This design comes from an exercise in tuning for small area, a short achievable clock period and few clock cycles on the open sky130 flow, not from production work. RTL that was checked went through simulation tests only; none was proved equivalent to the original. Some runs may be left out. An edit can pass the tests and still lose a function that they never use. The RTL of runs 2, 3, 13 and 14 was laid out without a check of its function.

<file path="flow/design.v">
module Rotational_Cordic #( 
	parameter 	INT_LENGTH				=	7, 
	parameter		FRAC_LENGTH				=	11,
	parameter 	NUM_OF_ITERATIONS	=	11
)  (
input  wire                                        CLK,
input  wire                                        RST,
input  wire                                        ENABLE,
input  wire signed  [INT_LENGTH+FRAC_LENGTH-1:0]	 Xo,
input  wire signed  [INT_LENGTH+FRAC_LENGTH-1:0]	 Yo,
input  wire signed  [INT_LENGTH+FRAC_LENGTH-1:0]	 Zo,
output reg 	signed  [INT_LENGTH+FRAC_LENGTH-1:0]	 XN,
output reg 	signed  [INT_LENGTH+FRAC_LENGTH-1:0]	 YN,
output reg                                         Done
);
localparam WORD_LENGTH = INT_LENGTH + FRAC_LENGTH ;
wire signed [WORD_LENGTH-1:0] two_pi                = 'h03243 ;
wire signed [WORD_LENGTH-1:0] minus_two_pi          = 'h3cdbc ;
wire signed [WORD_LENGTH-1:0] pi                    = 'h01921 ;
wire signed [WORD_LENGTH-1:0] half_pi               = 'h00c90 ;
wire signed [WORD_LENGTH-1:0] minus_half_pi         = 'h3f36f ;
wire signed [WORD_LENGTH-1:0] three_pi_over_2       = 'h025b2 ;
wire signed [WORD_LENGTH-1:0] minus_three_pi_over_2 = 'h3da4d ;
wire signed [WORD_LENGTH-1:0] Kn               			= 'h004db ;
reg 	signed [WORD_LENGTH-1:0] 	x_n_reg ;
reg 	signed [WORD_LENGTH-1:0] 	y_n_reg ;
reg 	signed [WORD_LENGTH-1:0] 	z_n_reg ;
wire 	signed [2*WORD_LENGTH-1:0] XN_double  ;
wire 	signed [2*WORD_LENGTH-1:0] YN_double  ;
wire 	signed	[WORD_LENGTH-1:0] x_shifted ;
wire 	signed	[WORD_LENGTH-1:0] y_shifted ;
reg 	[$clog2(NUM_OF_ITERATIONS):0] Count_iterations_reg;
reg flag_reg;
reg neg_reg;
wire before_end;
reg signed  [WORD_LENGTH-1:0]    arctan_LUT    [NUM_OF_ITERATIONS - 1:0];
integer i;
always @(posedge CLK or negedge RST) begin
	if (!RST) begin
		for ( i = 0 ; i <= (NUM_OF_ITERATIONS - 1) ; i = i + 1 ) begin
        	arctan_LUT [i] <= 'b0;
    	end 
	end
	else begin
		arctan_LUT[0]  <= 'b000000011001001000 ;
		arctan_LUT[1]  <= 'b000000001110110101 ;
		arctan_LUT[2]  <= 'b000000000111110101 ;
		arctan_LUT[3]  <= 'b000000000011111110 ;
		arctan_LUT[4]  <= 'b000000000001111111 ;
		arctan_LUT[5]  <= 'b000000000000111111 ;
		arctan_LUT[6]  <= 'b000000000000011111 ;
		arctan_LUT[7]  <= 'b000000000000001111 ;
		arctan_LUT[8]  <= 'b000000000000000111 ;
		arctan_LUT[9]  <= 'b000000000000000011 ;
		arctan_LUT[10] <= 'b000000000000000001 ;
	end
end
always @(posedge CLK or negedge RST)
 begin
	if (!RST) begin
		x_n_reg 	<= 'b0;
		y_n_reg		<= 'b0;
		z_n_reg 	<= 'b0;
		flag_reg	<=	'b0;
		Done        <=  'b0;
		neg_reg     <=  'b0;
		Count_iterations_reg <= 0;
	end
	else begin 
		if(ENABLE) begin
			x_n_reg 	<= 	Xo;
			y_n_reg 	<= 	Yo;
			flag_reg	<=	'b1;
			Done        <=  'b0;
			Count_iterations_reg <= 'b0;
			neg_reg     <=  ((Zo >= (half_pi) && Zo <= (three_pi_over_2)) ||
			                 (Zo <= (minus_half_pi) && Zo >= (minus_three_pi_over_2)));
      if(Zo	>=	two_pi)    begin
      	z_n_reg <= Zo - two_pi ;
      end        
      else if(Zo <= minus_two_pi) begin
      	z_n_reg <= Zo + two_pi ;
      end
      else if(Zo >= (half_pi) && Zo <= (three_pi_over_2)) begin
      	z_n_reg <= Zo - pi;       
      end
      else if(Zo > (three_pi_over_2) && Zo <= (two_pi)) begin
      	z_n_reg <= Zo - two_pi;            
      end
      else if(Zo >= (minus_three_pi_over_2) && Zo <= (minus_half_pi)) begin
      	z_n_reg <= Zo + pi;
      end
      else if(Zo >= (minus_two_pi) && Zo < (minus_three_pi_over_2))	begin
      	z_n_reg <= Zo + two_pi;
      end
      else begin 
      	z_n_reg <= Zo;
      end
		end
	  else if( flag_reg == 'b1 ) begin   
			if (z_n_reg[WORD_LENGTH-1])  begin
			      x_n_reg <= x_n_reg + y_shifted ;
			      y_n_reg <= y_n_reg - x_shifted ;
			      z_n_reg <= z_n_reg + arctan_LUT[Count_iterations_reg] ;
			end
			else begin
			      x_n_reg <= x_n_reg - y_shifted ;
			      y_n_reg <= y_n_reg + x_shifted ;
			      z_n_reg <= z_n_reg - arctan_LUT[Count_iterations_reg] ;		   	
			end
			if(Count_iterations_reg	==	(NUM_OF_ITERATIONS)) begin
			    flag_reg	 <=	'b0;
			    Done         <= 'b1;     
			    z_n_reg      <= 'b0;
			end
			else begin
			    Count_iterations_reg <=  Count_iterations_reg + 1'b1 ;
			    Done                 <=  'b0;
			    flag_reg	         <=	 'b1;
			end
	  end
	  else begin
			flag_reg	<=	'b0;
			x_n_reg 	<= 	'b0;
			y_n_reg		<= 	'b0;
			z_n_reg 	<= 	'b0;
			Done        <=  'b0;
			Count_iterations_reg	<=	'b0;
	  end
	end
end
assign before_end=(Count_iterations_reg==(NUM_OF_ITERATIONS))? 1'b1:1'b0;
assign x_shifted = x_n_reg >>> Count_iterations_reg;
assign y_shifted = y_n_reg >>> Count_iterations_reg;
assign XN_double = x_n_reg * Kn ;
assign YN_double = y_n_reg * Kn ;
always@(posedge CLK,negedge RST)begin
    if(!RST) begin
        XN <= 'b0;
        YN <= 'b0;
    end
	else if(before_end && !Done)  begin
	    if(neg_reg)
	    begin
	    	XN <= - XN_double[WORD_LENGTH+FRAC_LENGTH-1:FRAC_LENGTH];
	    	YN <= - YN_double[WORD_LENGTH+FRAC_LENGTH-1:FRAC_LENGTH];
	    end
	    else begin
	    	XN <= XN_double[WORD_LENGTH+FRAC_LENGTH-1:FRAC_LENGTH];
	    	YN <= YN_double[WORD_LENGTH+FRAC_LENGTH-1:FRAC_LENGTH];	         	
	    end
	 end
end
endmodule
</file>
<file path="flow/run.sh">
#!/bin/bash
# synth_recipe.tcl (not shown) runs the flow's synth.tcl, then flattens the netlist and writes it again
# the make line also repeats each setting of config.mk as NAME=value (left out here)
make -C /OpenROAD-flow-scripts/flow DESIGN_CONFIG=/design/flow/config.mk WORK_HOME=/design/flow/orfs CLKGATE_MAP_FILE= SYNTH_SCRIPT=/design/flow/synth_recipe.tcl finish
</file>
<file path="flow/config.mk">
export PLATFORM = sky130hd
export DESIGN_NAME = Rotational_Cordic
export DESIGN_NICKNAME = Rotational_Cordic
export VERILOG_FILES = /design/flow/design.v
export SDC_FILE = /design/flow/constraint.sdc
export NUM_CORES = 4
export LEC_CHECK = 0
export CAP_MARGIN = 20
export CORE_MARGIN = 2
export CORE_UTILIZATION = 40
export PLACE_DENSITY = 0.6
export SLEW_MARGIN = 20
</file>
<file path="flow/constraint.sdc">
create_clock -name core_clock -period 8.0 [get_ports {CLK}]
set_input_delay 1.6000 -clock core_clock [delete_from_list [all_inputs] [get_ports {CLK}]]
set_output_delay 1.6000 -clock core_clock [all_outputs]
set_load 0.01 [all_outputs]
</file>
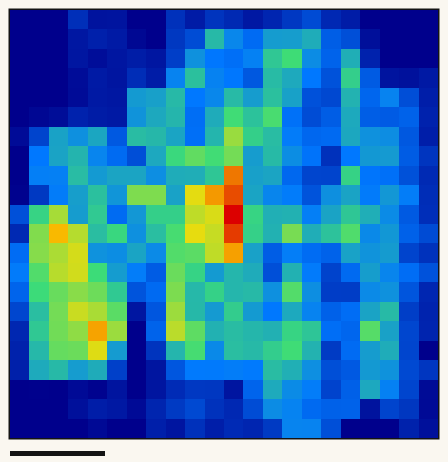
Figure 1: run 1, routed metal per tile.
The bar under the picture is 50 µm long. 22 x 22 tiles, from dark blue (low) to red (high), scaled to the fullest tile. Values are wire area over tile area, all layers added.
- densest ninth of the die: center
- tiles over half the peak: 12%
- fullest tile: 0.63
- emptiest ninth of the die: upper left

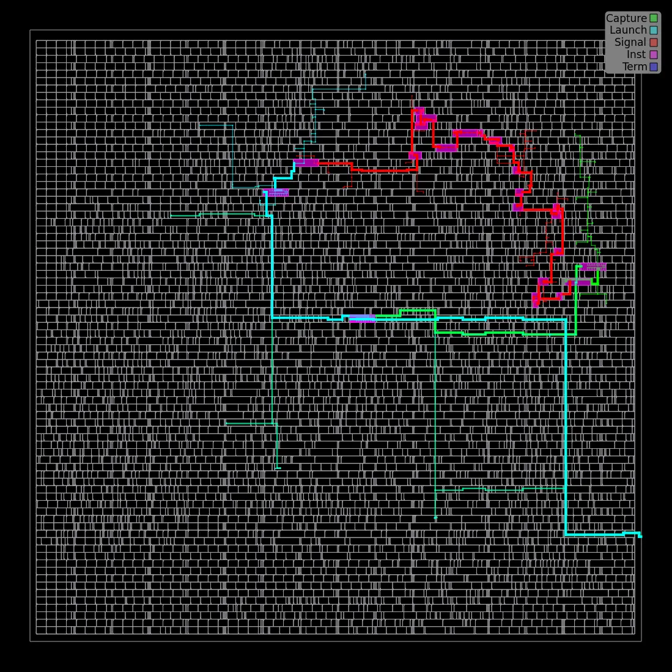
Figure 2: run 1, the worst timing path.
setup TNS: 0 ps
Final Core Density: 0.441
fin crit period: 6460 ps

==> flow_metrics.env, run 1 <==
export IMPL_status="no timing/DRC/antenna violations"
export IMPL_setup_ws_ps=1540
export IMPL_synthAdderAreaFrac=0.308
export IMPL_fin_worst_skew_ps=11.7
export IMPL_grt_pass1_vias=16700
export IMPL_dp_slack_ps=1560
export IMPL_path_max_fanout=10
export IMPL_die_area_um2=50300
export IMPL_met3_usage=0.0214
export IMPL_grt_use_total=0.214
export IMPL_dr_wl_met2_um=26200
export IMPL_top_layer_used="met4"
export IMPL_die_w_um=224
export IMPL_critPathLaunch="y_n_reg[9]"
export IMPL_hold_viol_final=0
export IMPL_grt_overflow_total=0
export IMPL_yosysTopAreaCellShare=0.162
export IMPL_hold_slack_ps=478
export IMPL_endpoint="YN[17]"
export IMPL_path_clk_slew_ps=70
export IMPL_synth_top_area_cell="fa_1"
export IMPL_top_usage_layer="met2"
export IMPL_worstPathArrival_ps=6710
export IMPL_worstHoldStart="YN[2]"
export IMPL_clock_sinks=99
export IMPL_clock_path_buffers=2
export IMPL_synth_mux_area_frac=0.0597
export IMPL_seq_area_frac_synth=0.128
export IMPL_largest_class="multi-input gates"
export IMPL_grtUsageMet2=0.380
export IMPL_drt_met1_wl_um=23500
export IMPL_drv_cap=0
export IMPL_r2r_end="YN[17]"
export IMPL_synth_distinct_cells=91
export IMPL_tap_cells=615
export IMPL_antenna_found_initial=0
export IMPL_cts_setup_buffers=0
export IMPL_path_buf_inv=2
export IMPL_multi_input_area_share=0.726
export IMPL_seq_share=0.118
export IMPL_cp_num_cells=20
export IMPL_netlist_area_um2=19400
export IMPL_max_freq_mhz=155
Testbench counts for the RTL of run 1, summed over its fixed seeds: cycles 20,800.
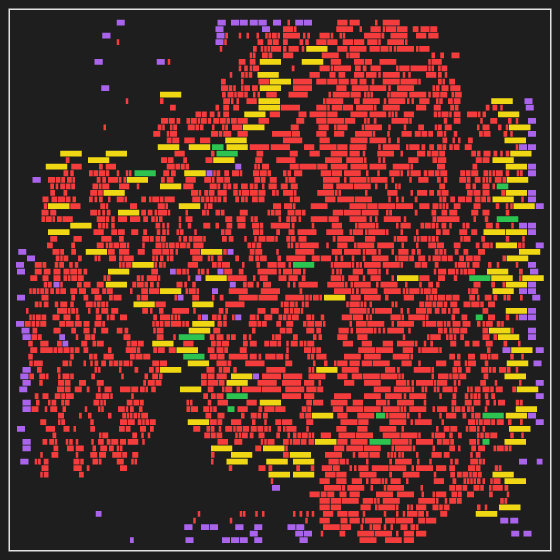
Figure 3: run 1, cell classes on the final placement.
- green: clock drivers and dummy loads (cells 16; share of their area 1.6%)
- purple: remaining buffers and delay cells (cells 109; share of their area 5.1%)
- yellow: sequential cells (cells 99; share of their area 12%)
- red: remaining logic cells (cells 2109; share of their area 81%)
row cnt: 80
Core Region: 47700 µm²

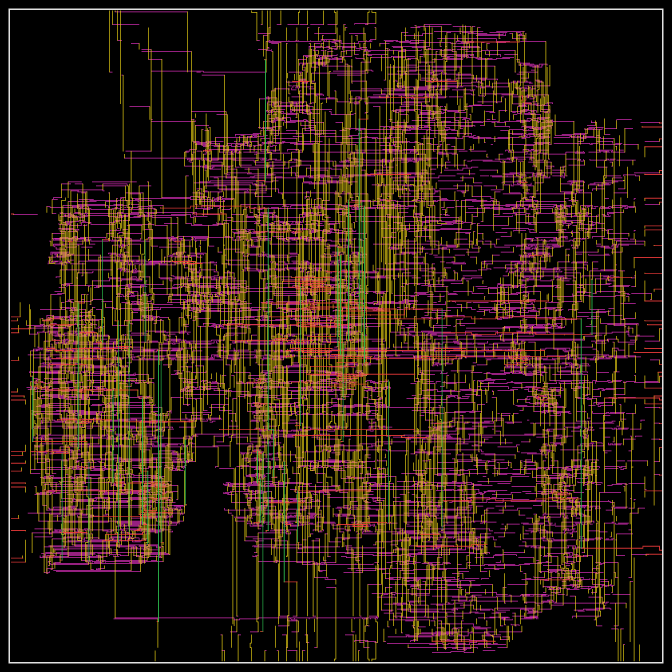
Figure 4: run 1, metal layers overlaid.
- yellow: M2 (wire length 26.2 mm)
- magenta: M1 (wire length 23.5 mm)
- green: M4 (wire length 1550 µm)
- red: M3 (wire length 2060 µm)

==> run 2: changes to the inputs <==
==> flow/design.v (replaced) <==
module Rotational_Cordic #(
	parameter INT_LENGTH = 7,
	parameter FRAC_LENGTH = 11,
	parameter NUM_OF_ITERATIONS = 11
) (
input  wire                      CLK,
input  wire                      RST,
input  wire                      ENABLE,
input  wire signed [17:0]        Xo,
input  wire signed [17:0]        Yo,
input  wire signed [17:0]        Zo,
output wire signed [17:0]        XN,
output wire signed [17:0]        YN,
output reg                       Done
);
localparam signed [17:0] TWO_PI=18'h03243, M2PI=18'h3cdbc, PI=18'h01921, HPI=18'h00c90,
  MHPI=18'h3f36f, T3PI2=18'h025b2, M3PI2=18'h3da4d;
reg signed [17:0] x, y, z;
reg neg, busy;
reg [3:0] cnt;
wire ge2pi = Zo >= TWO_PI;
wire le2pi = Zo <= M2PI;
wire inpos = Zo >= HPI && Zo <= T3PI2;
wire inneg = Zo >= M3PI2 && Zo <= MHPI;
wire hipos = Zo > T3PI2;
wire hineg = Zo < M3PI2;
wire signed [17:0] zred = (ge2pi | (hipos & ~ge2pi)) ? Zo - TWO_PI :
                          (le2pi | (hineg & ~le2pi)) ? Zo + TWO_PI :
                          inpos ? Zo - PI : inneg ? Zo + PI : Zo;
reg [17:0] a;
always @* case (cnt)
  4'd0: a = 18'h0648; 4'd1: a = 18'h03b5; 4'd2: a = 18'h01f5; 4'd3: a = 18'h00fe;
  4'd4: a = 18'h007f; 4'd5: a = 18'h003f; 4'd6: a = 18'h001f; 4'd7: a = 18'h000f;
  4'd8: a = 18'h0007; 4'd9: a = 18'h0003; default: a = 18'h0001;
endcase
wire s = z[17];
wire signed [17:0] xs = x >>> cnt;
wire signed [17:0] ys = y >>> cnt;
wire [17:0] xn = x + (ys ^ {18{~s}}) + {17'b0, ~s};
wire [17:0] yn = y + (xs ^ {18{s}}) + {17'b0, s};
wire [17:0] zn = z + (a ^ {18{~s}}) + {17'b0, ~s};
always @(posedge CLK or negedge RST)
  if (!RST) begin busy <= 1'b0; Done <= 1'b0; cnt <= 4'd0; end
  else begin
    Done <= busy && cnt == 4'd10;
    if (ENABLE) begin busy <= 1'b1; cnt <= 4'd0; end
    else if (busy) begin
      cnt <= cnt + 4'd1;
      if (cnt == 4'd10) busy <= 1'b0;
    end
  end
always @(posedge CLK)
  if (ENABLE) begin
    x <= Xo; y <= Yo; z <= zred;
    neg <= inpos | inneg;
  end else if (busy) begin
    x <= xn; y <= yn; z <= zn;
  end
wire signed [17:0] xq = x ^ {18{neg}};
wire signed [17:0] yq = y ^ {18{neg}};
wire [28:0] xe = {{11{xq[17]}}, xq};
wire [28:0] ye = {{11{yq[17]}}, yq};
wire [28:0] kc = neg ? 29'd3290 : 29'd0;
wire [28:0] P = (xe << 10) + (xe << 8) - (xe << 5) - (xe << 2) - xe + kc;
wire [28:0] Q = (ye << 10) + (ye << 8) - (ye << 5) - (ye << 2) - ye + kc;
assign XN = P[28:11];
assign YN = Q[28:11];
endmodule
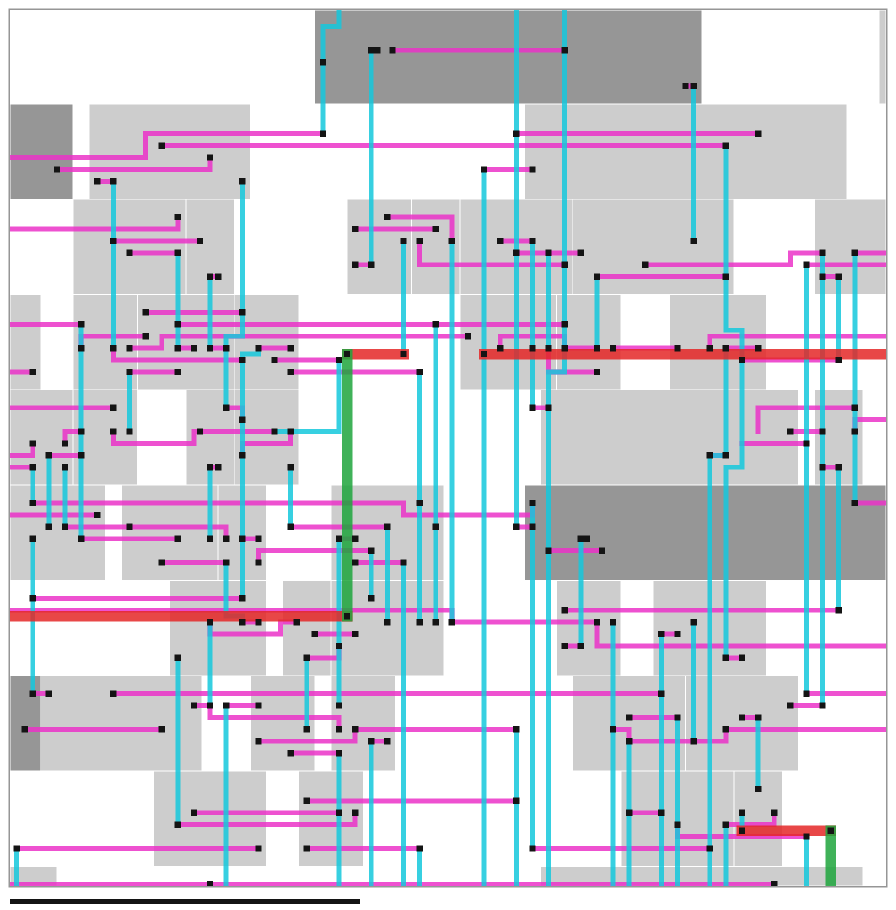
Figure 5: run 2, close-up of the layout.
The bar under the picture is 10 µm long. Region (35, 130) to (60, 155) µm. Cells in gray, sequential cells in the stronger gray; small squares are vias.
- magenta: M1
- cyan: M2
- green: M4
- red: M3
- cells with their middle in the window: 39
- most frequent: a21oi_1 (7), xnor2_1 (6)
- sequential cells in the window: 2
- netlist names of flops here include: `z` (2)

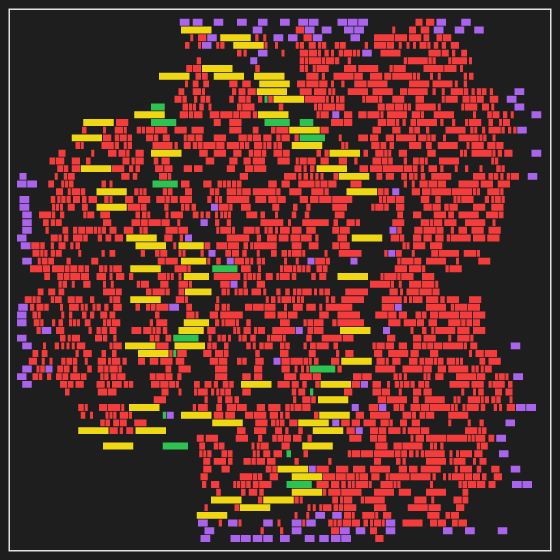
Figure 6: run 2, cell classes on the final placement.
- red: remaining logic cells (cells 1572; share of their area 79%)
- purple: remaining buffers and delay cells (cells 118; share of their area 7.5%)
- green: clock drivers and dummy loads (cells 16; share of their area 1.8%)
- yellow: sequential cells (cells 61; share of their area 12%)
Core Region: 34500 µm²
row cnt: 68
sequential cell area share: 0.116

==> run 2 against run 1 <==
Area after synthesis fell by 28%; routed wire length fell by 30%; largest cell class unchanged; still clean; register-to-register slack improved by 990 ps; via count fell by 27%; clock skew fell by 4.0 ps; count of clock-buffer cells in the layout rose by 4; first-iteration DRC count fell by 35%; maximum frequency fell by 15%; critical path depth fell by 1.
==> flow_metrics.env, run 2 <==
export IMPL_status="no timing/DRC/antenna violations"
export IMPL_hold_slack_ps=661
export IMPL_die_h_um=191
export IMPL_worstPathArrival_ps=5980
export IMPL_worstHoldStart="busy"
export IMPL_multi_input_area_share=0.715
export IMPL_tap_cells=455
export IMPL_reg2regPathDepth=15
export IMPL_path_clk_slew_ps=50
export IMPL_cts_setup_buffers=0
export IMPL_met3_usage=0.0248
export IMPL_layoutNonFillerInstCount=2223
export IMPL_endpoint="XN[16]"
export IMPL_top_usage_layer="met2"
export IMPL_critPathLaunch="x[1]"
export IMPL_grt_overflow_total=0
export IMPL_drc=0
export IMPL_path_buf_inv=2
export IMPL_netlist_area_um2=13900
export IMPL_dp_slack_ps=635
export IMPL_clock_sinks=61
export IMPL_top_layer_used="met4"
export IMPL_worstMarginPinSlew_ps=796
export IMPL_finalSetupTns_ps=0
export IMPL_setup_violations_final=0
export IMPL_path_max_fanout=6
export IMPL_crit_family="compound AO/OA/AOI/OAI gates"
export IMPL_fin_crit_ps=7580
export IMPL_seq_area_frac_synth=0.129
export IMPL_crit_required_ps=6400
export IMPL_die_w_um=191
export IMPL_synthAdderAreaFrac=0.251
export IMPL_dr_wl_met2_um=18800
export IMPL_drt_met1_wl_um=16100
export IMPL_synth_mux_area_frac=0.0678
export IMPL_synth_distinct_cells=79
export IMPL_clock_path_buffers=2
export IMPL_grt_pass1_vias=12000
export IMPL_grtUsageMet2=0.385
export IMPL_final_util=0.450
export IMPL_place_detailed_hpwl_um=29100
export IMPL_synth_top_family_by_area="adder cells"
export IMPL_setup_ws_ps=423
export IMPL_die_area_um2=36300
export IMPL_yosysTopAreaCellShare=0.147
export IMPL_synthMostInstantiatedCell="inv_1"
export IMPL_synth_top_area_cell="ha_1"
export IMPL_drv_cap=0
export IMPL_r2r_end="y[16]"
export IMPL_cp_num_cells=19
export IMPL_hold_viol_final=0
export IMPL_max_freq_mhz=132
export IMPL_io_pins=94
export IMPL_largest_class="multi-input gates"
export IMPL_fin_worst_skew_ps=7.71
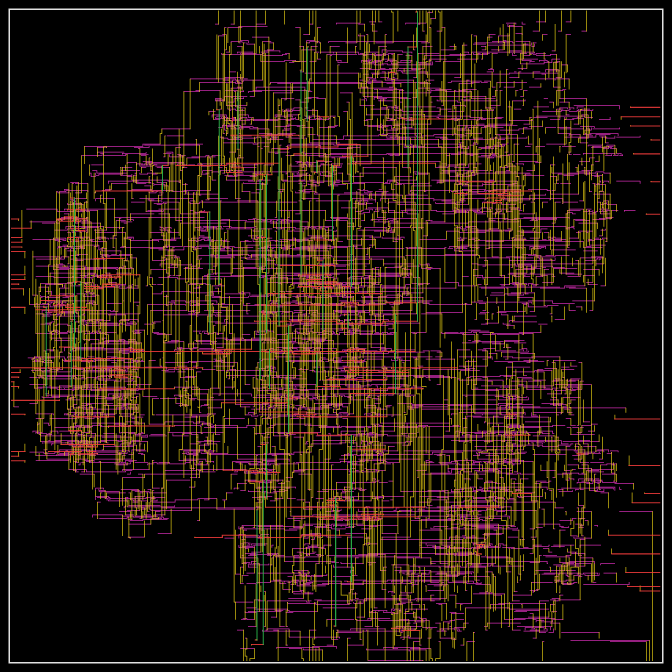
Figure 7: run 2, metal layers overlaid.
- red: M3 (wire length 1550 µm)
- magenta: M1 (wire length 16100 µm)
- yellow: M2 (wire length 18800 µm)
- green: M4 (wire length 922 µm)
all-layer global routing usage: 0.209
wire per inst: 16.8 µm
vias: 12200
drt total wl: 37400 µm

==> run 3: changes to the inputs <==
==> flow/design.v (replaced) <==
module Rotational_Cordic #(
	parameter INT_LENGTH        = 7,
	parameter FRAC_LENGTH       = 11,
	parameter NUM_OF_ITERATIONS = 11
) (
input  wire               CLK,
input  wire               RST,
input  wire               ENABLE,
input  wire signed [17:0] Xo,
input  wire signed [17:0] Yo,
input  wire signed [17:0] Zo,
output wire signed [17:0] XN,
output wire signed [17:0] YN,
output reg                Done
);
localparam signed [17:0] TWO_PI  = 18'h03243, M2PI  = 18'h3cdbc,
                         PI      = 18'h01921, MPI   = 18'h3e6df,
                         HPI     = 18'h00c90, MHPI  = 18'h3f36f,
                         T3PI2   = 18'h025b2, M3PI2 = 18'h3da4d;
reg signed [17:0] x, y;
reg signed [11:0] z;       
reg               neg, busy;
reg  [2:0]        pass;
wire hi  = Zo >  T3PI2;                
wire lo  = Zo <  M3PI2;                
wire qp  = Zo >= HPI  && Zo <= T3PI2;  
wire qn  = Zo >= M3PI2 && Zo <= MHPI;  
wire s0  = hi ? (Zo < TWO_PI) : lo ? (Zo <= M2PI) : qp ? (Zo < PI) : qn ? (Zo < MPI) : Zo[17];
reg signed [17:0] k1;
always @* begin
  case ({hi, lo, qp, qn})
    4'b1000: k1 = -TWO_PI;
    4'b0100: k1 =  TWO_PI;
    4'b0010: k1 = -PI;
    4'b0001: k1 =  PI;
    default: k1 = 18'sd0;
  endcase
  k1 = s0 ? k1 + 18'sd1608 : k1 - 18'sd1608;
end
wire signed [17:0] z1  = Zo + k1;
wire signed [11:0] z1s = (z1[17:11] == 7'h00 || z1[17:11] == 7'h7f) ? z1[11:0]
                                                                   : {z1[17], {11{~z1[17]}}};
wire [18:0] x1t = {Xo, 1'b1} + {Yo ^ {18{~s0}}, ~s0};
wire [18:0] y1t = {Yo, 1'b1} + {Xo ^ {18{s0}},  s0};
reg signed [17:0] xa, ya, xb, yb;    
reg        [11:0] aa, ab;            
always @* begin
  case (pass)
    3'd0:    begin aa = 12'h3b5; ab = 12'h1f5; end
    3'd1:    begin aa = 12'h0fe; ab = 12'h07f; end
    3'd2:    begin aa = 12'h03f; ab = 12'h01f; end
    3'd3:    begin aa = 12'h00f; ab = 12'h007; end
    default: begin aa = 12'h003; ab = 12'h001; end
  endcase
end
always @* begin
  case (pass)
    3'd0:    begin xa = x >>> 1; ya = y >>> 1; end
    3'd1:    begin xa = x >>> 3; ya = y >>> 3; end
    3'd2:    begin xa = x >>> 5; ya = y >>> 5; end
    3'd3:    begin xa = x >>> 7; ya = y >>> 7; end
    default: begin xa = x >>> 9; ya = y >>> 9; end
  endcase
end
wire sa = z[11];
wire [18:0] xat = {x, 1'b1} + {ya ^ {18{~sa}}, ~sa};
wire [18:0] yat = {y, 1'b1} + {xa ^ {18{sa}},  sa};
wire [12:0] zat = {z, 1'b1} + {aa ^ {12{~sa}}, ~sa};
wire signed [17:0] x2 = xat[18:1], y2 = yat[18:1];
wire signed [11:0] z2 = zat[12:1];
always @* begin
  case (pass)
    3'd0:    begin xb = x2 >>> 2; yb = y2 >>> 2; end
    3'd1:    begin xb = x2 >>> 4; yb = y2 >>> 4; end
    3'd2:    begin xb = x2 >>> 6; yb = y2 >>> 6; end
    3'd3:    begin xb = x2 >>> 8; yb = y2 >>> 8; end
    default: begin xb = x2 >>> 10; yb = y2 >>> 10; end
  endcase
end
wire sb = z2[11];
wire [18:0] xbt = {x2, 1'b1} + {yb ^ {18{~sb}}, ~sb};
wire [18:0] ybt = {y2, 1'b1} + {xb ^ {18{sb}},  sb};
wire [12:0] zbt = {z2, 1'b1} + {ab ^ {12{~sb}}, ~sb};
always @(posedge CLK or negedge RST)
  if (!RST) begin
    busy <= 1'b0; Done <= 1'b0; pass <= 3'd0;
  end else begin
    Done <= busy && pass == 3'd4;
    if (ENABLE) begin
      busy <= 1'b1; pass <= 3'd0;
    end else begin
      if (pass == 3'd4) busy <= 1'b0;
      pass <= pass + 3'd1;
    end
  end
always @(posedge CLK)
  if (ENABLE) begin
    x <= x1t[18:1]; y <= y1t[18:1]; z <= z1s;
    neg <= qp | qn;
  end else begin
    x <= xbt[18:1]; y <= ybt[18:1]; z <= zbt[12:1];
  end
wire [28:0] xq = {{11{x[17]^neg}}, x ^ {18{neg}}};
wire [28:0] yq = {{11{y[17]^neg}}, y ^ {18{neg}}};
wire [28:0] kc = neg ? 29'd3290 : 29'd0;
wire [28:0] x5 = (xq << 2) + xq;
wire [28:0] y5 = (yq << 2) + yq;
wire [28:0] P  = (x5 << 8) - (xq << 5) - x5 + kc;
wire [28:0] Q  = (y5 << 8) - (yq << 5) - y5 + kc;
assign XN = P[28:11];
assign YN = Q[28:11];
endmodule
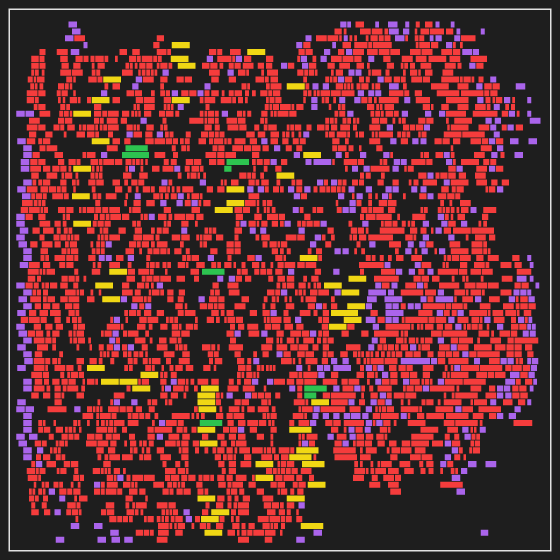
Figure 8: run 3, cell classes on the final placement.
- yellow: sequential cells (cells 54; share of their area 5.2%)
- purple: remaining buffers and delay cells (cells 409; share of their area 15%)
- red: remaining logic cells (cells 2188; share of their area 79%)
- green: clock drivers and dummy loads (cells 8; share of their area 0.82%)
design area: 22300 µm²
Final Core Density: 0.515
Core Region: 43300 µm²
row cnt: 76
sequential cell area share: 0.0501

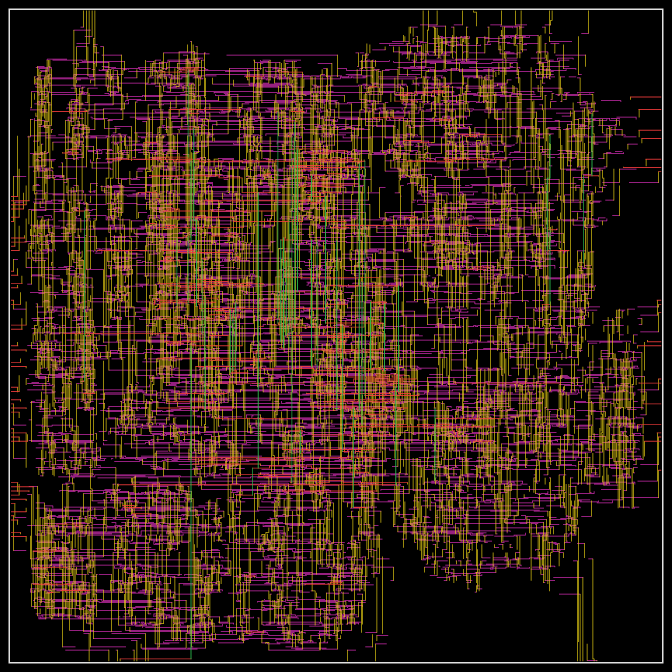
Figure 9: run 3, metal layers overlaid.
- magenta: M1 (wire length 26.5 mm)
- green: M4 (wire length 1690 µm)
- yellow: M2 (wire length 28.1 mm)
- red: M3 (wire length 2860 µm)

==> run 3 against run 2 <==
The layout now fails its checks (setup timing); clock skew hardly changed; global-route usage increased by 4.7 points; core utilization up 6.5 points; count of clock-buffer cells in the layout is 9 lower; via count is 53% higher; critical path type unchanged; largest cell class unchanged.
==> flow_metrics.env, run 3 <==
export IMPL_via_count=18600
export IMPL_so_faults="setup timing"
export IMPL_drt_met1_wl_um=26500
export IMPL_die_h_um=214
export IMPL_r2r_end="y[11]"
export IMPL_critPathLaunch="neg"
export IMPL_clock_sinks=54
export IMPL_synthAdderAreaFrac=0.230
export IMPL_seq_area_frac_synth=0.0634
export IMPL_io_pins=94
export IMPL_endpoint="XN[17]"
export IMPL_setup_violations_final=17
export IMPL_drc=0
export IMPL_largest_class="multi-input gates"
export IMPL_die_w_um=214
export IMPL_status="finished with violations"
export IMPL_max_freq_mhz=114
export IMPL_die_area_um2=45700
export IMPL_grtUsageMet2=0.448
export IMPL_yosysTopAreaCellShare=0.193
export IMPL_tap_cells=585
export IMPL_met3_usage=0.0221
export IMPL_top_usage_layer="met2"
export IMPL_grt_use_total=0.256
export IMPL_crit_family="compound AO/OA/AOI/OAI gates"
export IMPL_drive_gt1_frac=0.192
export IMPL_worstPathArrival_ps=7140
export IMPL_dp_slack_ps=-1120
export IMPL_cp_num_cells=36
export IMPL_hold_viol_final=0
export IMPL_place_detailed_hpwl_um=47200
export IMPL_synth_top_area_cell="ha_1"
export IMPL_wl_um=59200
export IMPL_synth_distinct_cells=98
export IMPL_path_buf_inv=7
export IMPL_worstMarginPinSlew_ps=1070
export IMPL_drv_cap=0
export IMPL_synth_mux_area_frac=0.00831
export IMPL_clock_path_buffers=2
export IMPL_antenna_found_initial=1
export IMPL_grt_pass1_vias=18500
export IMPL_crit_required_ps=6400
export IMPL_path_clk_slew_ps=70
export IMPL_synthMostInstantiatedCell="ha_1"
export IMPL_worstHoldStart="busy"
export IMPL_reg2regPathDepth=31
export IMPL_cts_setup_buffers=36
export IMPL_synth_top_family_by_area="compound AO/OA/AOI/OAI gates"
export IMPL_dp_cells=3186
export IMPL_path_max_fanout=7
export IMPL_netlist_area_um2=17600
export IMPL_setup_ws_ps=-741
export IMPL_dr_wl_met2_um=28100
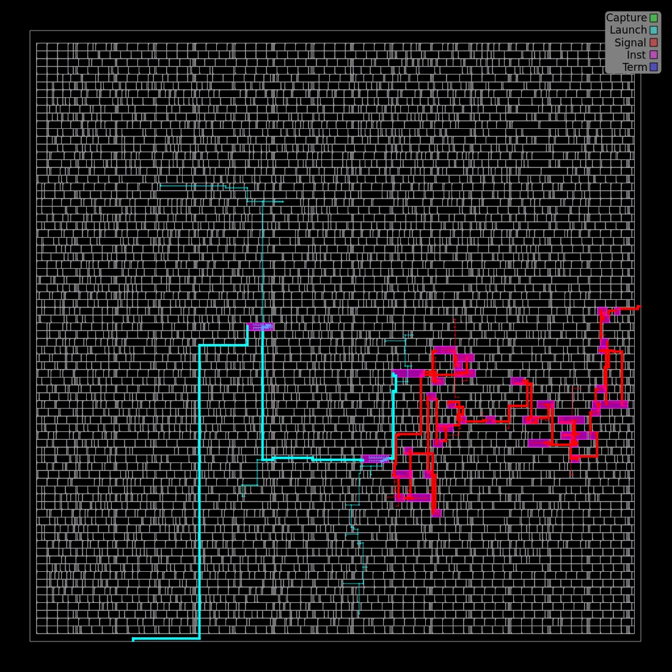
Figure 10: run 3, the worst timing path.
fin crit period: 8740 ps
Final WS setup: -741 ps
Post-Layout Cell Count: 3244
setup TNS: -7770 ps

==> run 4: changes to the inputs <==
--- a/flow/design.v
+++ b/flow/design.v
@@ -102,11 +102,9 @@
   end
 wire [28:0] xq = {{11{x[17]^neg}}, x ^ {18{neg}}};
 wire [28:0] yq = {{11{y[17]^neg}}, y ^ {18{neg}}};
-wire [28:0] kc = neg ? 29'd3290 : 29'd0;
-wire [28:0] x5 = (xq << 2) + xq;
-wire [28:0] y5 = (yq << 2) + yq;
-wire [28:0] P  = (x5 << 8) - (xq << 5) - x5 + kc;
-wire [28:0] Q  = (y5 << 8) - (yq << 5) - y5 + kc;
+wire [28:0] kc = neg ? 29'd3293 : 29'd3;
+wire [28:0] P  = (xq << 10) + (xq << 8) + ~(xq << 5) + ~(xq << 2) + ~xq + kc;
+wire [28:0] Q  = (yq << 10) + (yq << 8) + ~(yq << 5) + ~(yq << 2) + ~yq + kc;
 assign XN = P[28:11];
 assign YN = Q[28:11];
 endmodule
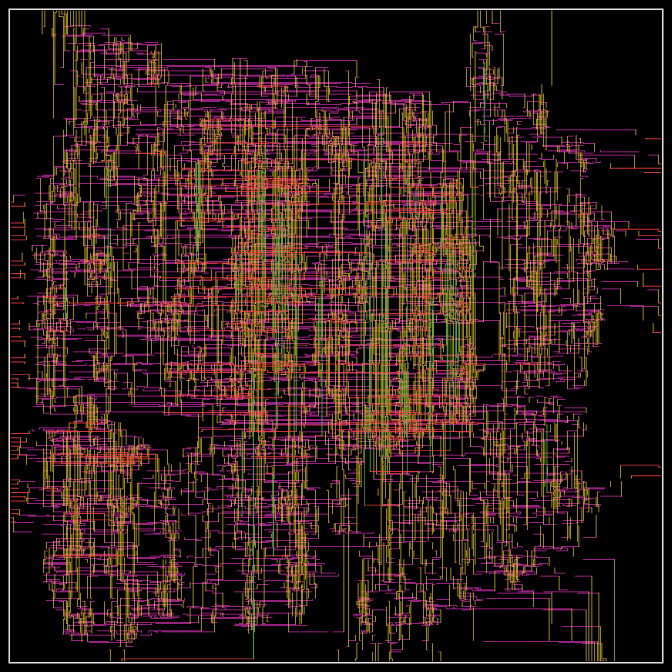
Figure 11: run 4, metal layers overlaid.
- red: M3 (wire length 2960 µm)
- magenta: M1 (wire length 23.3 mm)
- green: M4 (wire length 1590 µm)
- yellow: M2 (wire length 22.8 mm)

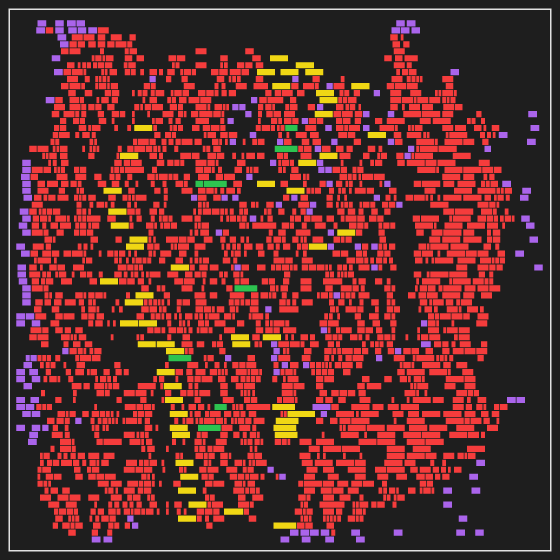
Figure 12: run 4, cell classes on the final placement.
- green: clock drivers and dummy loads (cells 8; share of their area 0.88%)
- red: remaining logic cells (cells 1981; share of their area 85%)
- yellow: sequential cells (cells 54; share of their area 6.1%)
- purple: remaining buffers and delay cells (cells 165; share of their area 8.1%)
row cnt: 75
sequential cell area share: 0.0585
Final Core Density: 0.454
Core Region: 42000 µm²

==> run 4 against run 3 <==
Now clean on timing, DRC and antenna; critical path depth decreased by 18; non-clock buffer count down 244; hold slack lost 14 ps; area after synthesis down 3.1%; flip-flop and latch count unchanged.
==> flow_metrics.env, run 4 <==
export IMPL_status="no timing/DRC/antenna violations"
export IMPL_largest_class="multi-input gates"
export IMPL_grt_pass1_vias=15500
export IMPL_synth_top_area_cell="ha_1"
export IMPL_grt_overflow_total=0
export IMPL_synthAdderAreaFrac=0.302
export IMPL_endpoint="XN[17]"
export IMPL_setup_ws_ps=420
export IMPL_crit_required_ps=6400
export IMPL_synthMostInstantiatedCell="ha_1"
export IMPL_wl_um=50600
export IMPL_grt_use_total=0.226
export IMPL_worstHoldStart="busy"
export IMPL_die_w_um=211
export IMPL_grtUsageMet2=0.368
export IMPL_hold_viol_final=0
export IMPL_cp_num_cells=18
export IMPL_io_pins=94
export IMPL_reg2regPathDepth=33
export IMPL_crit_family="compound AO/OA/AOI/OAI gates"
export IMPL_dp_slack_ps=393
export IMPL_drc=0
export IMPL_synth_top_family_by_area="adder cells"
export IMPL_hold_slack_ps=478
export IMPL_die_h_um=211
export IMPL_worstMarginPinSlew_ps=946
export IMPL_fin_crit_ps=7580
Testbench counts for the RTL of run 4, summed over its fixed seeds: cycles 9,600.
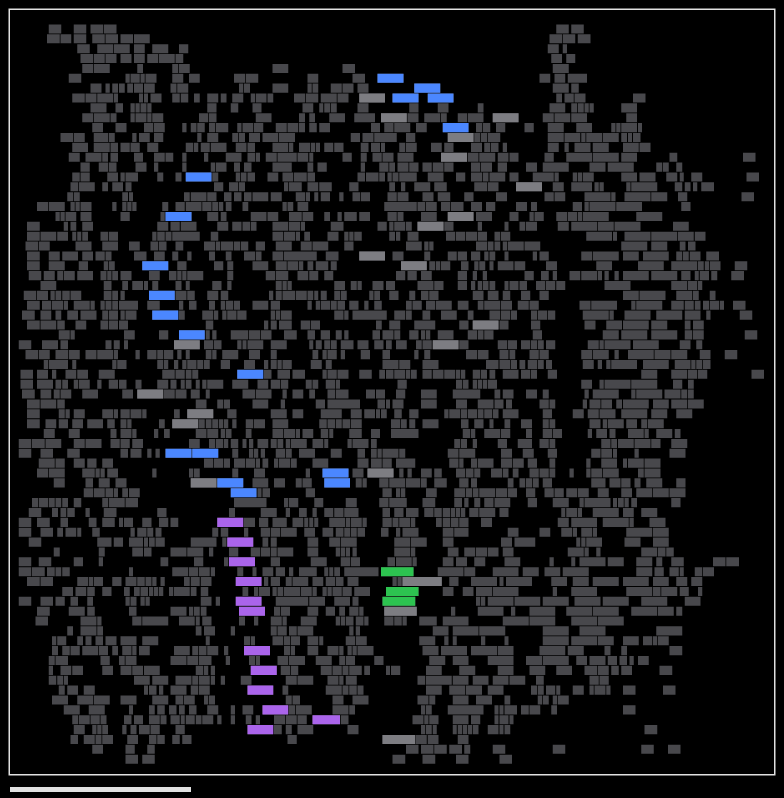
Figure 13: run 4, where the registers sit.
The bar under the picture is 50 µm long. Other sequential cells in the stronger gray, the rest of the logic in the fainter gray.
- blue: `x` (flops 18)
- green: `pass` (flops 3)
- purple: `z` (flops 12)
- not colored: 21
register area: 1120 µm²

==> run 5: changes to the inputs <==
--- a/flow/design.v
+++ b/flow/design.v
@@ -40,8 +40,6 @@
 wire signed [17:0] z1  = Zo + k1;
 wire signed [11:0] z1s = (z1[17:11] == 7'h00 || z1[17:11] == 7'h7f) ? z1[11:0]
                                                                    : {z1[17], {11{~z1[17]}}};
-wire [18:0] x1t = {Xo, 1'b1} + {Yo ^ {18{~s0}}, ~s0};
-wire [18:0] y1t = {Yo, 1'b1} + {Xo ^ {18{s0}},  s0};
 reg signed [17:0] xa, ya, xb, yb;    
 reg        [11:0] aa, ab;            
 always @* begin
@@ -68,18 +66,21 @@
 wire [12:0] zat = {z, 1'b1} + {aa ^ {12{~sa}}, ~sa};
 wire signed [17:0] x2 = xat[18:1], y2 = yat[18:1];
 wire signed [11:0] z2 = zat[12:1];
+wire signed [17:0] xi = busy ? x2 : Xo;
+wire signed [17:0] yi = busy ? y2 : Yo;
 always @* begin
-  case (pass)
-    3'd0:    begin xb = x2 >>> 2; yb = y2 >>> 2; end
-    3'd1:    begin xb = x2 >>> 4; yb = y2 >>> 4; end
-    3'd2:    begin xb = x2 >>> 6; yb = y2 >>> 6; end
-    3'd3:    begin xb = x2 >>> 8; yb = y2 >>> 8; end
-    default: begin xb = x2 >>> 10; yb = y2 >>> 10; end
+  if (!busy) begin xb = xi; yb = yi; end
+  else case (pass)
+    3'd0:    begin xb = xi >>> 2; yb = yi >>> 2; end
+    3'd1:    begin xb = xi >>> 4; yb = yi >>> 4; end
+    3'd2:    begin xb = xi >>> 6; yb = yi >>> 6; end
+    3'd3:    begin xb = xi >>> 8; yb = yi >>> 8; end
+    default: begin xb = xi >>> 10; yb = yi >>> 10; end
   endcase
 end
-wire sb = z2[11];
-wire [18:0] xbt = {x2, 1'b1} + {yb ^ {18{~sb}}, ~sb};
-wire [18:0] ybt = {y2, 1'b1} + {xb ^ {18{sb}},  sb};
+wire sb = busy ? z2[11] : s0;
+wire [18:0] xbt = {xi, 1'b1} + {yb ^ {18{~sb}}, ~sb};
+wire [18:0] ybt = {yi, 1'b1} + {xb ^ {18{sb}},  sb};
 wire [12:0] zbt = {z2, 1'b1} + {ab ^ {12{~sb}}, ~sb};
 always @(posedge CLK or negedge RST)
   if (!RST) begin
@@ -95,7 +96,7 @@
   end
 always @(posedge CLK)
   if (ENABLE) begin
-    x <= x1t[18:1]; y <= y1t[18:1]; z <= z1s;
+    x <= xbt[18:1]; y <= ybt[18:1]; z <= z1s;
     neg <= qp | qn;
   end else begin
     x <= xbt[18:1]; y <= ybt[18:1]; z <= zbt[12:1];
--- a/flow/config.mk
+++ b/flow/config.mk
@@ -7,6 +7,6 @@
 export LEC_CHECK = 0
 export CAP_MARGIN = 20
 export CORE_MARGIN = 2
-export CORE_UTILIZATION = 40
-export PLACE_DENSITY = 0.6
+export CORE_UTILIZATION = 70
+export PLACE_DENSITY = 0.8
 export SLEW_MARGIN = 20
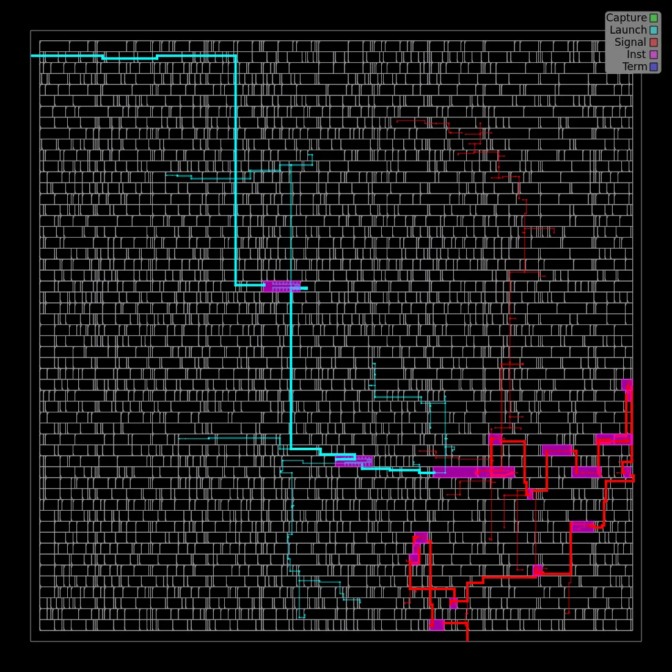
Figure 14: run 5, the worst timing path.
Final WS setup: 269 ps
setup TNS: 0 ps
Post-Layout Cell Count: 2264
fin crit period: 7730 ps
Final Core Density: 0.782

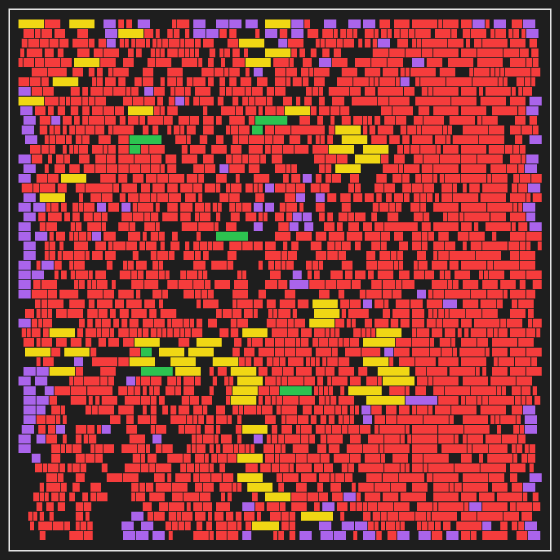
Figure 15: run 5, cell classes on the final placement.
- red: remaining logic cells (cells 1785; share of their area 85%)
- purple: remaining buffers and delay cells (cells 137; share of their area 7.8%)
- green: clock drivers and dummy loads (cells 8; share of their area 0.91%)
- yellow: sequential cells (cells 54; share of their area 6.7%)
design area: 17000 µm²
Core Region: 21700 µm²
sequential cell area share: 0.0659
row cnt: 54

==> run 5 against run 4 <==
Setup slack worse by 150 ps; area after synthesis is 10% lower; critical path depth is 1 lower; routed wire length is 7.9% lower; cell count is 18% lower; sequential share of layout area is 0.74 points higher; flip-flop and latch count stayed put; via count is 5.1% lower; highest routed layer unchanged.
==> flow_metrics.env, run 5 <==
export IMPL_via_count=15200
export IMPL_critPathLaunch="neg"
export IMPL_hold_viol_final=0
export IMPL_top_layer_used="met4"
export IMPL_path_clk_slew_ps=80
export IMPL_worstPathArrival_ps=6130
export IMPL_avgRoutedWirePerCell_um=20.6
export IMPL_grt_overflow_total=0
export IMPL_die_h_um=152
export IMPL_synth_mux_area_frac=0.0149
export IMPL_crit_required_ps=6400
export IMPL_synth_distinct_cells=91
export IMPL_dp_cells=2253
export IMPL_path_buf_inv=3
export IMPL_tap_cells=280
export IMPL_drt_met1_wl_um=18400
export IMPL_fin_worst_skew_ps=18.8
export IMPL_grtUsageMet2=0.623
export IMPL_r2r_end="x[17]"
export IMPL_die_area_um2=23100
export IMPL_hold_slack_ps=507
export IMPL_clock_path_buffers=2
export IMPL_worstMarginPinSlew_ps=805
export IMPL_netlist_area_um2=15400
export IMPL_antenna_found_initial=0
export IMPL_path_max_fanout=32
export IMPL_grt_pass1_vias=14700
export IMPL_largest_class="multi-input gates"
export IMPL_dr_wl_met2_um=20600
export IMPL_cts_setup_buffers=0
export IMPL_synthAdderAreaFrac=0.307
export IMPL_ff_latch_area_um2=1120
export IMPL_reg2regPathDepth=32
export IMPL_setup_violations_final=0
export IMPL_synthMostInstantiatedCell="ha_1"
export IMPL_status="no timing/DRC/antenna violations"
export IMPL_wl_um=46600
export IMPL_grt_use_total=0.390
export IMPL_endpoint="YN[17]"
export IMPL_drive_gt1_frac=0.0625
export IMPL_clock_sinks=54
export IMPL_die_w_um=152
export IMPL_drc=0
export IMPL_drv_cap=0
export IMPL_cp_num_cells=17
export IMPL_yosysTopAreaCellShare=0.190
export IMPL_synth_top_area_cell="ha_1"
export IMPL_io_pins=94
export IMPL_max_freq_mhz=129
export IMPL_synth_top_family_by_area="adder cells"
export IMPL_dp_slack_ps=209
Testbench counts for the RTL of run 5, summed over its fixed seeds: cycles 9,600.
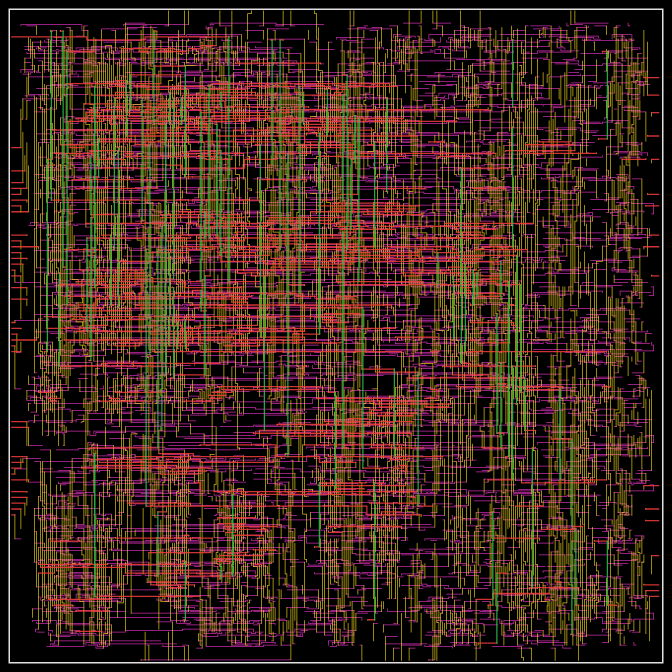
Figure 16: run 5, metal layers overlaid.
- green: M4 (wire length 2470 µm)
- red: M3 (wire length 5040 µm)
- magenta: M1 (wire length 18400 µm)
- yellow: M2 (wire length 20.6 mm)

==> run 6: changes to the inputs <==
--- a/flow/config.mk
+++ b/flow/config.mk
@@ -5,8 +5,9 @@
 export SDC_FILE = /design/flow/constraint.sdc
 export NUM_CORES = 4
 export LEC_CHECK = 0
+export ABC_AREA = 1
 export CAP_MARGIN = 20
 export CORE_MARGIN = 2
-export CORE_UTILIZATION = 70
-export PLACE_DENSITY = 0.8
+export CORE_UTILIZATION = 40
+export PLACE_DENSITY = 0.6
 export SLEW_MARGIN = 20
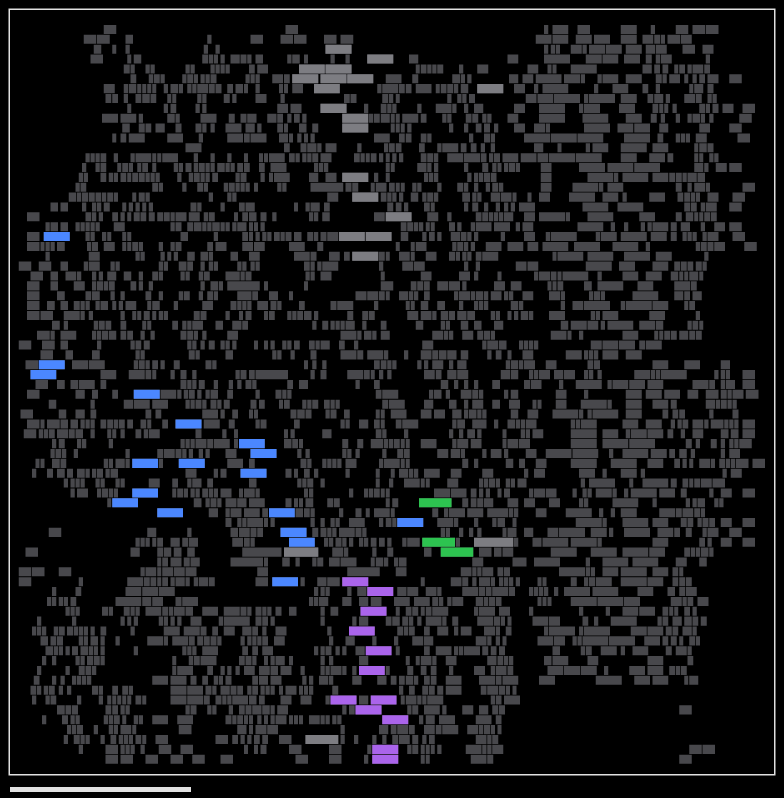
Figure 17: run 6, where the registers sit.
The bar under the picture is 50 µm long. Other sequential cells in the stronger gray, the rest of the logic in the fainter gray.
- green: `pass` (flops 3)
- purple: `z` (flops 12; where bottom center)
- blue: `x` (flops 18; where middle left)
- not colored: 21

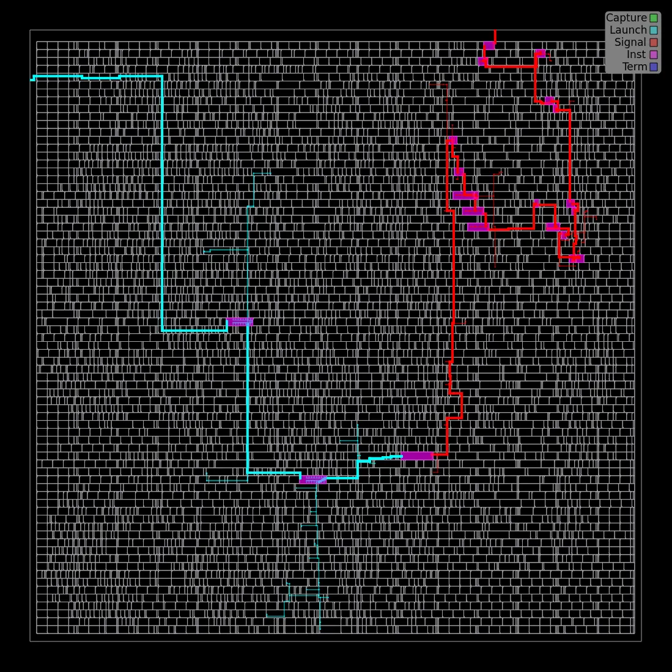
Figure 18: run 6, the worst timing path.
fin crit period: 7590 ps
Final Core Density: 0.448
Post-Layout Cell Count: 3291
Final WS setup: 413 ps

==> run 6 against run 5 <==
First-iteration DRC count shrank 6.1%; area after synthesis rose by 11%; setup slack better by 140 ps; clock skew decreased by 4.5 ps; hold slack hardly changed; global-route usage down 13 points; non-clock buffer count decreased by 15; core utilization fell by 33 points; critical path type unchanged; critical endpoint unchanged; largest cell class unchanged.
==> flow_metrics.env, run 6 <==
export IMPL_r2r_end="y[17]"
export IMPL_netlist_area_um2=17100
export IMPL_ff_latch_area_um2=1120
export IMPL_top_usage_layer="met2"
export IMPL_die_w_um=211
export IMPL_max_freq_mhz=132
export IMPL_dr_wl_met2_um=26500
export IMPL_status="no timing/DRC/antenna violations"
export IMPL_drt_met1_wl_um=26800
export IMPL_critPathLaunch="neg"
export IMPL_path_clk_slew_ps=80
export IMPL_grtUsageMet2=0.436
export IMPL_hold_viol_final=0
export IMPL_synthAdderAreaFrac=0.276
export IMPL_die_h_um=211
export IMPL_top_layer_used="met4"
export IMPL_drv_cap=0
export IMPL_drive_gt1_frac=0.0345
export IMPL_grt_pass1_vias=17500
export IMPL_path_max_fanout=12
export IMPL_cp_num_cells=18
export IMPL_met3_usage=0.0214
export IMPL_dp_cells=3282
export IMPL_setup_violations_final=0
export IMPL_worstHoldStart="pass[0]"
export IMPL_hold_slack_ps=506
export IMPL_synthMostInstantiatedCell="nand2_1"
export IMPL_yosysTopAreaCellShare=0.171
export IMPL_cts_setup_buffers=0
export IMPL_wl_um=58800
export IMPL_rows=75
export IMPL_dp_slack_ps=569
export IMPL_clock_path_buffers=2
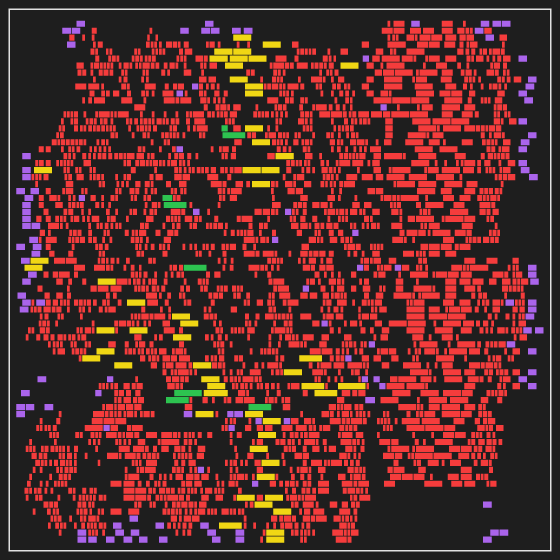
Figure 19: run 6, cell classes on the final placement.
- red: remaining logic cells (cells 2568; share of their area 87%)
- yellow: sequential cells (cells 54; share of their area 6.1%)
- green: clock drivers and dummy loads (cells 8; share of their area 0.96%)
- purple: remaining buffers and delay cells (cells 122; share of their area 6.3%)

==> run 7: changes to the inputs <==
--- a/flow/config.mk
+++ b/flow/config.mk
@@ -5,9 +5,9 @@
 export SDC_FILE = /design/flow/constraint.sdc
 export NUM_CORES = 4
 export LEC_CHECK = 0
-export ABC_AREA = 1
 export CAP_MARGIN = 20
 export CORE_MARGIN = 2
 export CORE_UTILIZATION = 40
 export PLACE_DENSITY = 0.6
+export SETUP_SLACK_MARGIN = 1.5
 export SLEW_MARGIN = 20
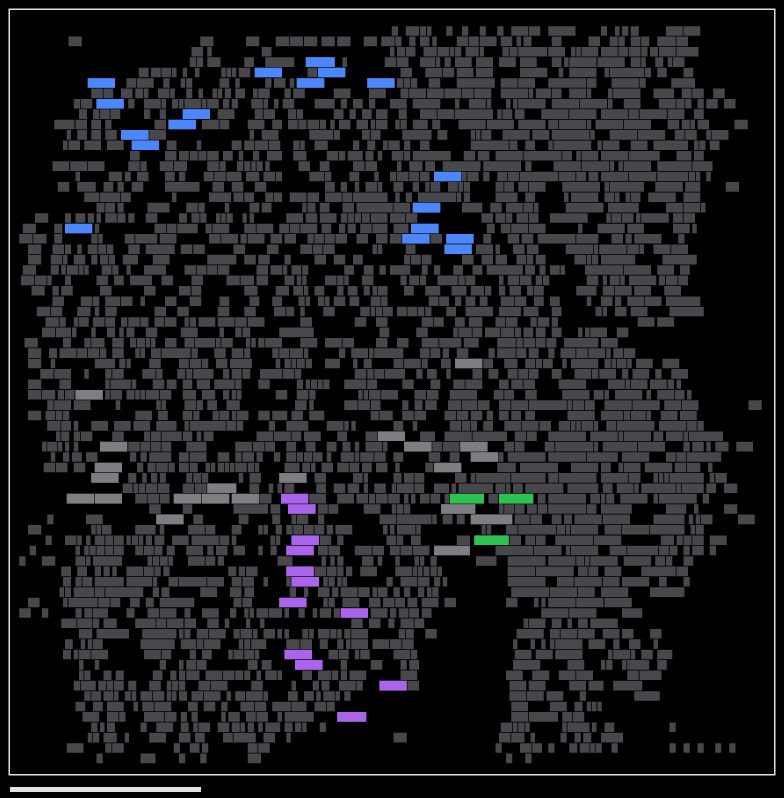
Figure 20: run 7, where the registers sit.
The bar under the picture is 50 µm long. Other sequential cells in the stronger gray, the rest of the logic in the fainter gray.
- purple: `z` (flops 12; where bottom center)
- blue: `x` (flops 18)
- green: `pass` (flops 3)
- not colored: 21
register area: 1120 µm²

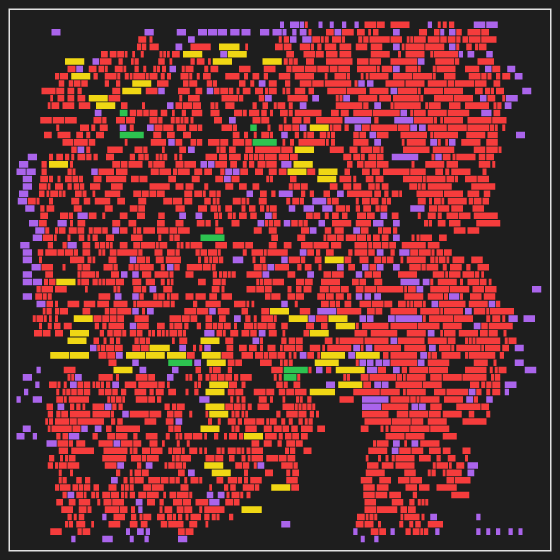
Figure 21: run 7, cell classes on the final placement.
- yellow: sequential cells (cells 54; share of their area 5.8%)
- purple: remaining buffers and delay cells (cells 285; share of their area 12%)
- green: clock drivers and dummy loads (cells 8; share of their area 0.80%)
- red: remaining logic cells (cells 1790; share of their area 81%)

==> run 7 against run 6 <==
Clock skew rose by 7.4 ps; synthesized cell count fell by 28%; critical endpoint is now XN[15]; first-iteration DRC count is 24% lower; maximum frequency up 13%; critical path depth increased by 4; hold slack better by 14 ps; register-to-register slack gained 420 ps; non-clock buffer count rose by 163; highest routed layer unchanged; die area decreased by 9.9%; setup slack gained 900 ps.
==> flow_metrics.env, run 7 <==
export IMPL_status="no timing/DRC/antenna violations"
export IMPL_endpoint="XN[15]"
export IMPL_yosysTopAreaCellShare=0.190
export IMPL_synth_top_area_cell="ha_1"
export IMPL_grt_overflow_total=0
export IMPL_final_util=0.533
export IMPL_seq_area_frac_synth=0.0727
export IMPL_place_detailed_hpwl_um=40400
export IMPL_die_h_um=200
export IMPL_grt_pass1_vias=14800
export IMPL_synth_mux_area_frac=0.0149
export IMPL_drive_gt1_frac=0.246
export IMPL_io_pins=94
export IMPL_fin_crit_ps=6690
export IMPL_setup_ws_ps=1310
export IMPL_crit_family="adder cells"
export IMPL_worstHoldStart="pass[0]"
export IMPL_post_route_cell_area_um2=20100
export IMPL_tap_cells=511
export IMPL_path_buf_inv=6
export IMPL_clock_path_buffers=2
export IMPL_r2r_end="y[17]"
export IMPL_path_clk_slew_ps=80
export IMPL_finalSetupTns_ps=0
export IMPL_antenna_found_initial=0
export IMPL_grtUsageMet2=0.424
export IMPL_cts_setup_buffers=44
export IMPL_die_w_um=200
export IMPL_path_max_fanout=8
export IMPL_hold_slack_ps=521
export IMPL_worstPathArrival_ps=5090
export IMPL_synthAdderAreaFrac=0.307
export IMPL_clock_sinks=54
export IMPL_reg2regPathDepth=27
export IMPL_dp_slack_ps=454
export IMPL_drt_met1_wl_um=23700
export IMPL_synth_distinct_cells=91
export IMPL_dr_wl_met2_um=24700
export IMPL_top_usage_layer="met2"
export IMPL_rows=71
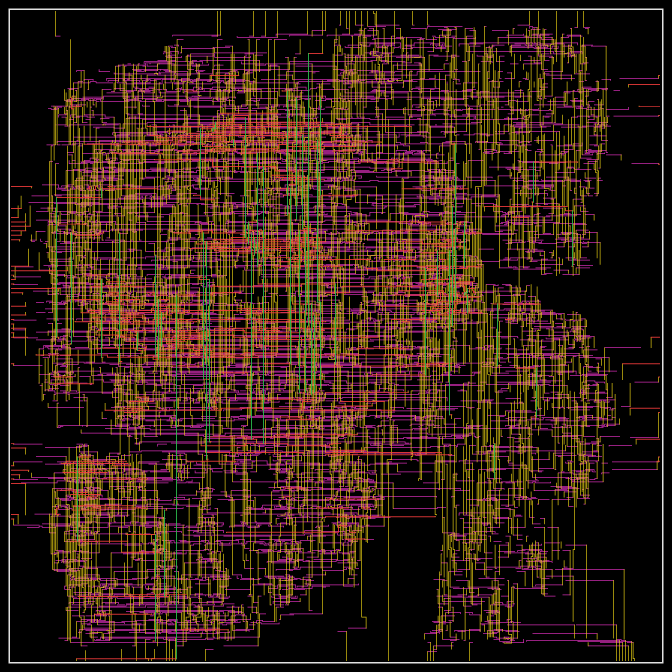
Figure 22: run 7, metal layers overlaid.
- magenta: M1 (wire length 23.7 mm)
- red: M3 (wire length 3780 µm)
- green: M4 (wire length 1620 µm)
- yellow: M2 (wire length 24.7 mm)
wire per inst: 20.3 µm
all-layer global routing usage: 0.260
vias: 15600
drt total wl: 53800 µm

==> run 8: changes to the inputs <==
--- a/flow/config.mk
+++ b/flow/config.mk
@@ -9,5 +9,4 @@
 export CORE_MARGIN = 2
 export CORE_UTILIZATION = 40
 export PLACE_DENSITY = 0.6
-export SETUP_SLACK_MARGIN = 1.5
 export SLEW_MARGIN = 20
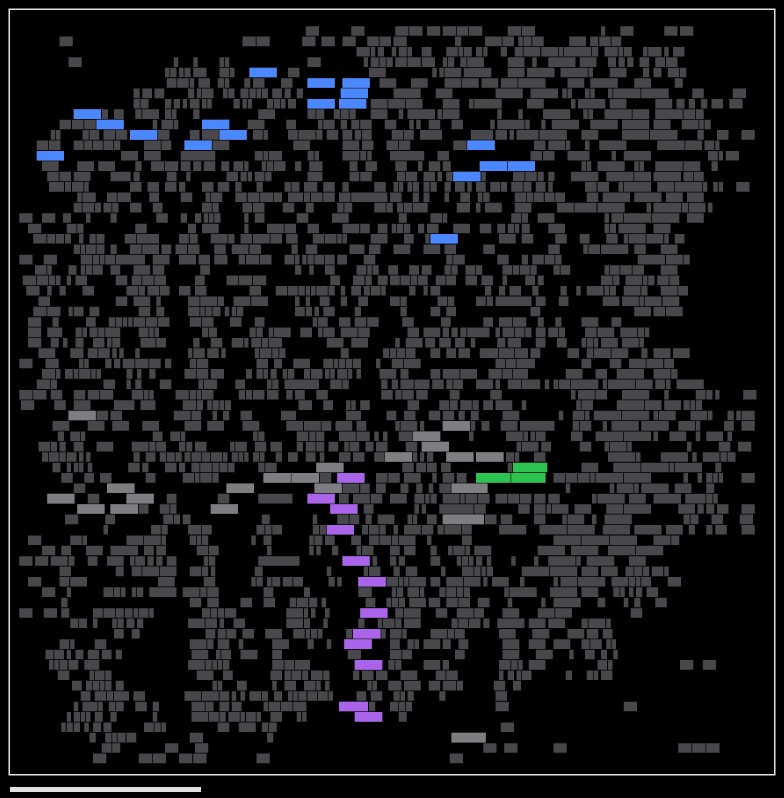
Figure 23: run 8, where the registers sit.
The bar under the picture is 50 µm long. Other sequential cells in the stronger gray, the rest of the logic in the fainter gray.
- blue: `x` (flops 18)
- green: `pass` (flops 3)
- purple: `z` (flops 12; where bottom center)
- not colored: 21
Final Core Density: 0.458
sequential cell area share: 0.0647

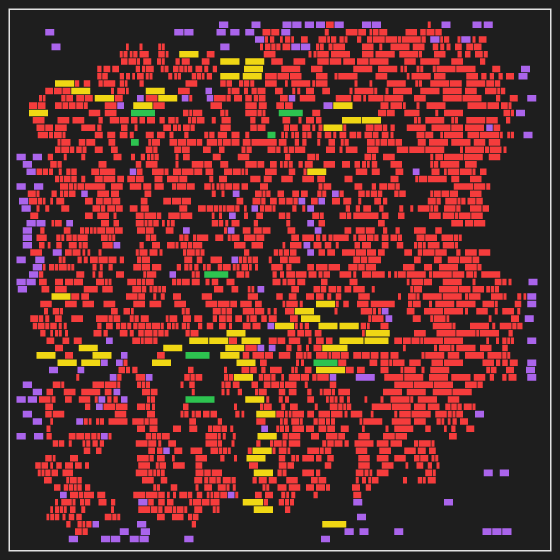
Figure 24: run 8, cell classes on the final placement.
- green: clock drivers and dummy loads (cells 8; share of their area 1.0%)
- red: remaining logic cells (cells 1785; share of their area 84%)
- purple: remaining buffers and delay cells (cells 146; share of their area 8.1%)
- yellow: sequential cells (cells 54; share of their area 6.7%)

==> run 8 against run 7 <==
Still clean on timing, DRC and antenna; die area unchanged; routed wire length decreased by 7.7%; setup slack got worse by 880 ps; maximum frequency decreased by 12%; count of clock-buffer cells in the layout decreased by 1; register-to-register slack got worse by 1100 ps; first-iteration DRC count increased by 16%; core utilization decreased by 7.6 points; area after synthesis unchanged; largest cell class unchanged.
==> flow_metrics.env, run 8 <==
export IMPL_status="no timing/DRC/antenna violations"
export IMPL_die_w_um=200
export IMPL_max_freq_mhz=132
export IMPL_drv_cap=0
export IMPL_grt_overflow_total=0
export IMPL_path_max_fanout=47
export IMPL_hold_slack_ps=513
export IMPL_endpoint="XN[16]"
export IMPL_synthAdderAreaFrac=0.307
export IMPL_setup_violations_final=0
export IMPL_worstHoldStart="pass[0]"
export IMPL_ff_latch_area_um2=1120
export IMPL_worstMarginPinSlew_ps=983
export IMPL_netlist_area_um2=15400
export IMPL_seq_area_frac_synth=0.0727
export IMPL_critPathLaunch="neg"
export IMPL_cp_num_cells=21
export IMPL_crit_family="adder cells"
export IMPL_multi_input_area_share=0.784
export IMPL_path_clk_slew_ps=80
export IMPL_drive_gt1_frac=0.0632
export IMPL_yosysTopAreaCellShare=0.190
export IMPL_rows=71
export IMPL_grt_pass1_vias=14200
export IMPL_grt_use_total=0.252
export IMPL_hold_viol_final=0
export IMPL_core_area_um2=37800
export IMPL_met3_usage=0.0449
export IMPL_synth_mux_area_frac=0.0149
export IMPL_die_h_um=200
export IMPL_finalSetupTns_ps=0
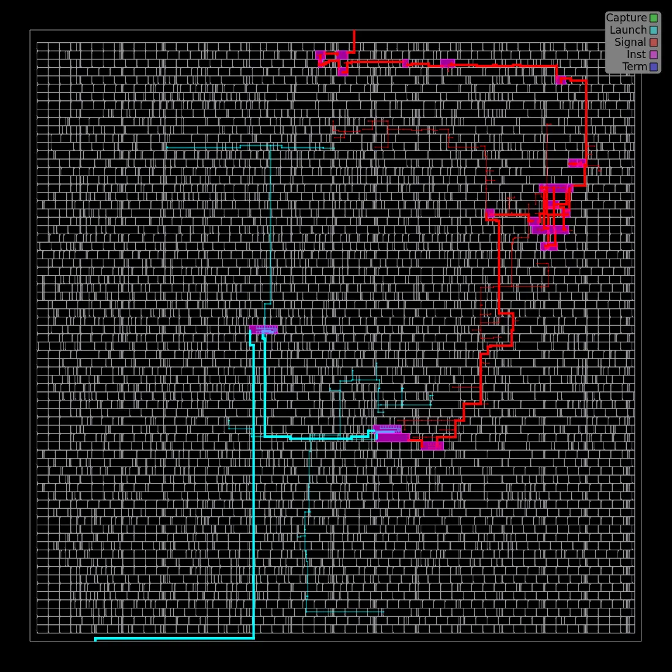
Figure 25: run 8, the worst timing path.
fin crit period: 7570 ps
Final WS setup: 434 ps
Post-Layout Cell Count: 2504

==> run 9: changes to the inputs <==
--- a/flow/config.mk
+++ b/flow/config.mk
@@ -9,4 +9,5 @@
 export CORE_MARGIN = 2
 export CORE_UTILIZATION = 40
 export PLACE_DENSITY = 0.6
+export SETUP_SLACK_MARGIN = 0.5
 export SLEW_MARGIN = 20
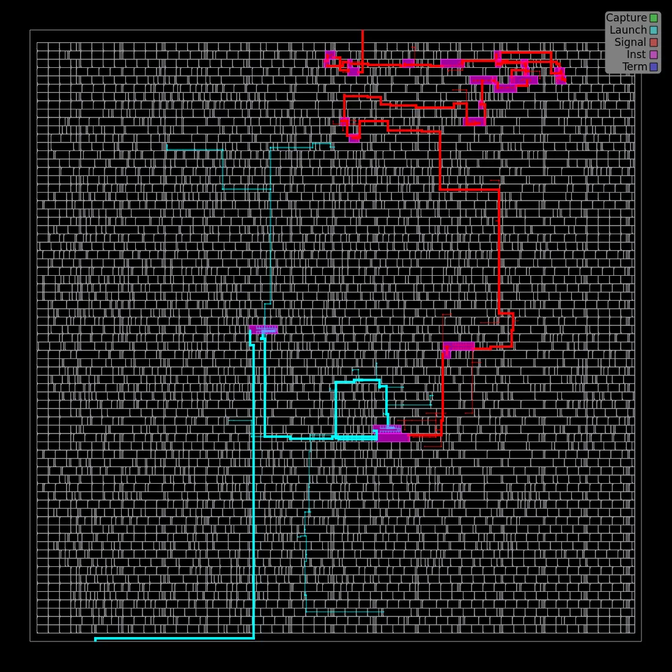
Figure 26: run 9, the worst timing path.
Final WS setup: 701 ps
Post-Layout Cell Count: 2514
Final Core Density: 0.471
fin crit period: 7300 ps

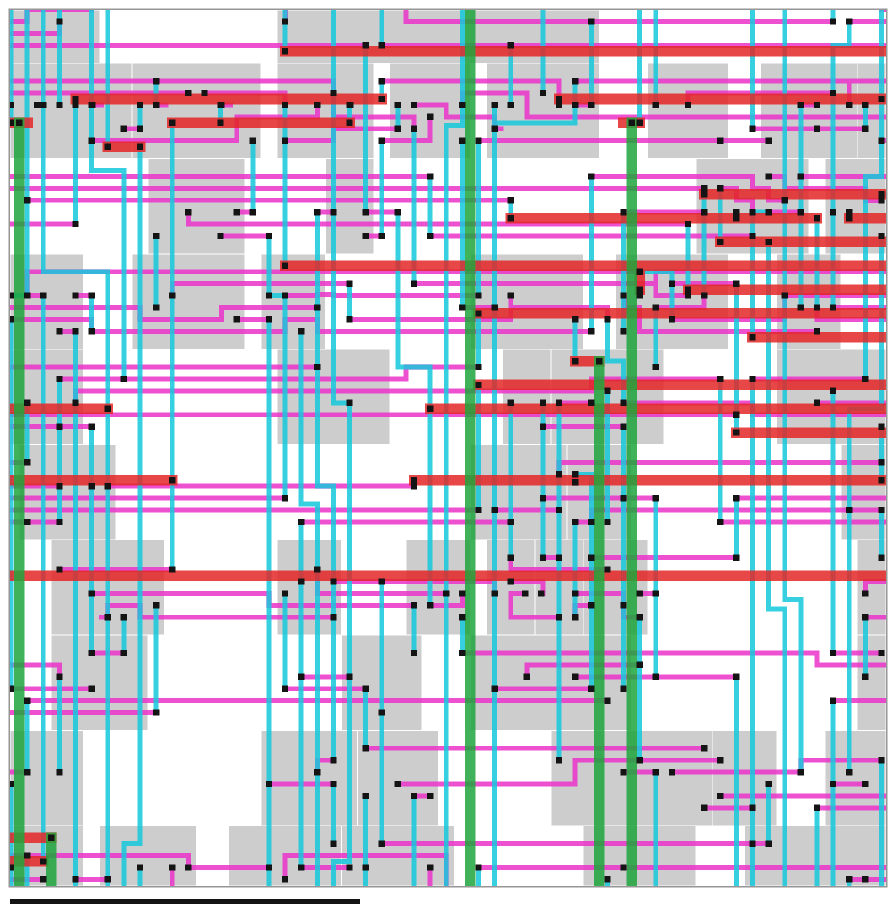
Figure 27: run 9, close-up of the layout.
The bar under the picture is 10 µm long. Region (37, 137) to (62, 162) µm. Cells in gray, sequential cells in the stronger gray; small squares are vias.
- magenta: M1
- cyan: M2
- green: M4
- red: M3
- sequential cells in the window: 0
- cells with their middle in the window: 49
- most frequent: xnor2_1 (6), nand2_1 (6), a21o_1 (4)

==> run 9 against run 8 <==
Via count rose by 0.51%; count of clock-buffer cells in the layout did not move; highest routed layer unchanged; still clean on timing, DRC and antenna; first-iteration DRC count fell by 1.8%.
==> flow_metrics.env, run 9 <==
export IMPL_dr_wl_met2_um=22000
export IMPL_cts_setup_buffers=1
export IMPL_dp_cells=2496
export IMPL_ff_latch_area_um2=1120
export IMPL_synth_mux_area_frac=0.0149
export IMPL_r2r_end="x[17]"
export IMPL_via_count=14700
export IMPL_drive_gt1_frac=0.0914
export IMPL_path_buf_inv=6
export IMPL_status="no timing/DRC/antenna violations"
export IMPL_die_area_um2=40000
export IMPL_synth_distinct_cells=91
export IMPL_grtUsageMet2=0.392
export IMPL_grt_use_total=0.255
export IMPL_die_h_um=200
export IMPL_hold_slack_ps=517
export IMPL_path_clk_slew_ps=80
export IMPL_setup_violations_final=0
export IMPL_wl_um=50500
export IMPL_synth_top_family_by_area="adder cells"
export IMPL_multi_input_area_share=0.782
export IMPL_crit_required_ps=6400
export IMPL_met3_usage=0.0449
export IMPL_cp_num_cells=22
export IMPL_largest_class="multi-input gates"
export IMPL_io_pins=94
export IMPL_hold_viol_final=0
export IMPL_synthAdderAreaFrac=0.307
export IMPL_grt_overflow_total=0
export IMPL_post_route_cell_area_um2=17800
export IMPL_worstMarginPinSlew_ps=984
export IMPL_yosysTopAreaCellShare=0.190
export IMPL_drc=0
export IMPL_core_area_um2=37800
export IMPL_clock_path_buffers=2
export IMPL_seq_area_frac_synth=0.0727
export IMPL_tap_cells=511
export IMPL_worstHoldStart="pass[0]"
export IMPL_avgRoutedWirePerCell_um=20.1
export IMPL_place_detailed_hpwl_um=40700
export IMPL_path_max_fanout=23
export IMPL_top_layer_used="met4"
export IMPL_fin_worst_skew_ps=13.0
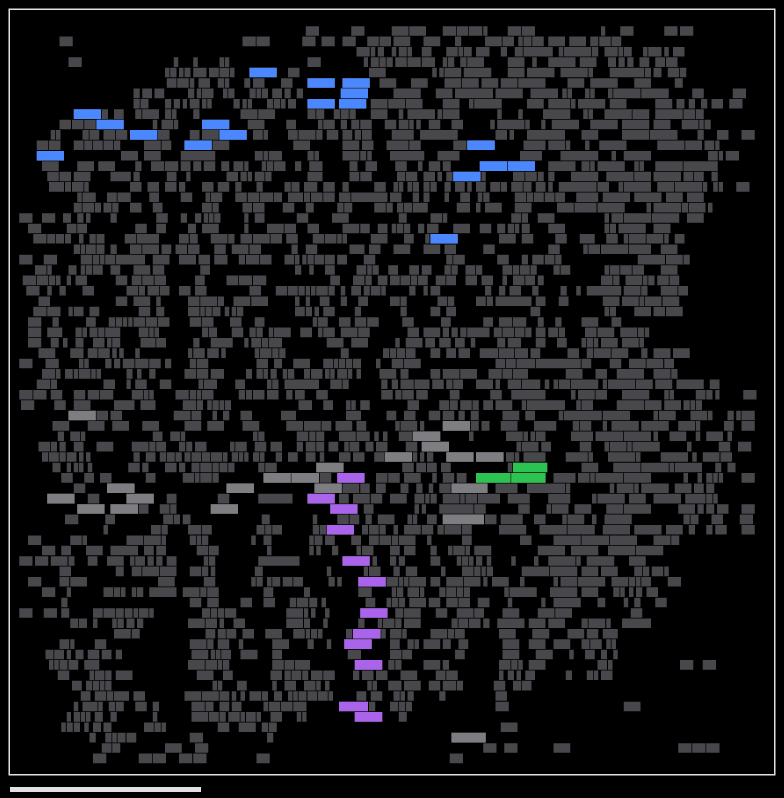
Figure 28: run 9, where the registers sit.
The bar under the picture is 50 µm long. Other sequential cells in the stronger gray, the rest of the logic in the fainter gray.
- purple: `z` (flops 12; where bottom center)
- blue: `x` (flops 18)
- green: `pass` (flops 3)
- not colored: 21

==> run 10: changes to the inputs <==
--- a/flow/config.mk
+++ b/flow/config.mk
@@ -5,9 +5,10 @@
 export SDC_FILE = /design/flow/constraint.sdc
 export NUM_CORES = 4
 export LEC_CHECK = 0
+export ABC_AREA = 1
 export CAP_MARGIN = 20
 export CORE_MARGIN = 2
 export CORE_UTILIZATION = 40
 export PLACE_DENSITY = 0.6
-export SETUP_SLACK_MARGIN = 0.5
+export SETUP_SLACK_MARGIN = 1.0
 export SLEW_MARGIN = 20
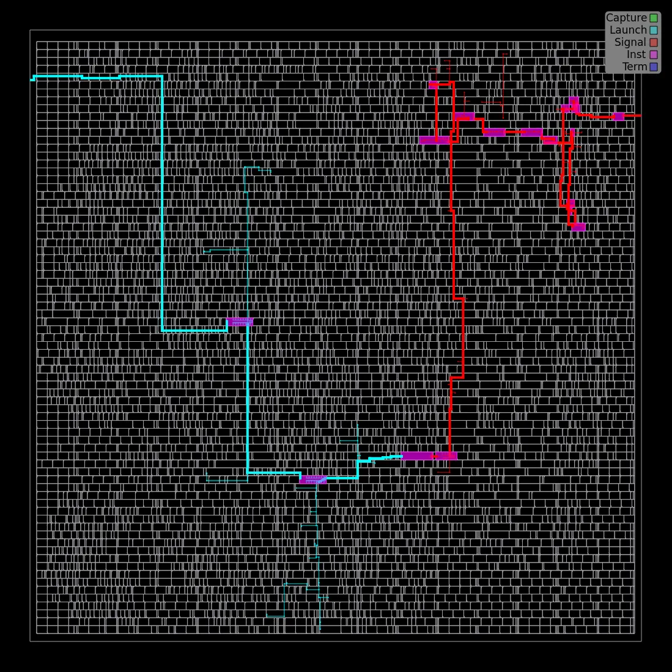
Figure 29: run 10, the worst timing path.
Post-Layout Cell Count: 3303
Final WS setup: 1270 ps

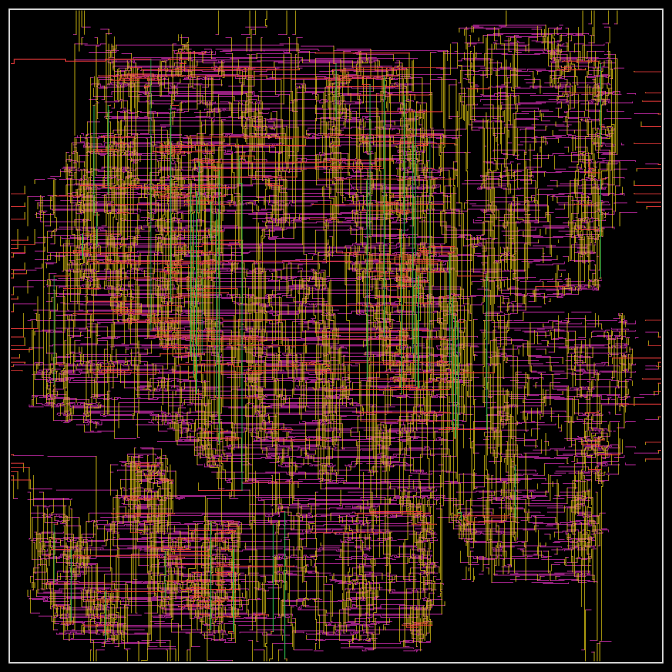
Figure 30: run 10, metal layers overlaid.
- yellow: M2 (wire length 26.9 mm)
- red: M3 (wire length 3680 µm)
- green: M4 (wire length 1830 µm)
- magenta: M1 (wire length 26.8 mm)

==> run 10 against run 9 <==
Sequential share of layout area fell by 0.61 points; core utilization decreased by 0.27 points; critical path type unchanged; still clean; maximum frequency increased by 8.5%; clock skew grew 2.6 ps; synthesized cell count up 39%; area after synthesis grew 11%; non-clock buffer count shrank 21; count of clock-buffer cells in the layout unchanged; critical endpoint is now YN[9].
==> flow_metrics.env, run 10 <==
export IMPL_path_clk_slew_ps=80
export IMPL_drt_met1_wl_um=26800
export IMPL_synth_top_area_cell="ha_1"
export IMPL_max_freq_mhz=149
export IMPL_worstPathArrival_ps=5130
export IMPL_critPathLaunch="neg"
export IMPL_synth_distinct_cells=52
export IMPL_yosysTopAreaCellShare=0.171
export IMPL_via_count=18300
export IMPL_dp_cells=3282
export IMPL_fin_worst_skew_ps=15.6
export IMPL_drc=0
export IMPL_dr_wl_met2_um=26900
export IMPL_crit_required_ps=6400
export IMPL_hold_slack_ps=509
export IMPL_cts_setup_buffers=4
export IMPL_finalSetupTns_ps=0
export IMPL_wl_um=59200
export IMPL_worstMarginPinSlew_ps=905
export IMPL_met3_usage=0.0208
export IMPL_largest_class="multi-input gates"
export IMPL_netlist_area_um2=17100
export IMPL_status="no timing/DRC/antenna violations"
export IMPL_die_area_um2=44400
export IMPL_seq_share=0.0568
export IMPL_fin_crit_ps=6730
export IMPL_tap_cells=539
export IMPL_top_usage_layer="met2"
export IMPL_drv_cap=0
export IMPL_post_route_cell_area_um2=19700
export IMPL_path_max_fanout=12
export IMPL_endpoint="YN[9]"
export IMPL_place_detailed_hpwl_um=49400
export IMPL_avgRoutedWirePerCell_um=17.9
export IMPL_top_layer_used="met4"
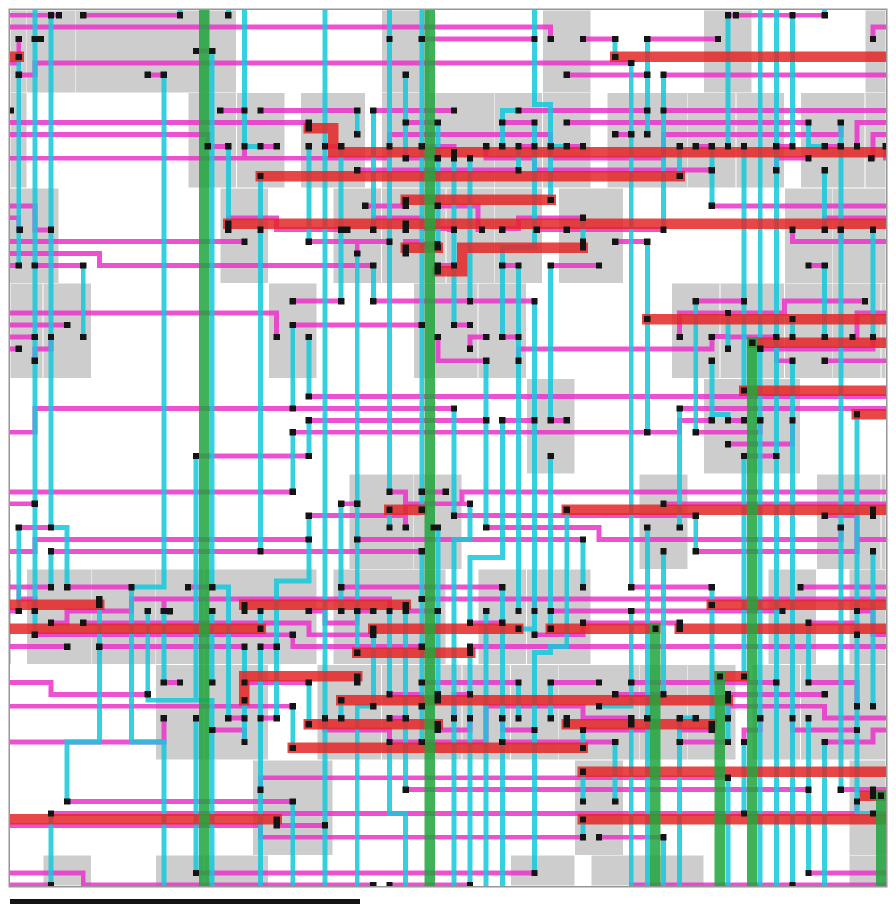
Figure 31: run 10, close-up of the layout.
The bar under the picture is 10 µm long. Region (40, 146) to (65, 171) µm. Cells in gray, sequential cells in the stronger gray; small squares are vias.
- green: M4
- cyan: M2
- magenta: M1
- red: M3
- sequential cells in the window: 0
- cells with their middle in the window: 64
- most frequent: nand2_1 (25), inv_1 (8), o21ai_0 (8)

==> run 11: changes to the inputs <==
--- a/flow/config.mk
+++ b/flow/config.mk
@@ -5,7 +5,6 @@
 export SDC_FILE = /design/flow/constraint.sdc
 export NUM_CORES = 4
 export LEC_CHECK = 0
-export ABC_AREA = 1
 export CAP_MARGIN = 20
 export CORE_MARGIN = 2
 export CORE_UTILIZATION = 40
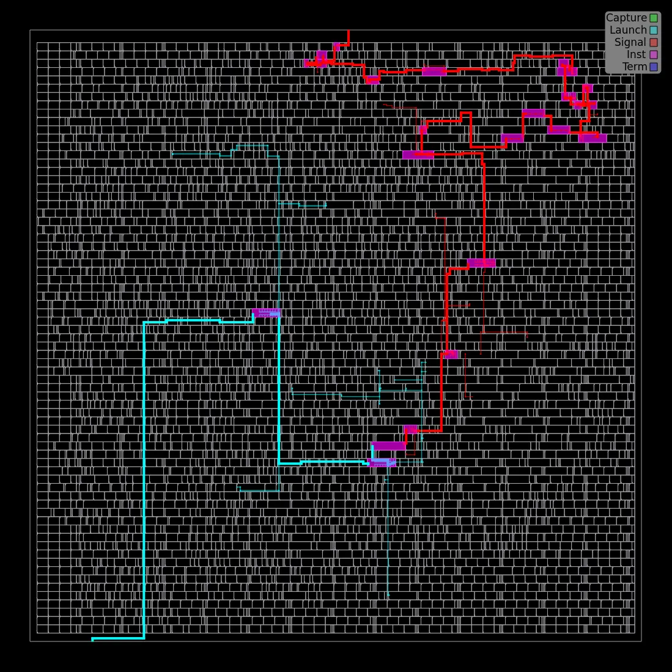
Figure 32: run 11, the worst timing path.
Final WS setup: 1180 ps
Post-Layout Cell Count: 2552
fin crit period: 6820 ps
Final Core Density: 0.494

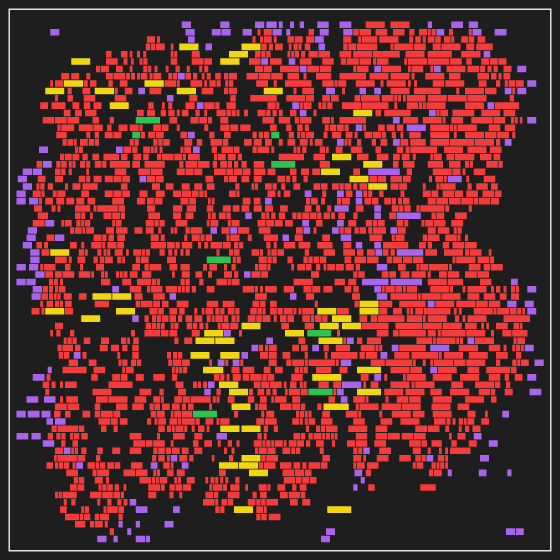
Figure 33: run 11, cell classes on the final placement.
- green: clock drivers and dummy loads (cells 8; share of their area 0.93%)
- red: remaining logic cells (cells 1785; share of their area 83%)
- purple: remaining buffers and delay cells (cells 194; share of their area 10%)
- yellow: sequential cells (cells 54; share of their area 6.2%)

==> run 11 against run 10 <==
Clock skew increased by 2.4 ps; maximum frequency decreased by 1.4%; global-route usage decreased by 0.39 points; cell count decreased by 23%; area after synthesis decreased by 10%; die area decreased by 9.9%; count of clock-buffer cells in the layout increased by 1.
==> flow_metrics.env, run 11 <==
export IMPL_status="no timing/DRC/antenna violations"
export IMPL_synthAdderAreaFrac=0.307
export IMPL_wl_um=52100
export IMPL_die_area_um2=40000
export IMPL_dr_wl_met2_um=23000
export IMPL_post_dp_cell_area_um2=17000
export IMPL_finalSetupTns_ps=0
export IMPL_path_clk_slew_ps=80
export IMPL_crit_required_ps=6400
export IMPL_endpoint="XN[16]"
export IMPL_worstMarginPinSlew_ps=947
export IMPL_top_usage_layer="met2"
export IMPL_reg2regPathDepth=32
export IMPL_grt_overflow_total=0
export IMPL_synth_top_area_cell="ha_1"
export IMPL_critPathLaunch="neg"
export IMPL_met3_usage=0.0376
export IMPL_largest_class="multi-input gates"
export IMPL_multi_input_area_share=0.774
export IMPL_place_detailed_hpwl_um=40700
export IMPL_path_max_fanout=6
export IMPL_yosysTopAreaCellShare=0.190
export IMPL_rows=71
export IMPL_netlist_area_um2=15400
export IMPL_drive_gt1_frac=0.147
export IMPL_die_w_um=200
export IMPL_synth_mux_area_frac=0.0149
export IMPL_synth_top_family_by_area="adder cells"
export IMPL_post_route_cell_area_um2=18700
export IMPL_seq_area_frac_synth=0.0727
export IMPL_dp_slack_ps=99.7
export IMPL_grt_pass1_vias=14200
export IMPL_antenna_found_initial=0
export IMPL_die_h_um=200
export IMPL_max_freq_mhz=147
export IMPL_r2r_end="x[17]"
export IMPL_drv_cap=0
export IMPL_cts_setup_buffers=10
export IMPL_drt_met1_wl_um=23500
export IMPL_worstPathArrival_ps=5220
export IMPL_hold_viol_final=0
export IMPL_grt_use_total=0.258
export IMPL_avgRoutedWirePerCell_um=20.4
export IMPL_synthMostInstantiatedCell="ha_1"
export IMPL_hold_slack_ps=503
export IMPL_core_area_um2=37800
export IMPL_path_buf_inv=5
export IMPL_via_count=15000
export IMPL_worstHoldStart="pass[0]"
export IMPL_clock_path_buffers=2
export IMPL_top_layer_used="met4"
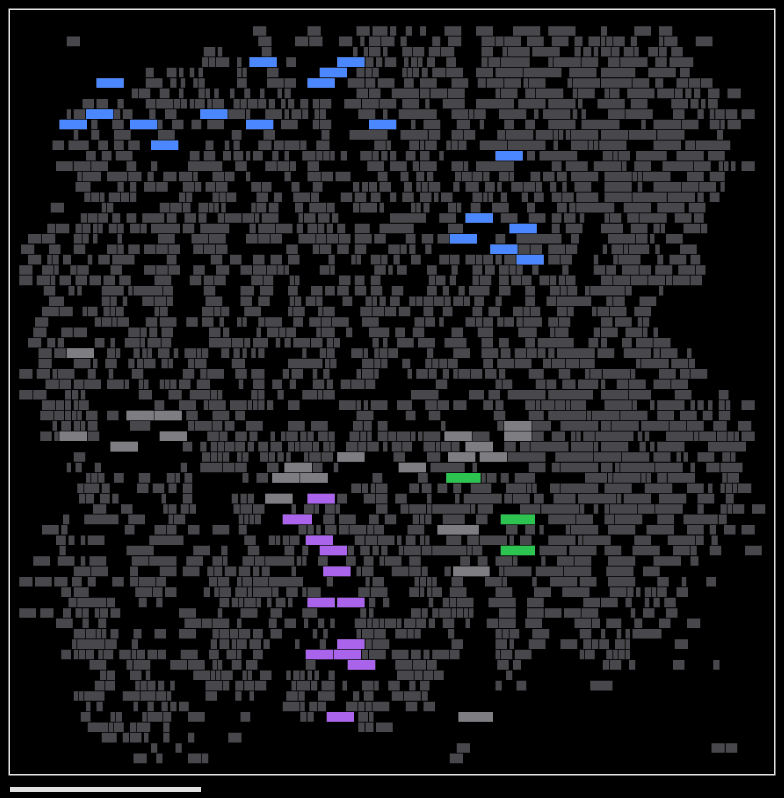
Figure 34: run 11, where the registers sit.
The bar under the picture is 50 µm long. Other sequential cells in the stronger gray, the rest of the logic in the fainter gray.
- blue: `x` (flops 18)
- purple: `z` (flops 12; where bottom center)
- green: `pass` (flops 3)
- not colored: 21
register area: 1120 µm²
sequential cell area share: 0.0600

==> run 12: changes to the inputs <==
--- a/flow/config.mk
+++ b/flow/config.mk
@@ -7,7 +7,7 @@
 export LEC_CHECK = 0
 export CAP_MARGIN = 20
 export CORE_MARGIN = 2
-export CORE_UTILIZATION = 40
-export PLACE_DENSITY = 0.6
+export CORE_UTILIZATION = 55
+export PLACE_DENSITY = 0.7
 export SETUP_SLACK_MARGIN = 1.0
 export SLEW_MARGIN = 20
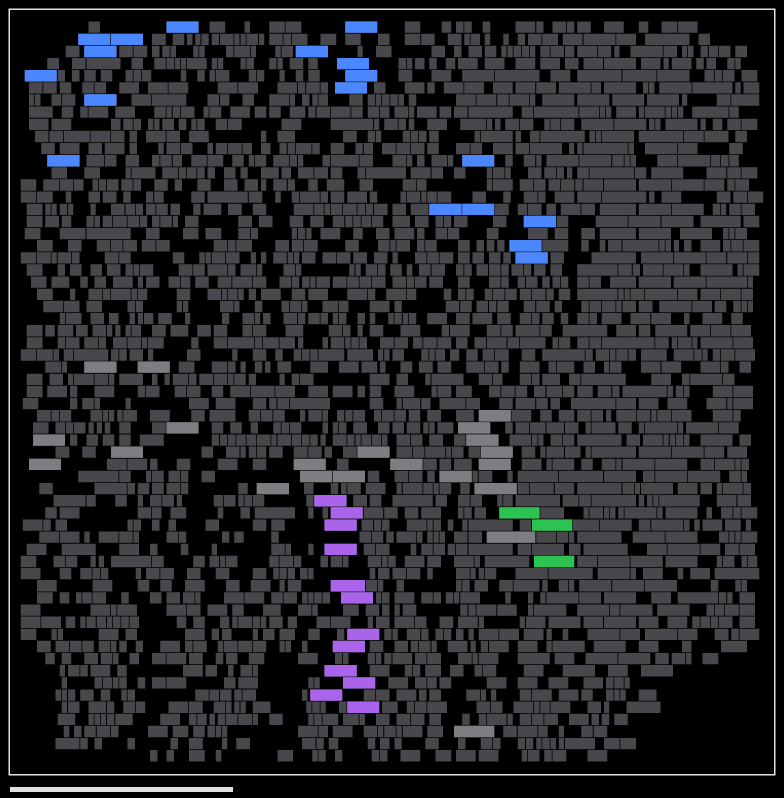
Figure 35: run 12, where the registers sit.
The bar under the picture is 50 µm long. Other sequential cells in the stronger gray, the rest of the logic in the fainter gray.
- blue: `x` (flops 18)
- green: `pass` (flops 3)
- purple: `z` (flops 12; where bottom center)
Final Core Density: 0.674
sequential cell area share: 0.0601

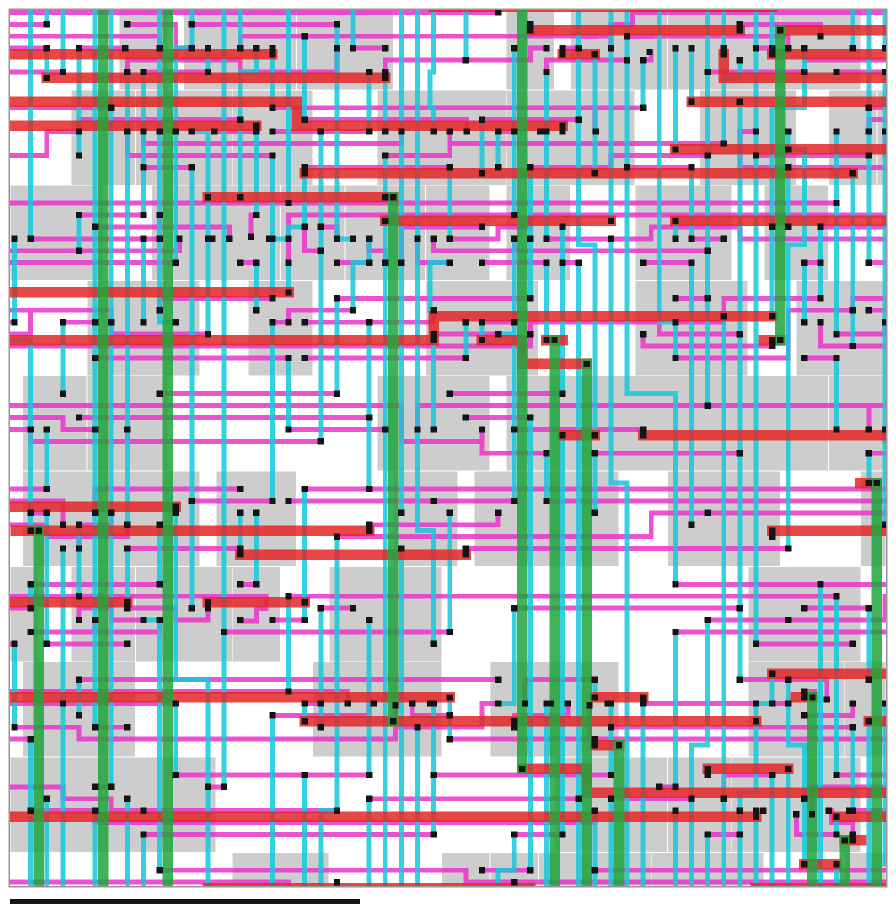
Figure 36: run 12, close-up of the layout.
The bar under the picture is 10 µm long. Region (30, 116) to (55, 141) µm. Cells in gray, sequential cells in the stronger gray; small squares are vias.
- cyan: M2
- green: M4
- magenta: M1
- red: M3
- sequential cells in the window: 0
- most frequent: xnor2_1 (7)
- cells with their middle in the window: 52

==> run 12 against run 11 <==
Critical path depth stayed put; synthesized cell count is the same; register-to-register slack lost 80 ps; area after synthesis unchanged; first-iteration DRC count up 12%.
==> flow_metrics.env, run 12 <==
export IMPL_status="no timing/DRC/antenna violations"
export IMPL_drt_met1_wl_um=21000
export IMPL_avgRoutedWirePerCell_um=20.7
export IMPL_synthMostInstantiatedCell="ha_1"
export IMPL_yosysTopAreaCellShare=0.190
export IMPL_post_dp_cell_area_um2=16800
export IMPL_core_area_um2=27600
export IMPL_met3_usage=0.0463
export IMPL_path_clk_slew_ps=90
export IMPL_dp_cells=2358
export IMPL_critPathLaunch="neg"
export IMPL_setup_ws_ps=991
export IMPL_seq_area_frac_synth=0.0727
export IMPL_synthAdderAreaFrac=0.307
export IMPL_top_usage_layer="met2"
export IMPL_grt_use_total=0.332
export IMPL_clock_path_buffers=2
export IMPL_cp_num_cells=22
export IMPL_dr_wl_met2_um=22900
export IMPL_ff_latch_area_um2=1120
export IMPL_fin_worst_skew_ps=12.8
export IMPL_synth_mux_area_frac=0.0149
export IMPL_drv_cap=0
export IMPL_antenna_found_initial=0
export IMPL_grtUsageMet2=0.532
export IMPL_synth_top_family_by_area="adder cells"
export IMPL_largest_class="multi-input gates"
export IMPL_rows=61
export IMPL_die_area_um2=29300
export IMPL_crit_family="adder cells"
export IMPL_multi_input_area_share=0.783
export IMPL_drc=0
export IMPL_hold_viol_final=0
export IMPL_drive_gt1_frac=0.153
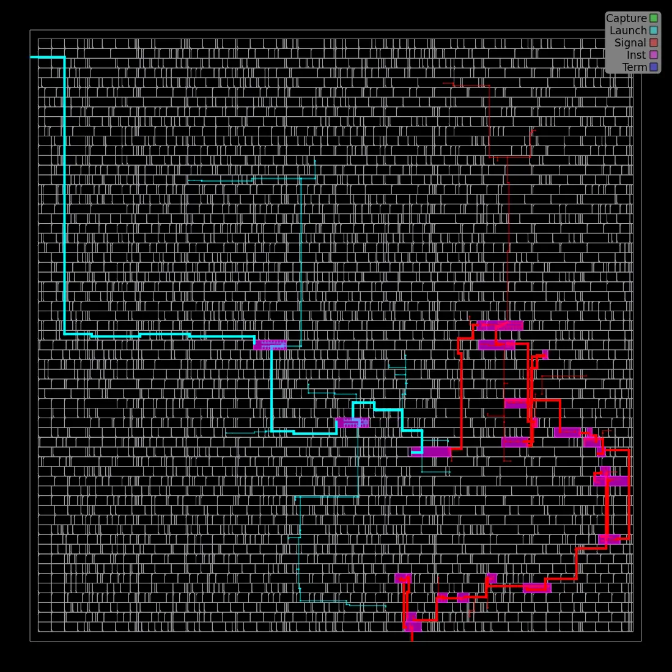
Figure 37: run 12, the worst timing path.
fin crit period: 7010 ps
Post-Layout Cell Count: 2428

==> run 13: changes to the inputs <==
--- a/flow/design.v
+++ b/flow/design.v
@@ -37,9 +37,6 @@
   endcase
   k1 = s0 ? k1 + 18'sd1608 : k1 - 18'sd1608;
 end
-wire signed [17:0] z1  = Zo + k1;
-wire signed [11:0] z1s = (z1[17:11] == 7'h00 || z1[17:11] == 7'h7f) ? z1[11:0]
-                                                                   : {z1[17], {11{~z1[17]}}};
 reg signed [17:0] xa, ya, xb, yb;    
 reg        [11:0] aa, ab;            
 always @* begin
@@ -81,7 +78,12 @@
 wire sb = busy ? z2[11] : s0;
 wire [18:0] xbt = {xi, 1'b1} + {yb ^ {18{~sb}}, ~sb};
 wire [18:0] ybt = {yi, 1'b1} + {xb ^ {18{sb}},  sb};
-wire [12:0] zbt = {z2, 1'b1} + {ab ^ {12{~sb}}, ~sb};
+wire signed [17:0] abs = {6'd0, ab};
+wire signed [17:0] za  = busy ? {{6{z2[11]}}, z2} : Zo;
+wire signed [17:0] zk  = busy ? (sb ? abs : -abs) : k1;
+wire signed [17:0] z3  = za + zk;
+wire signed [11:0] z3s = (z3[17:11] == 7'h00 || z3[17:11] == 7'h7f) ? z3[11:0]
+                                                                   : {z3[17], {11{~z3[17]}}};
 always @(posedge CLK or negedge RST)
   if (!RST) begin
     busy <= 1'b0; Done <= 1'b0; pass <= 3'd0;
@@ -94,13 +96,12 @@
       pass <= pass + 3'd1;
     end
   end
-always @(posedge CLK)
+always @(posedge CLK) begin
   if (ENABLE) begin
-    x <= xbt[18:1]; y <= ybt[18:1]; z <= z1s;
     neg <= qp | qn;
-  end else begin
-    x <= xbt[18:1]; y <= ybt[18:1]; z <= zbt[12:1];
   end
+  x <= xbt[18:1]; y <= ybt[18:1]; z <= z3s;
+end
 wire [28:0] xq = {{11{x[17]^neg}}, x ^ {18{neg}}};
 wire [28:0] yq = {{11{y[17]^neg}}, y ^ {18{neg}}};
 wire [28:0] kc = neg ? 29'd3293 : 29'd3;
--- a/flow/config.mk
+++ b/flow/config.mk
@@ -7,7 +7,6 @@
 export LEC_CHECK = 0
 export CAP_MARGIN = 20
 export CORE_MARGIN = 2
-export CORE_UTILIZATION = 55
-export PLACE_DENSITY = 0.7
-export SETUP_SLACK_MARGIN = 1.0
+export CORE_UTILIZATION = 40
+export PLACE_DENSITY = 0.6
 export SLEW_MARGIN = 20
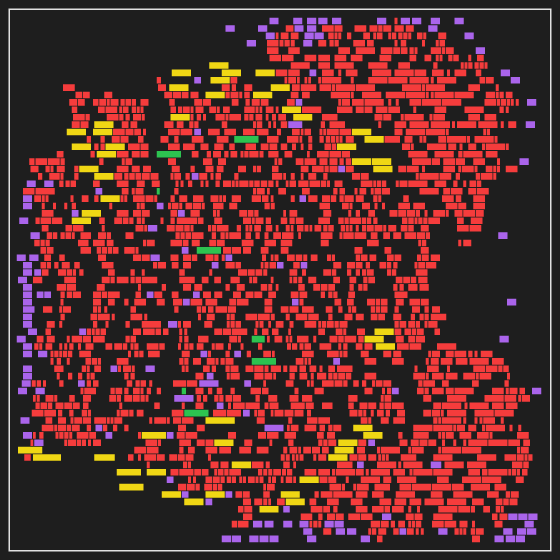
Figure 38: run 13, cell classes on the final placement.
- green: clock drivers and dummy loads (cells 8; share of their area 0.90%)
- yellow: sequential cells (cells 54; share of their area 6.8%)
- red: remaining logic cells (cells 1729; share of their area 84%)
- purple: remaining buffers and delay cells (cells 143; share of their area 8.3%)
design area: 17000 µm²
sequential cell area share: 0.0659
Final Core Density: 0.454
row cnt: 71

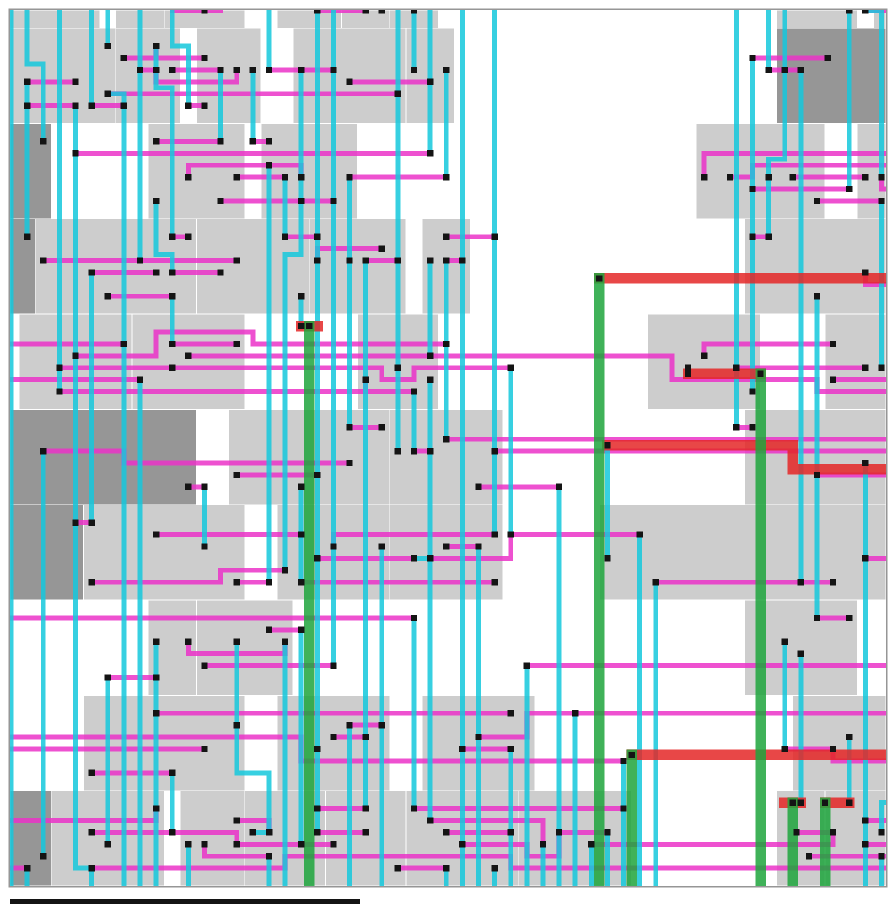
Figure 39: run 13, close-up of the layout.
The bar under the picture is 10 µm long. Region (37, 136) to (62, 161) µm. Cells in gray, sequential cells in the stronger gray; small squares are vias.
- green: M4
- magenta: M1
- red: M3
- cyan: M2
- sequential cells in the window: 1
- most frequent: xnor2_1 (11), ha_1 (7), a21o_1 (4)
- netlist names of flops here include: `z` (1)
- cells with their middle in the window: 41

==> run 13 against run 12 <==
Maximum frequency down 8.4%; count of clock-buffer cells in the layout increased by 2; core utilization shrank 22 points; sequential share of layout area is 0.58 points higher; first-iteration DRC count is 12% lower; hold slack got worse by 120 ps; critical path type unchanged; critical endpoint is now XN[12]; highest routed layer is now met5.
==> flow_metrics.env, run 13 <==
export IMPL_endpoint="XN[12]"
export IMPL_dp_slack_ps=92.7
export IMPL_reg2regPathDepth=28
export IMPL_met3_usage=0.0297
export IMPL_worstMarginPinSlew_ps=889
export IMPL_path_buf_inv=4
export IMPL_worstHoldStart="pass[0]"
export IMPL_grtUsageMet2=0.426
export IMPL_synthMostInstantiatedCell="ha_1"
export IMPL_status="no timing/DRC/antenna violations"
export IMPL_antenna_found_initial=2
export IMPL_grt_overflow_total=0
export IMPL_synth_distinct_cells=90
export IMPL_synth_mux_area_frac=0.0266
export IMPL_dr_wl_met2_um=23000
export IMPL_critPathLaunch="neg"
export IMPL_cp_num_cells=20
export IMPL_crit_required_ps=6400
export IMPL_fin_worst_skew_ps=10.6
export IMPL_fin_crit_ps=7650
export IMPL_hold_viol_final=0
export IMPL_synth_top_family_by_area="adder cells"
export IMPL_io_pins=94
export IMPL_core_area_um2=37500
export IMPL_yosysTopAreaCellShare=0.183
export IMPL_path_clk_slew_ps=70
export IMPL_layoutNonFillerInstCount=2446
export IMPL_setup_ws_ps=350
export IMPL_top_usage_layer="met2"
export IMPL_post_dp_cell_area_um2=16800
export IMPL_max_freq_mhz=131
export IMPL_cts_setup_buffers=0
export IMPL_setup_violations_final=0
export IMPL_tap_cells=511
export IMPL_clock_path_buffers=2
export IMPL_crit_family="compound AO/OA/AOI/OAI gates"
export IMPL_drv_cap=0
export IMPL_place_detailed_hpwl_um=40700
export IMPL_drc=0
export IMPL_finalSetupTns_ps=0
export IMPL_largest_class="multi-input gates"
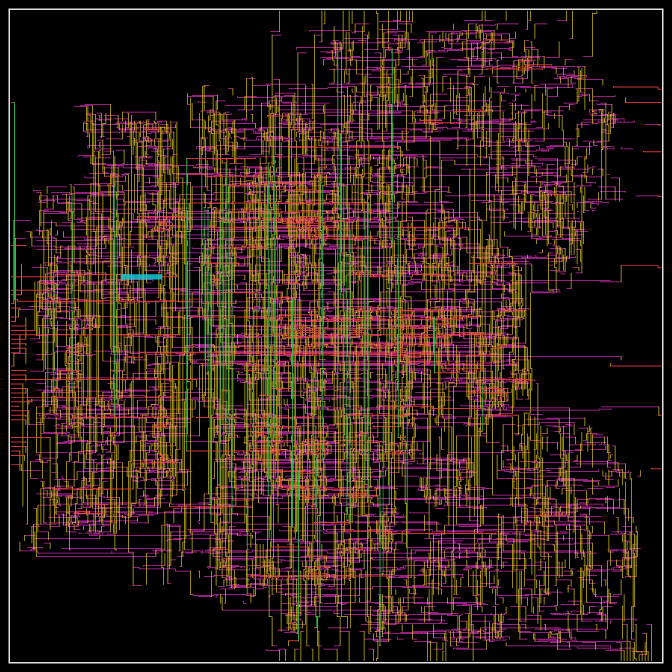
Figure 40: run 13, metal layers overlaid.
- red: M3 (wire length 2610 µm)
- yellow: M2 (wire length 23.0 mm)
- magenta: M1 (wire length 21.2 mm)
- green: M4 (wire length 3200 µm)
- cyan: M5 (wire length 11.0 µm)
vias: 14300
wire per inst: 20.5 µm
drt total wl: 50100 µm
all-layer global routing usage: 0.256

==> run 14: changes to the inputs <==
--- a/flow/config.mk
+++ b/flow/config.mk
@@ -9,4 +9,5 @@
 export CORE_MARGIN = 2
 export CORE_UTILIZATION = 40
 export PLACE_DENSITY = 0.6
+export SETUP_SLACK_MARGIN = 1.0
 export SLEW_MARGIN = 20
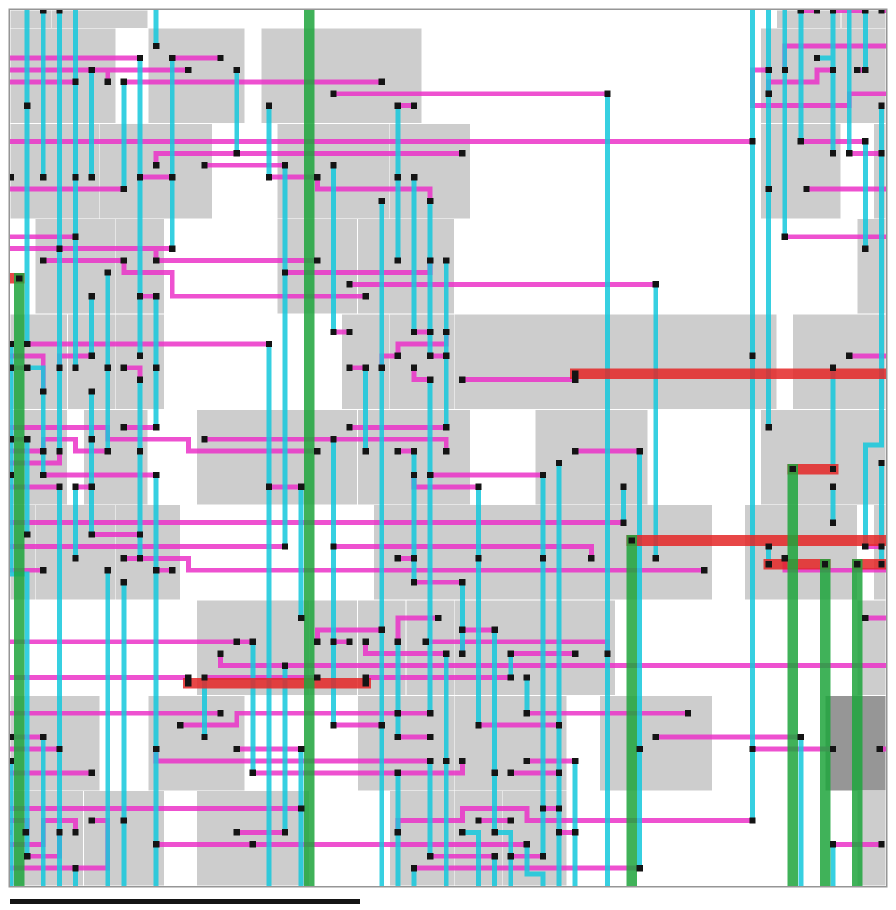
Figure 41: run 14, close-up of the layout.
The bar under the picture is 10 µm long. Region (37, 136) to (62, 161) µm. Cells in gray, sequential cells in the stronger gray; small squares are vias.
- green: M4
- cyan: M2
- red: M3
- magenta: M1
- cells with their middle in the window: 46
- most frequent: xnor2_1 (7), ha_1 (6), nand2_1 (5)
- sequential cells in the window: 0

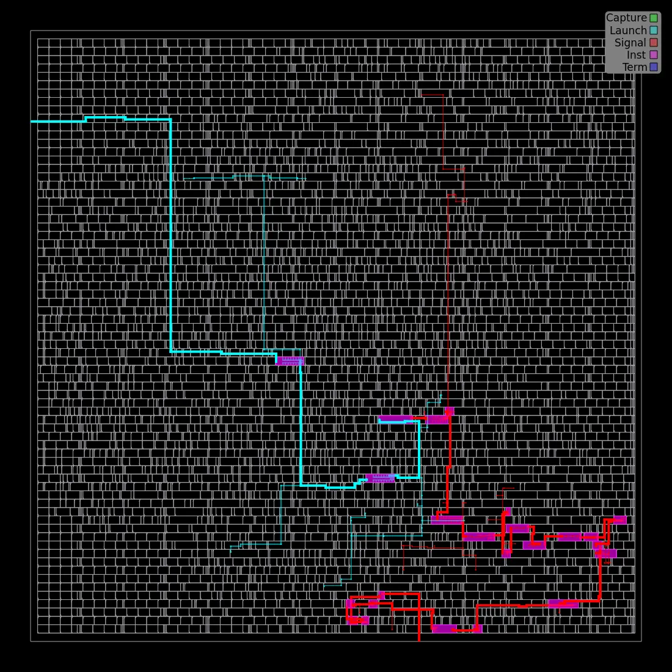
Figure 42: run 14, the worst timing path.
Final Core Density: 0.511
Post-Layout Cell Count: 2544
Final WS setup: 987 ps
fin crit period: 7010 ps

==> run 14 against run 13 <==
Flip-flop and latch count unchanged; synthesized cell count unchanged; maximum frequency up 9.1%; global-route usage about the same; die area unchanged; setup slack better by 640 ps; clock skew down 4.8 ps; critical path type unchanged.
==> flow_metrics.env, run 14 <==
export IMPL_rows=71
export IMPL_finalSetupTns_ps=0
export IMPL_yosysTopAreaCellShare=0.183
export IMPL_max_freq_mhz=143
export IMPL_grt_overflow_total=0
export IMPL_die_w_um=199
export IMPL_met3_usage=0.0276
export IMPL_dp_cells=2444
export IMPL_tap_cells=511
export IMPL_grt_pass1_vias=14200
export IMPL_largest_class="multi-input gates"
export IMPL_crit_required_ps=6400
export IMPL_multi_input_area_share=0.757
export IMPL_synth_mux_area_frac=0.0266
export IMPL_die_area_um2=39400
export IMPL_io_pins=94
export IMPL_via_count=15000
export IMPL_cp_num_cells=21
export IMPL_path_max_fanout=6
export IMPL_reg2regPathDepth=29
export IMPL_top_layer_used="met4"
export IMPL_drive_gt1_frac=0.207
export IMPL_cts_setup_buffers=14
export IMPL_synth_distinct_cells=90
export IMPL_synthMostInstantiatedCell="ha_1"
export IMPL_worstHoldStart="pass[0]"
export IMPL_path_buf_inv=8
export IMPL_top_usage_layer="met2"
export IMPL_clock_path_buffers=2
export IMPL_critPathLaunch="neg"
export IMPL_seq_area_frac_synth=0.0737
export IMPL_status="no timing/DRC/antenna violations"
export IMPL_synthAdderAreaFrac=0.302
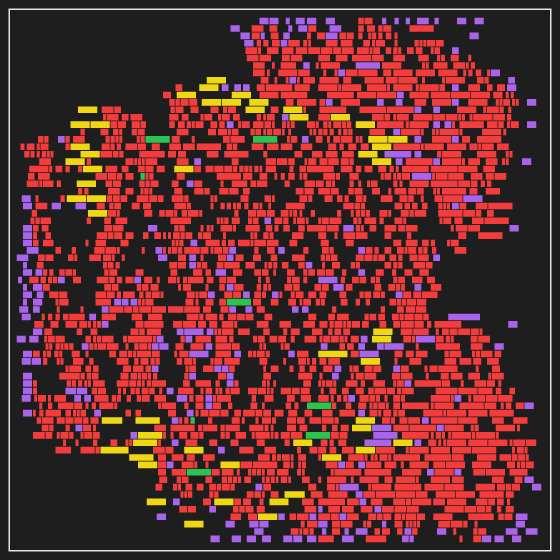
Figure 43: run 14, cell classes on the final placement.
- green: clock drivers and dummy loads (cells 8; share of their area 0.86%)
- purple: remaining buffers and delay cells (cells 238; share of their area 12%)
- red: remaining logic cells (cells 1732; share of their area 81%)
- yellow: sequential cells (cells 54; share of their area 6.1%)


==> gallery <==
Where the registers sit.
The bar under the picture is 50 µm long. Other sequential cells in the stronger gray, the rest of the logic in the fainter gray.
image #1
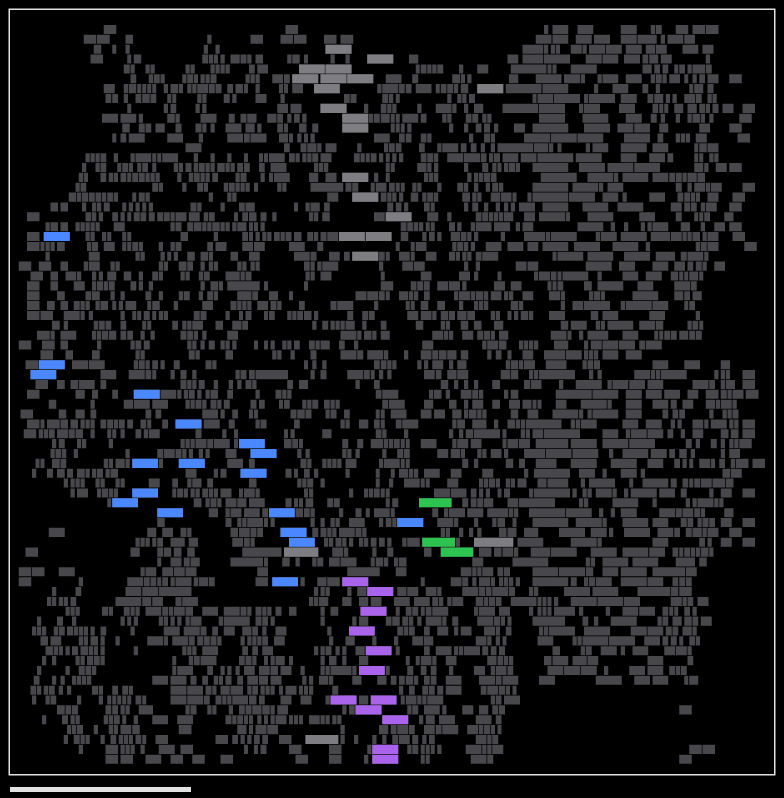
image #2
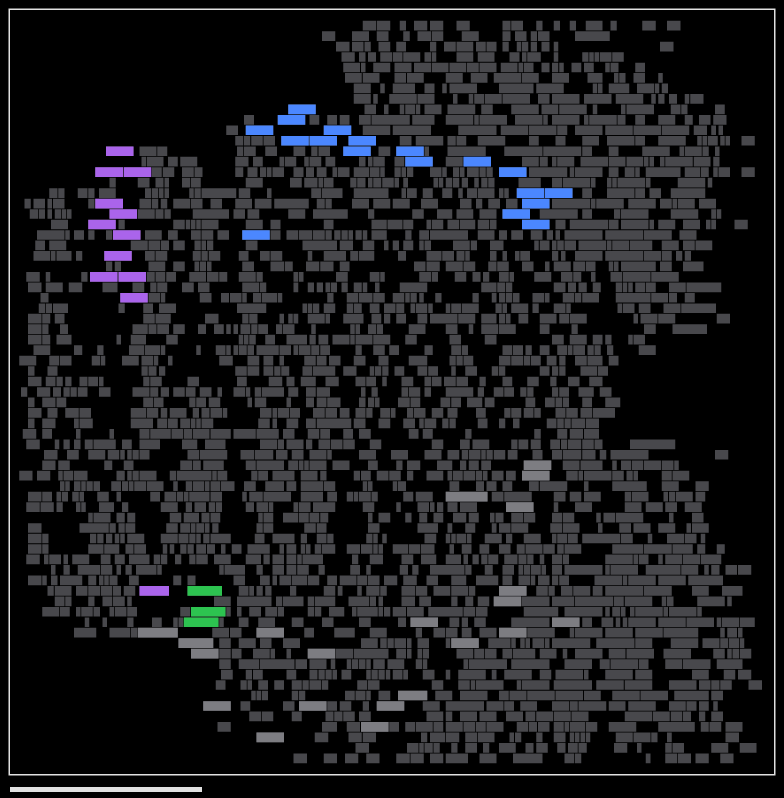
image #3
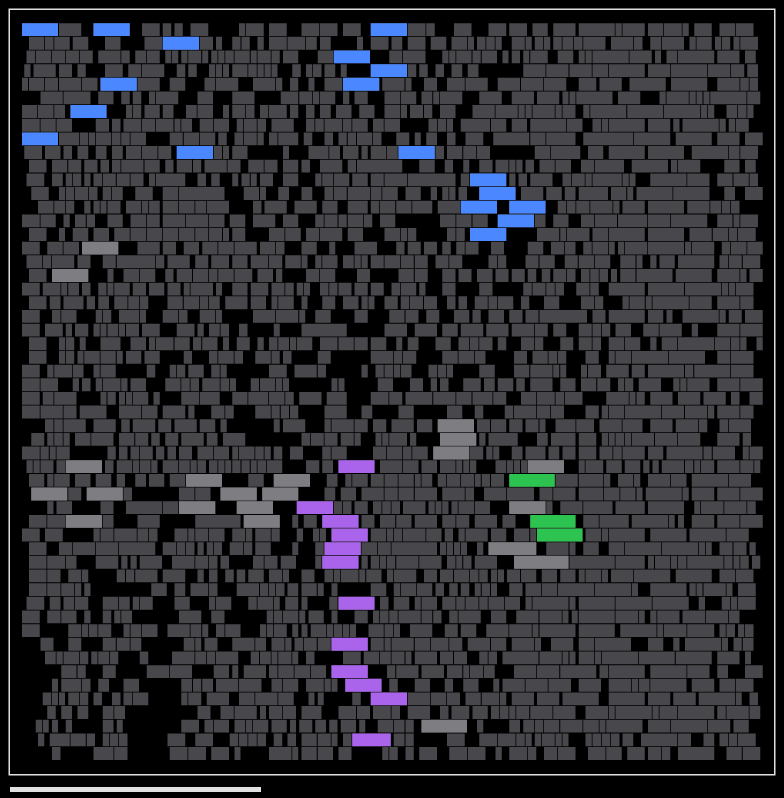
image #4
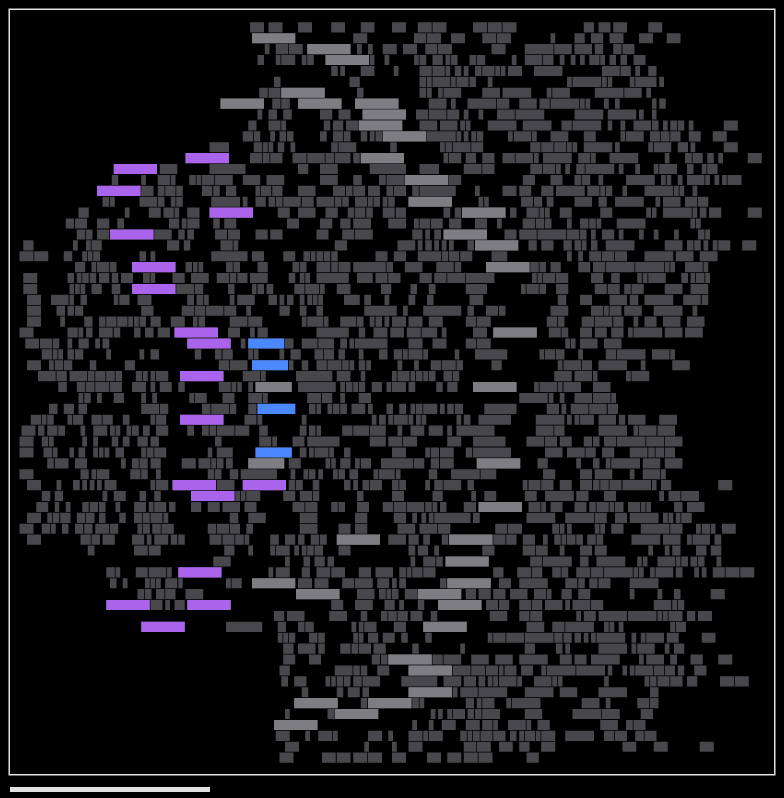
- image #2 = run 14
- image #4 = run 2
- image #1 = run 10
- image #3 = run 5
The one with the smallest die is image #3.


## Gallery

Cell classes on the final placement.
(a)
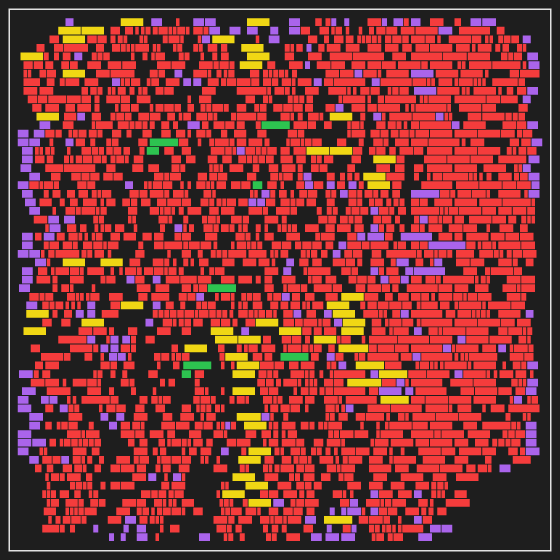
(b)
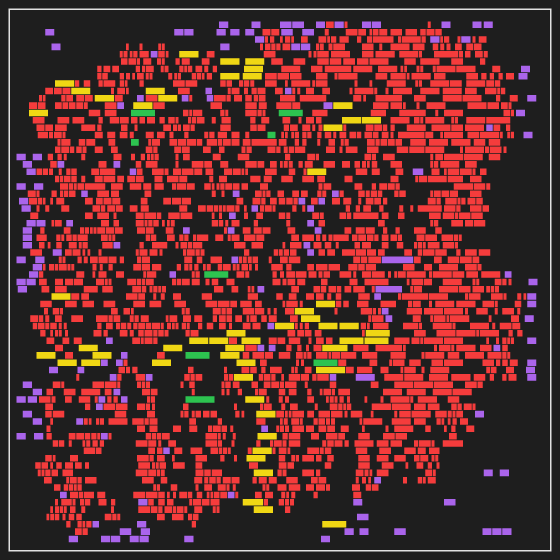
(c)
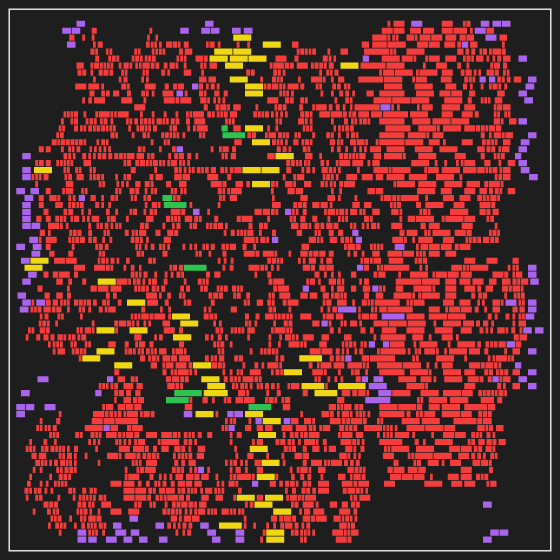
run 9 -> (b)
run 10 -> (c)
run 12 -> (a)
Of these, most cells: (c)
Of these, highest utilization: (a)

re-timing with driven ports:
The flow's constraints put no driver on any port. The routed layouts listed below were extracted and timed again, unchanged, in two steps. Step 1 (the two cells are an assumption about what drives the block):
set clk [get_ports {CLK}]
set_driving_cell -lib_cell sky130_fd_sc_hd__clkbuf_16 $clk
set_driving_cell -lib_cell sky130_fd_sc_hd__buf_2 [delete_from_list [all_inputs] $clk]
Step 2 moves the port delays by t, midway between the first and last clock arrival at a register: inputs arrive t later, outputs are due t later. That takes back most of the time a late clock gives input paths. Slacks: no drivers / after step 1 / after step 2; pairs: no drivers / after step 1.
run	shift t [ns]	setup slack, ns	latest minus earliest clock arrival (ns)	slew at the worst register clock pin (ns)
run 1	0.444	1.542 / 1.542 / 1.542	0.015 / 0.015	0.08 / 0.08
run 2	0.400	0.423 / 0.373 / 0.773	0.008 / 0.007	0.05 / 0.05
run 3	0.366	-0.741 / -0.789 / -0.423	0.008 / 0.007	0.08 / 0.08
run 4	0.359	0.420 / 0.372 / 0.382	0.008 / 0.008	0.08 / 0.08
run 5	0.361	0.269 / 0.224 / 0.362	0.019 / 0.019	0.09 / 0.09
run 6	0.365	0.413 / 0.361 / 0.726	0.014 / 0.014	0.09 / 0.09
run 7	0.371	1.313 / 1.262 / 1.356	0.022 / 0.022	0.10 / 0.10
run 8	0.371	0.434 / 0.388 / 0.510	0.012 / 0.012	0.09 / 0.09
run 9	0.374	0.701 / 0.654 / 0.612	0.013 / 0.013	0.09 / 0.09
run 10	0.368	1.274 / 1.221 / 1.008	0.015 / 0.016	0.09 / 0.09
run 11	0.382	1.178 / 1.125 / 0.901	0.018 / 0.018	0.10 / 0.10
run 12	0.364	0.991 / 0.941 / 0.892	0.013 / 0.013	0.09 / 0.09
run 13	0.354	0.350 / 0.306 / 0.018	0.011 / 0.012	0.08 / 0.08
run 14	0.369	0.987 / 0.935 / 0.893	0.006 / 0.006	0.07 / 0.07
The setup slack of run 13, which loses most, moves by -0.044 ns with the drivers and by -0.332 ns with both steps.
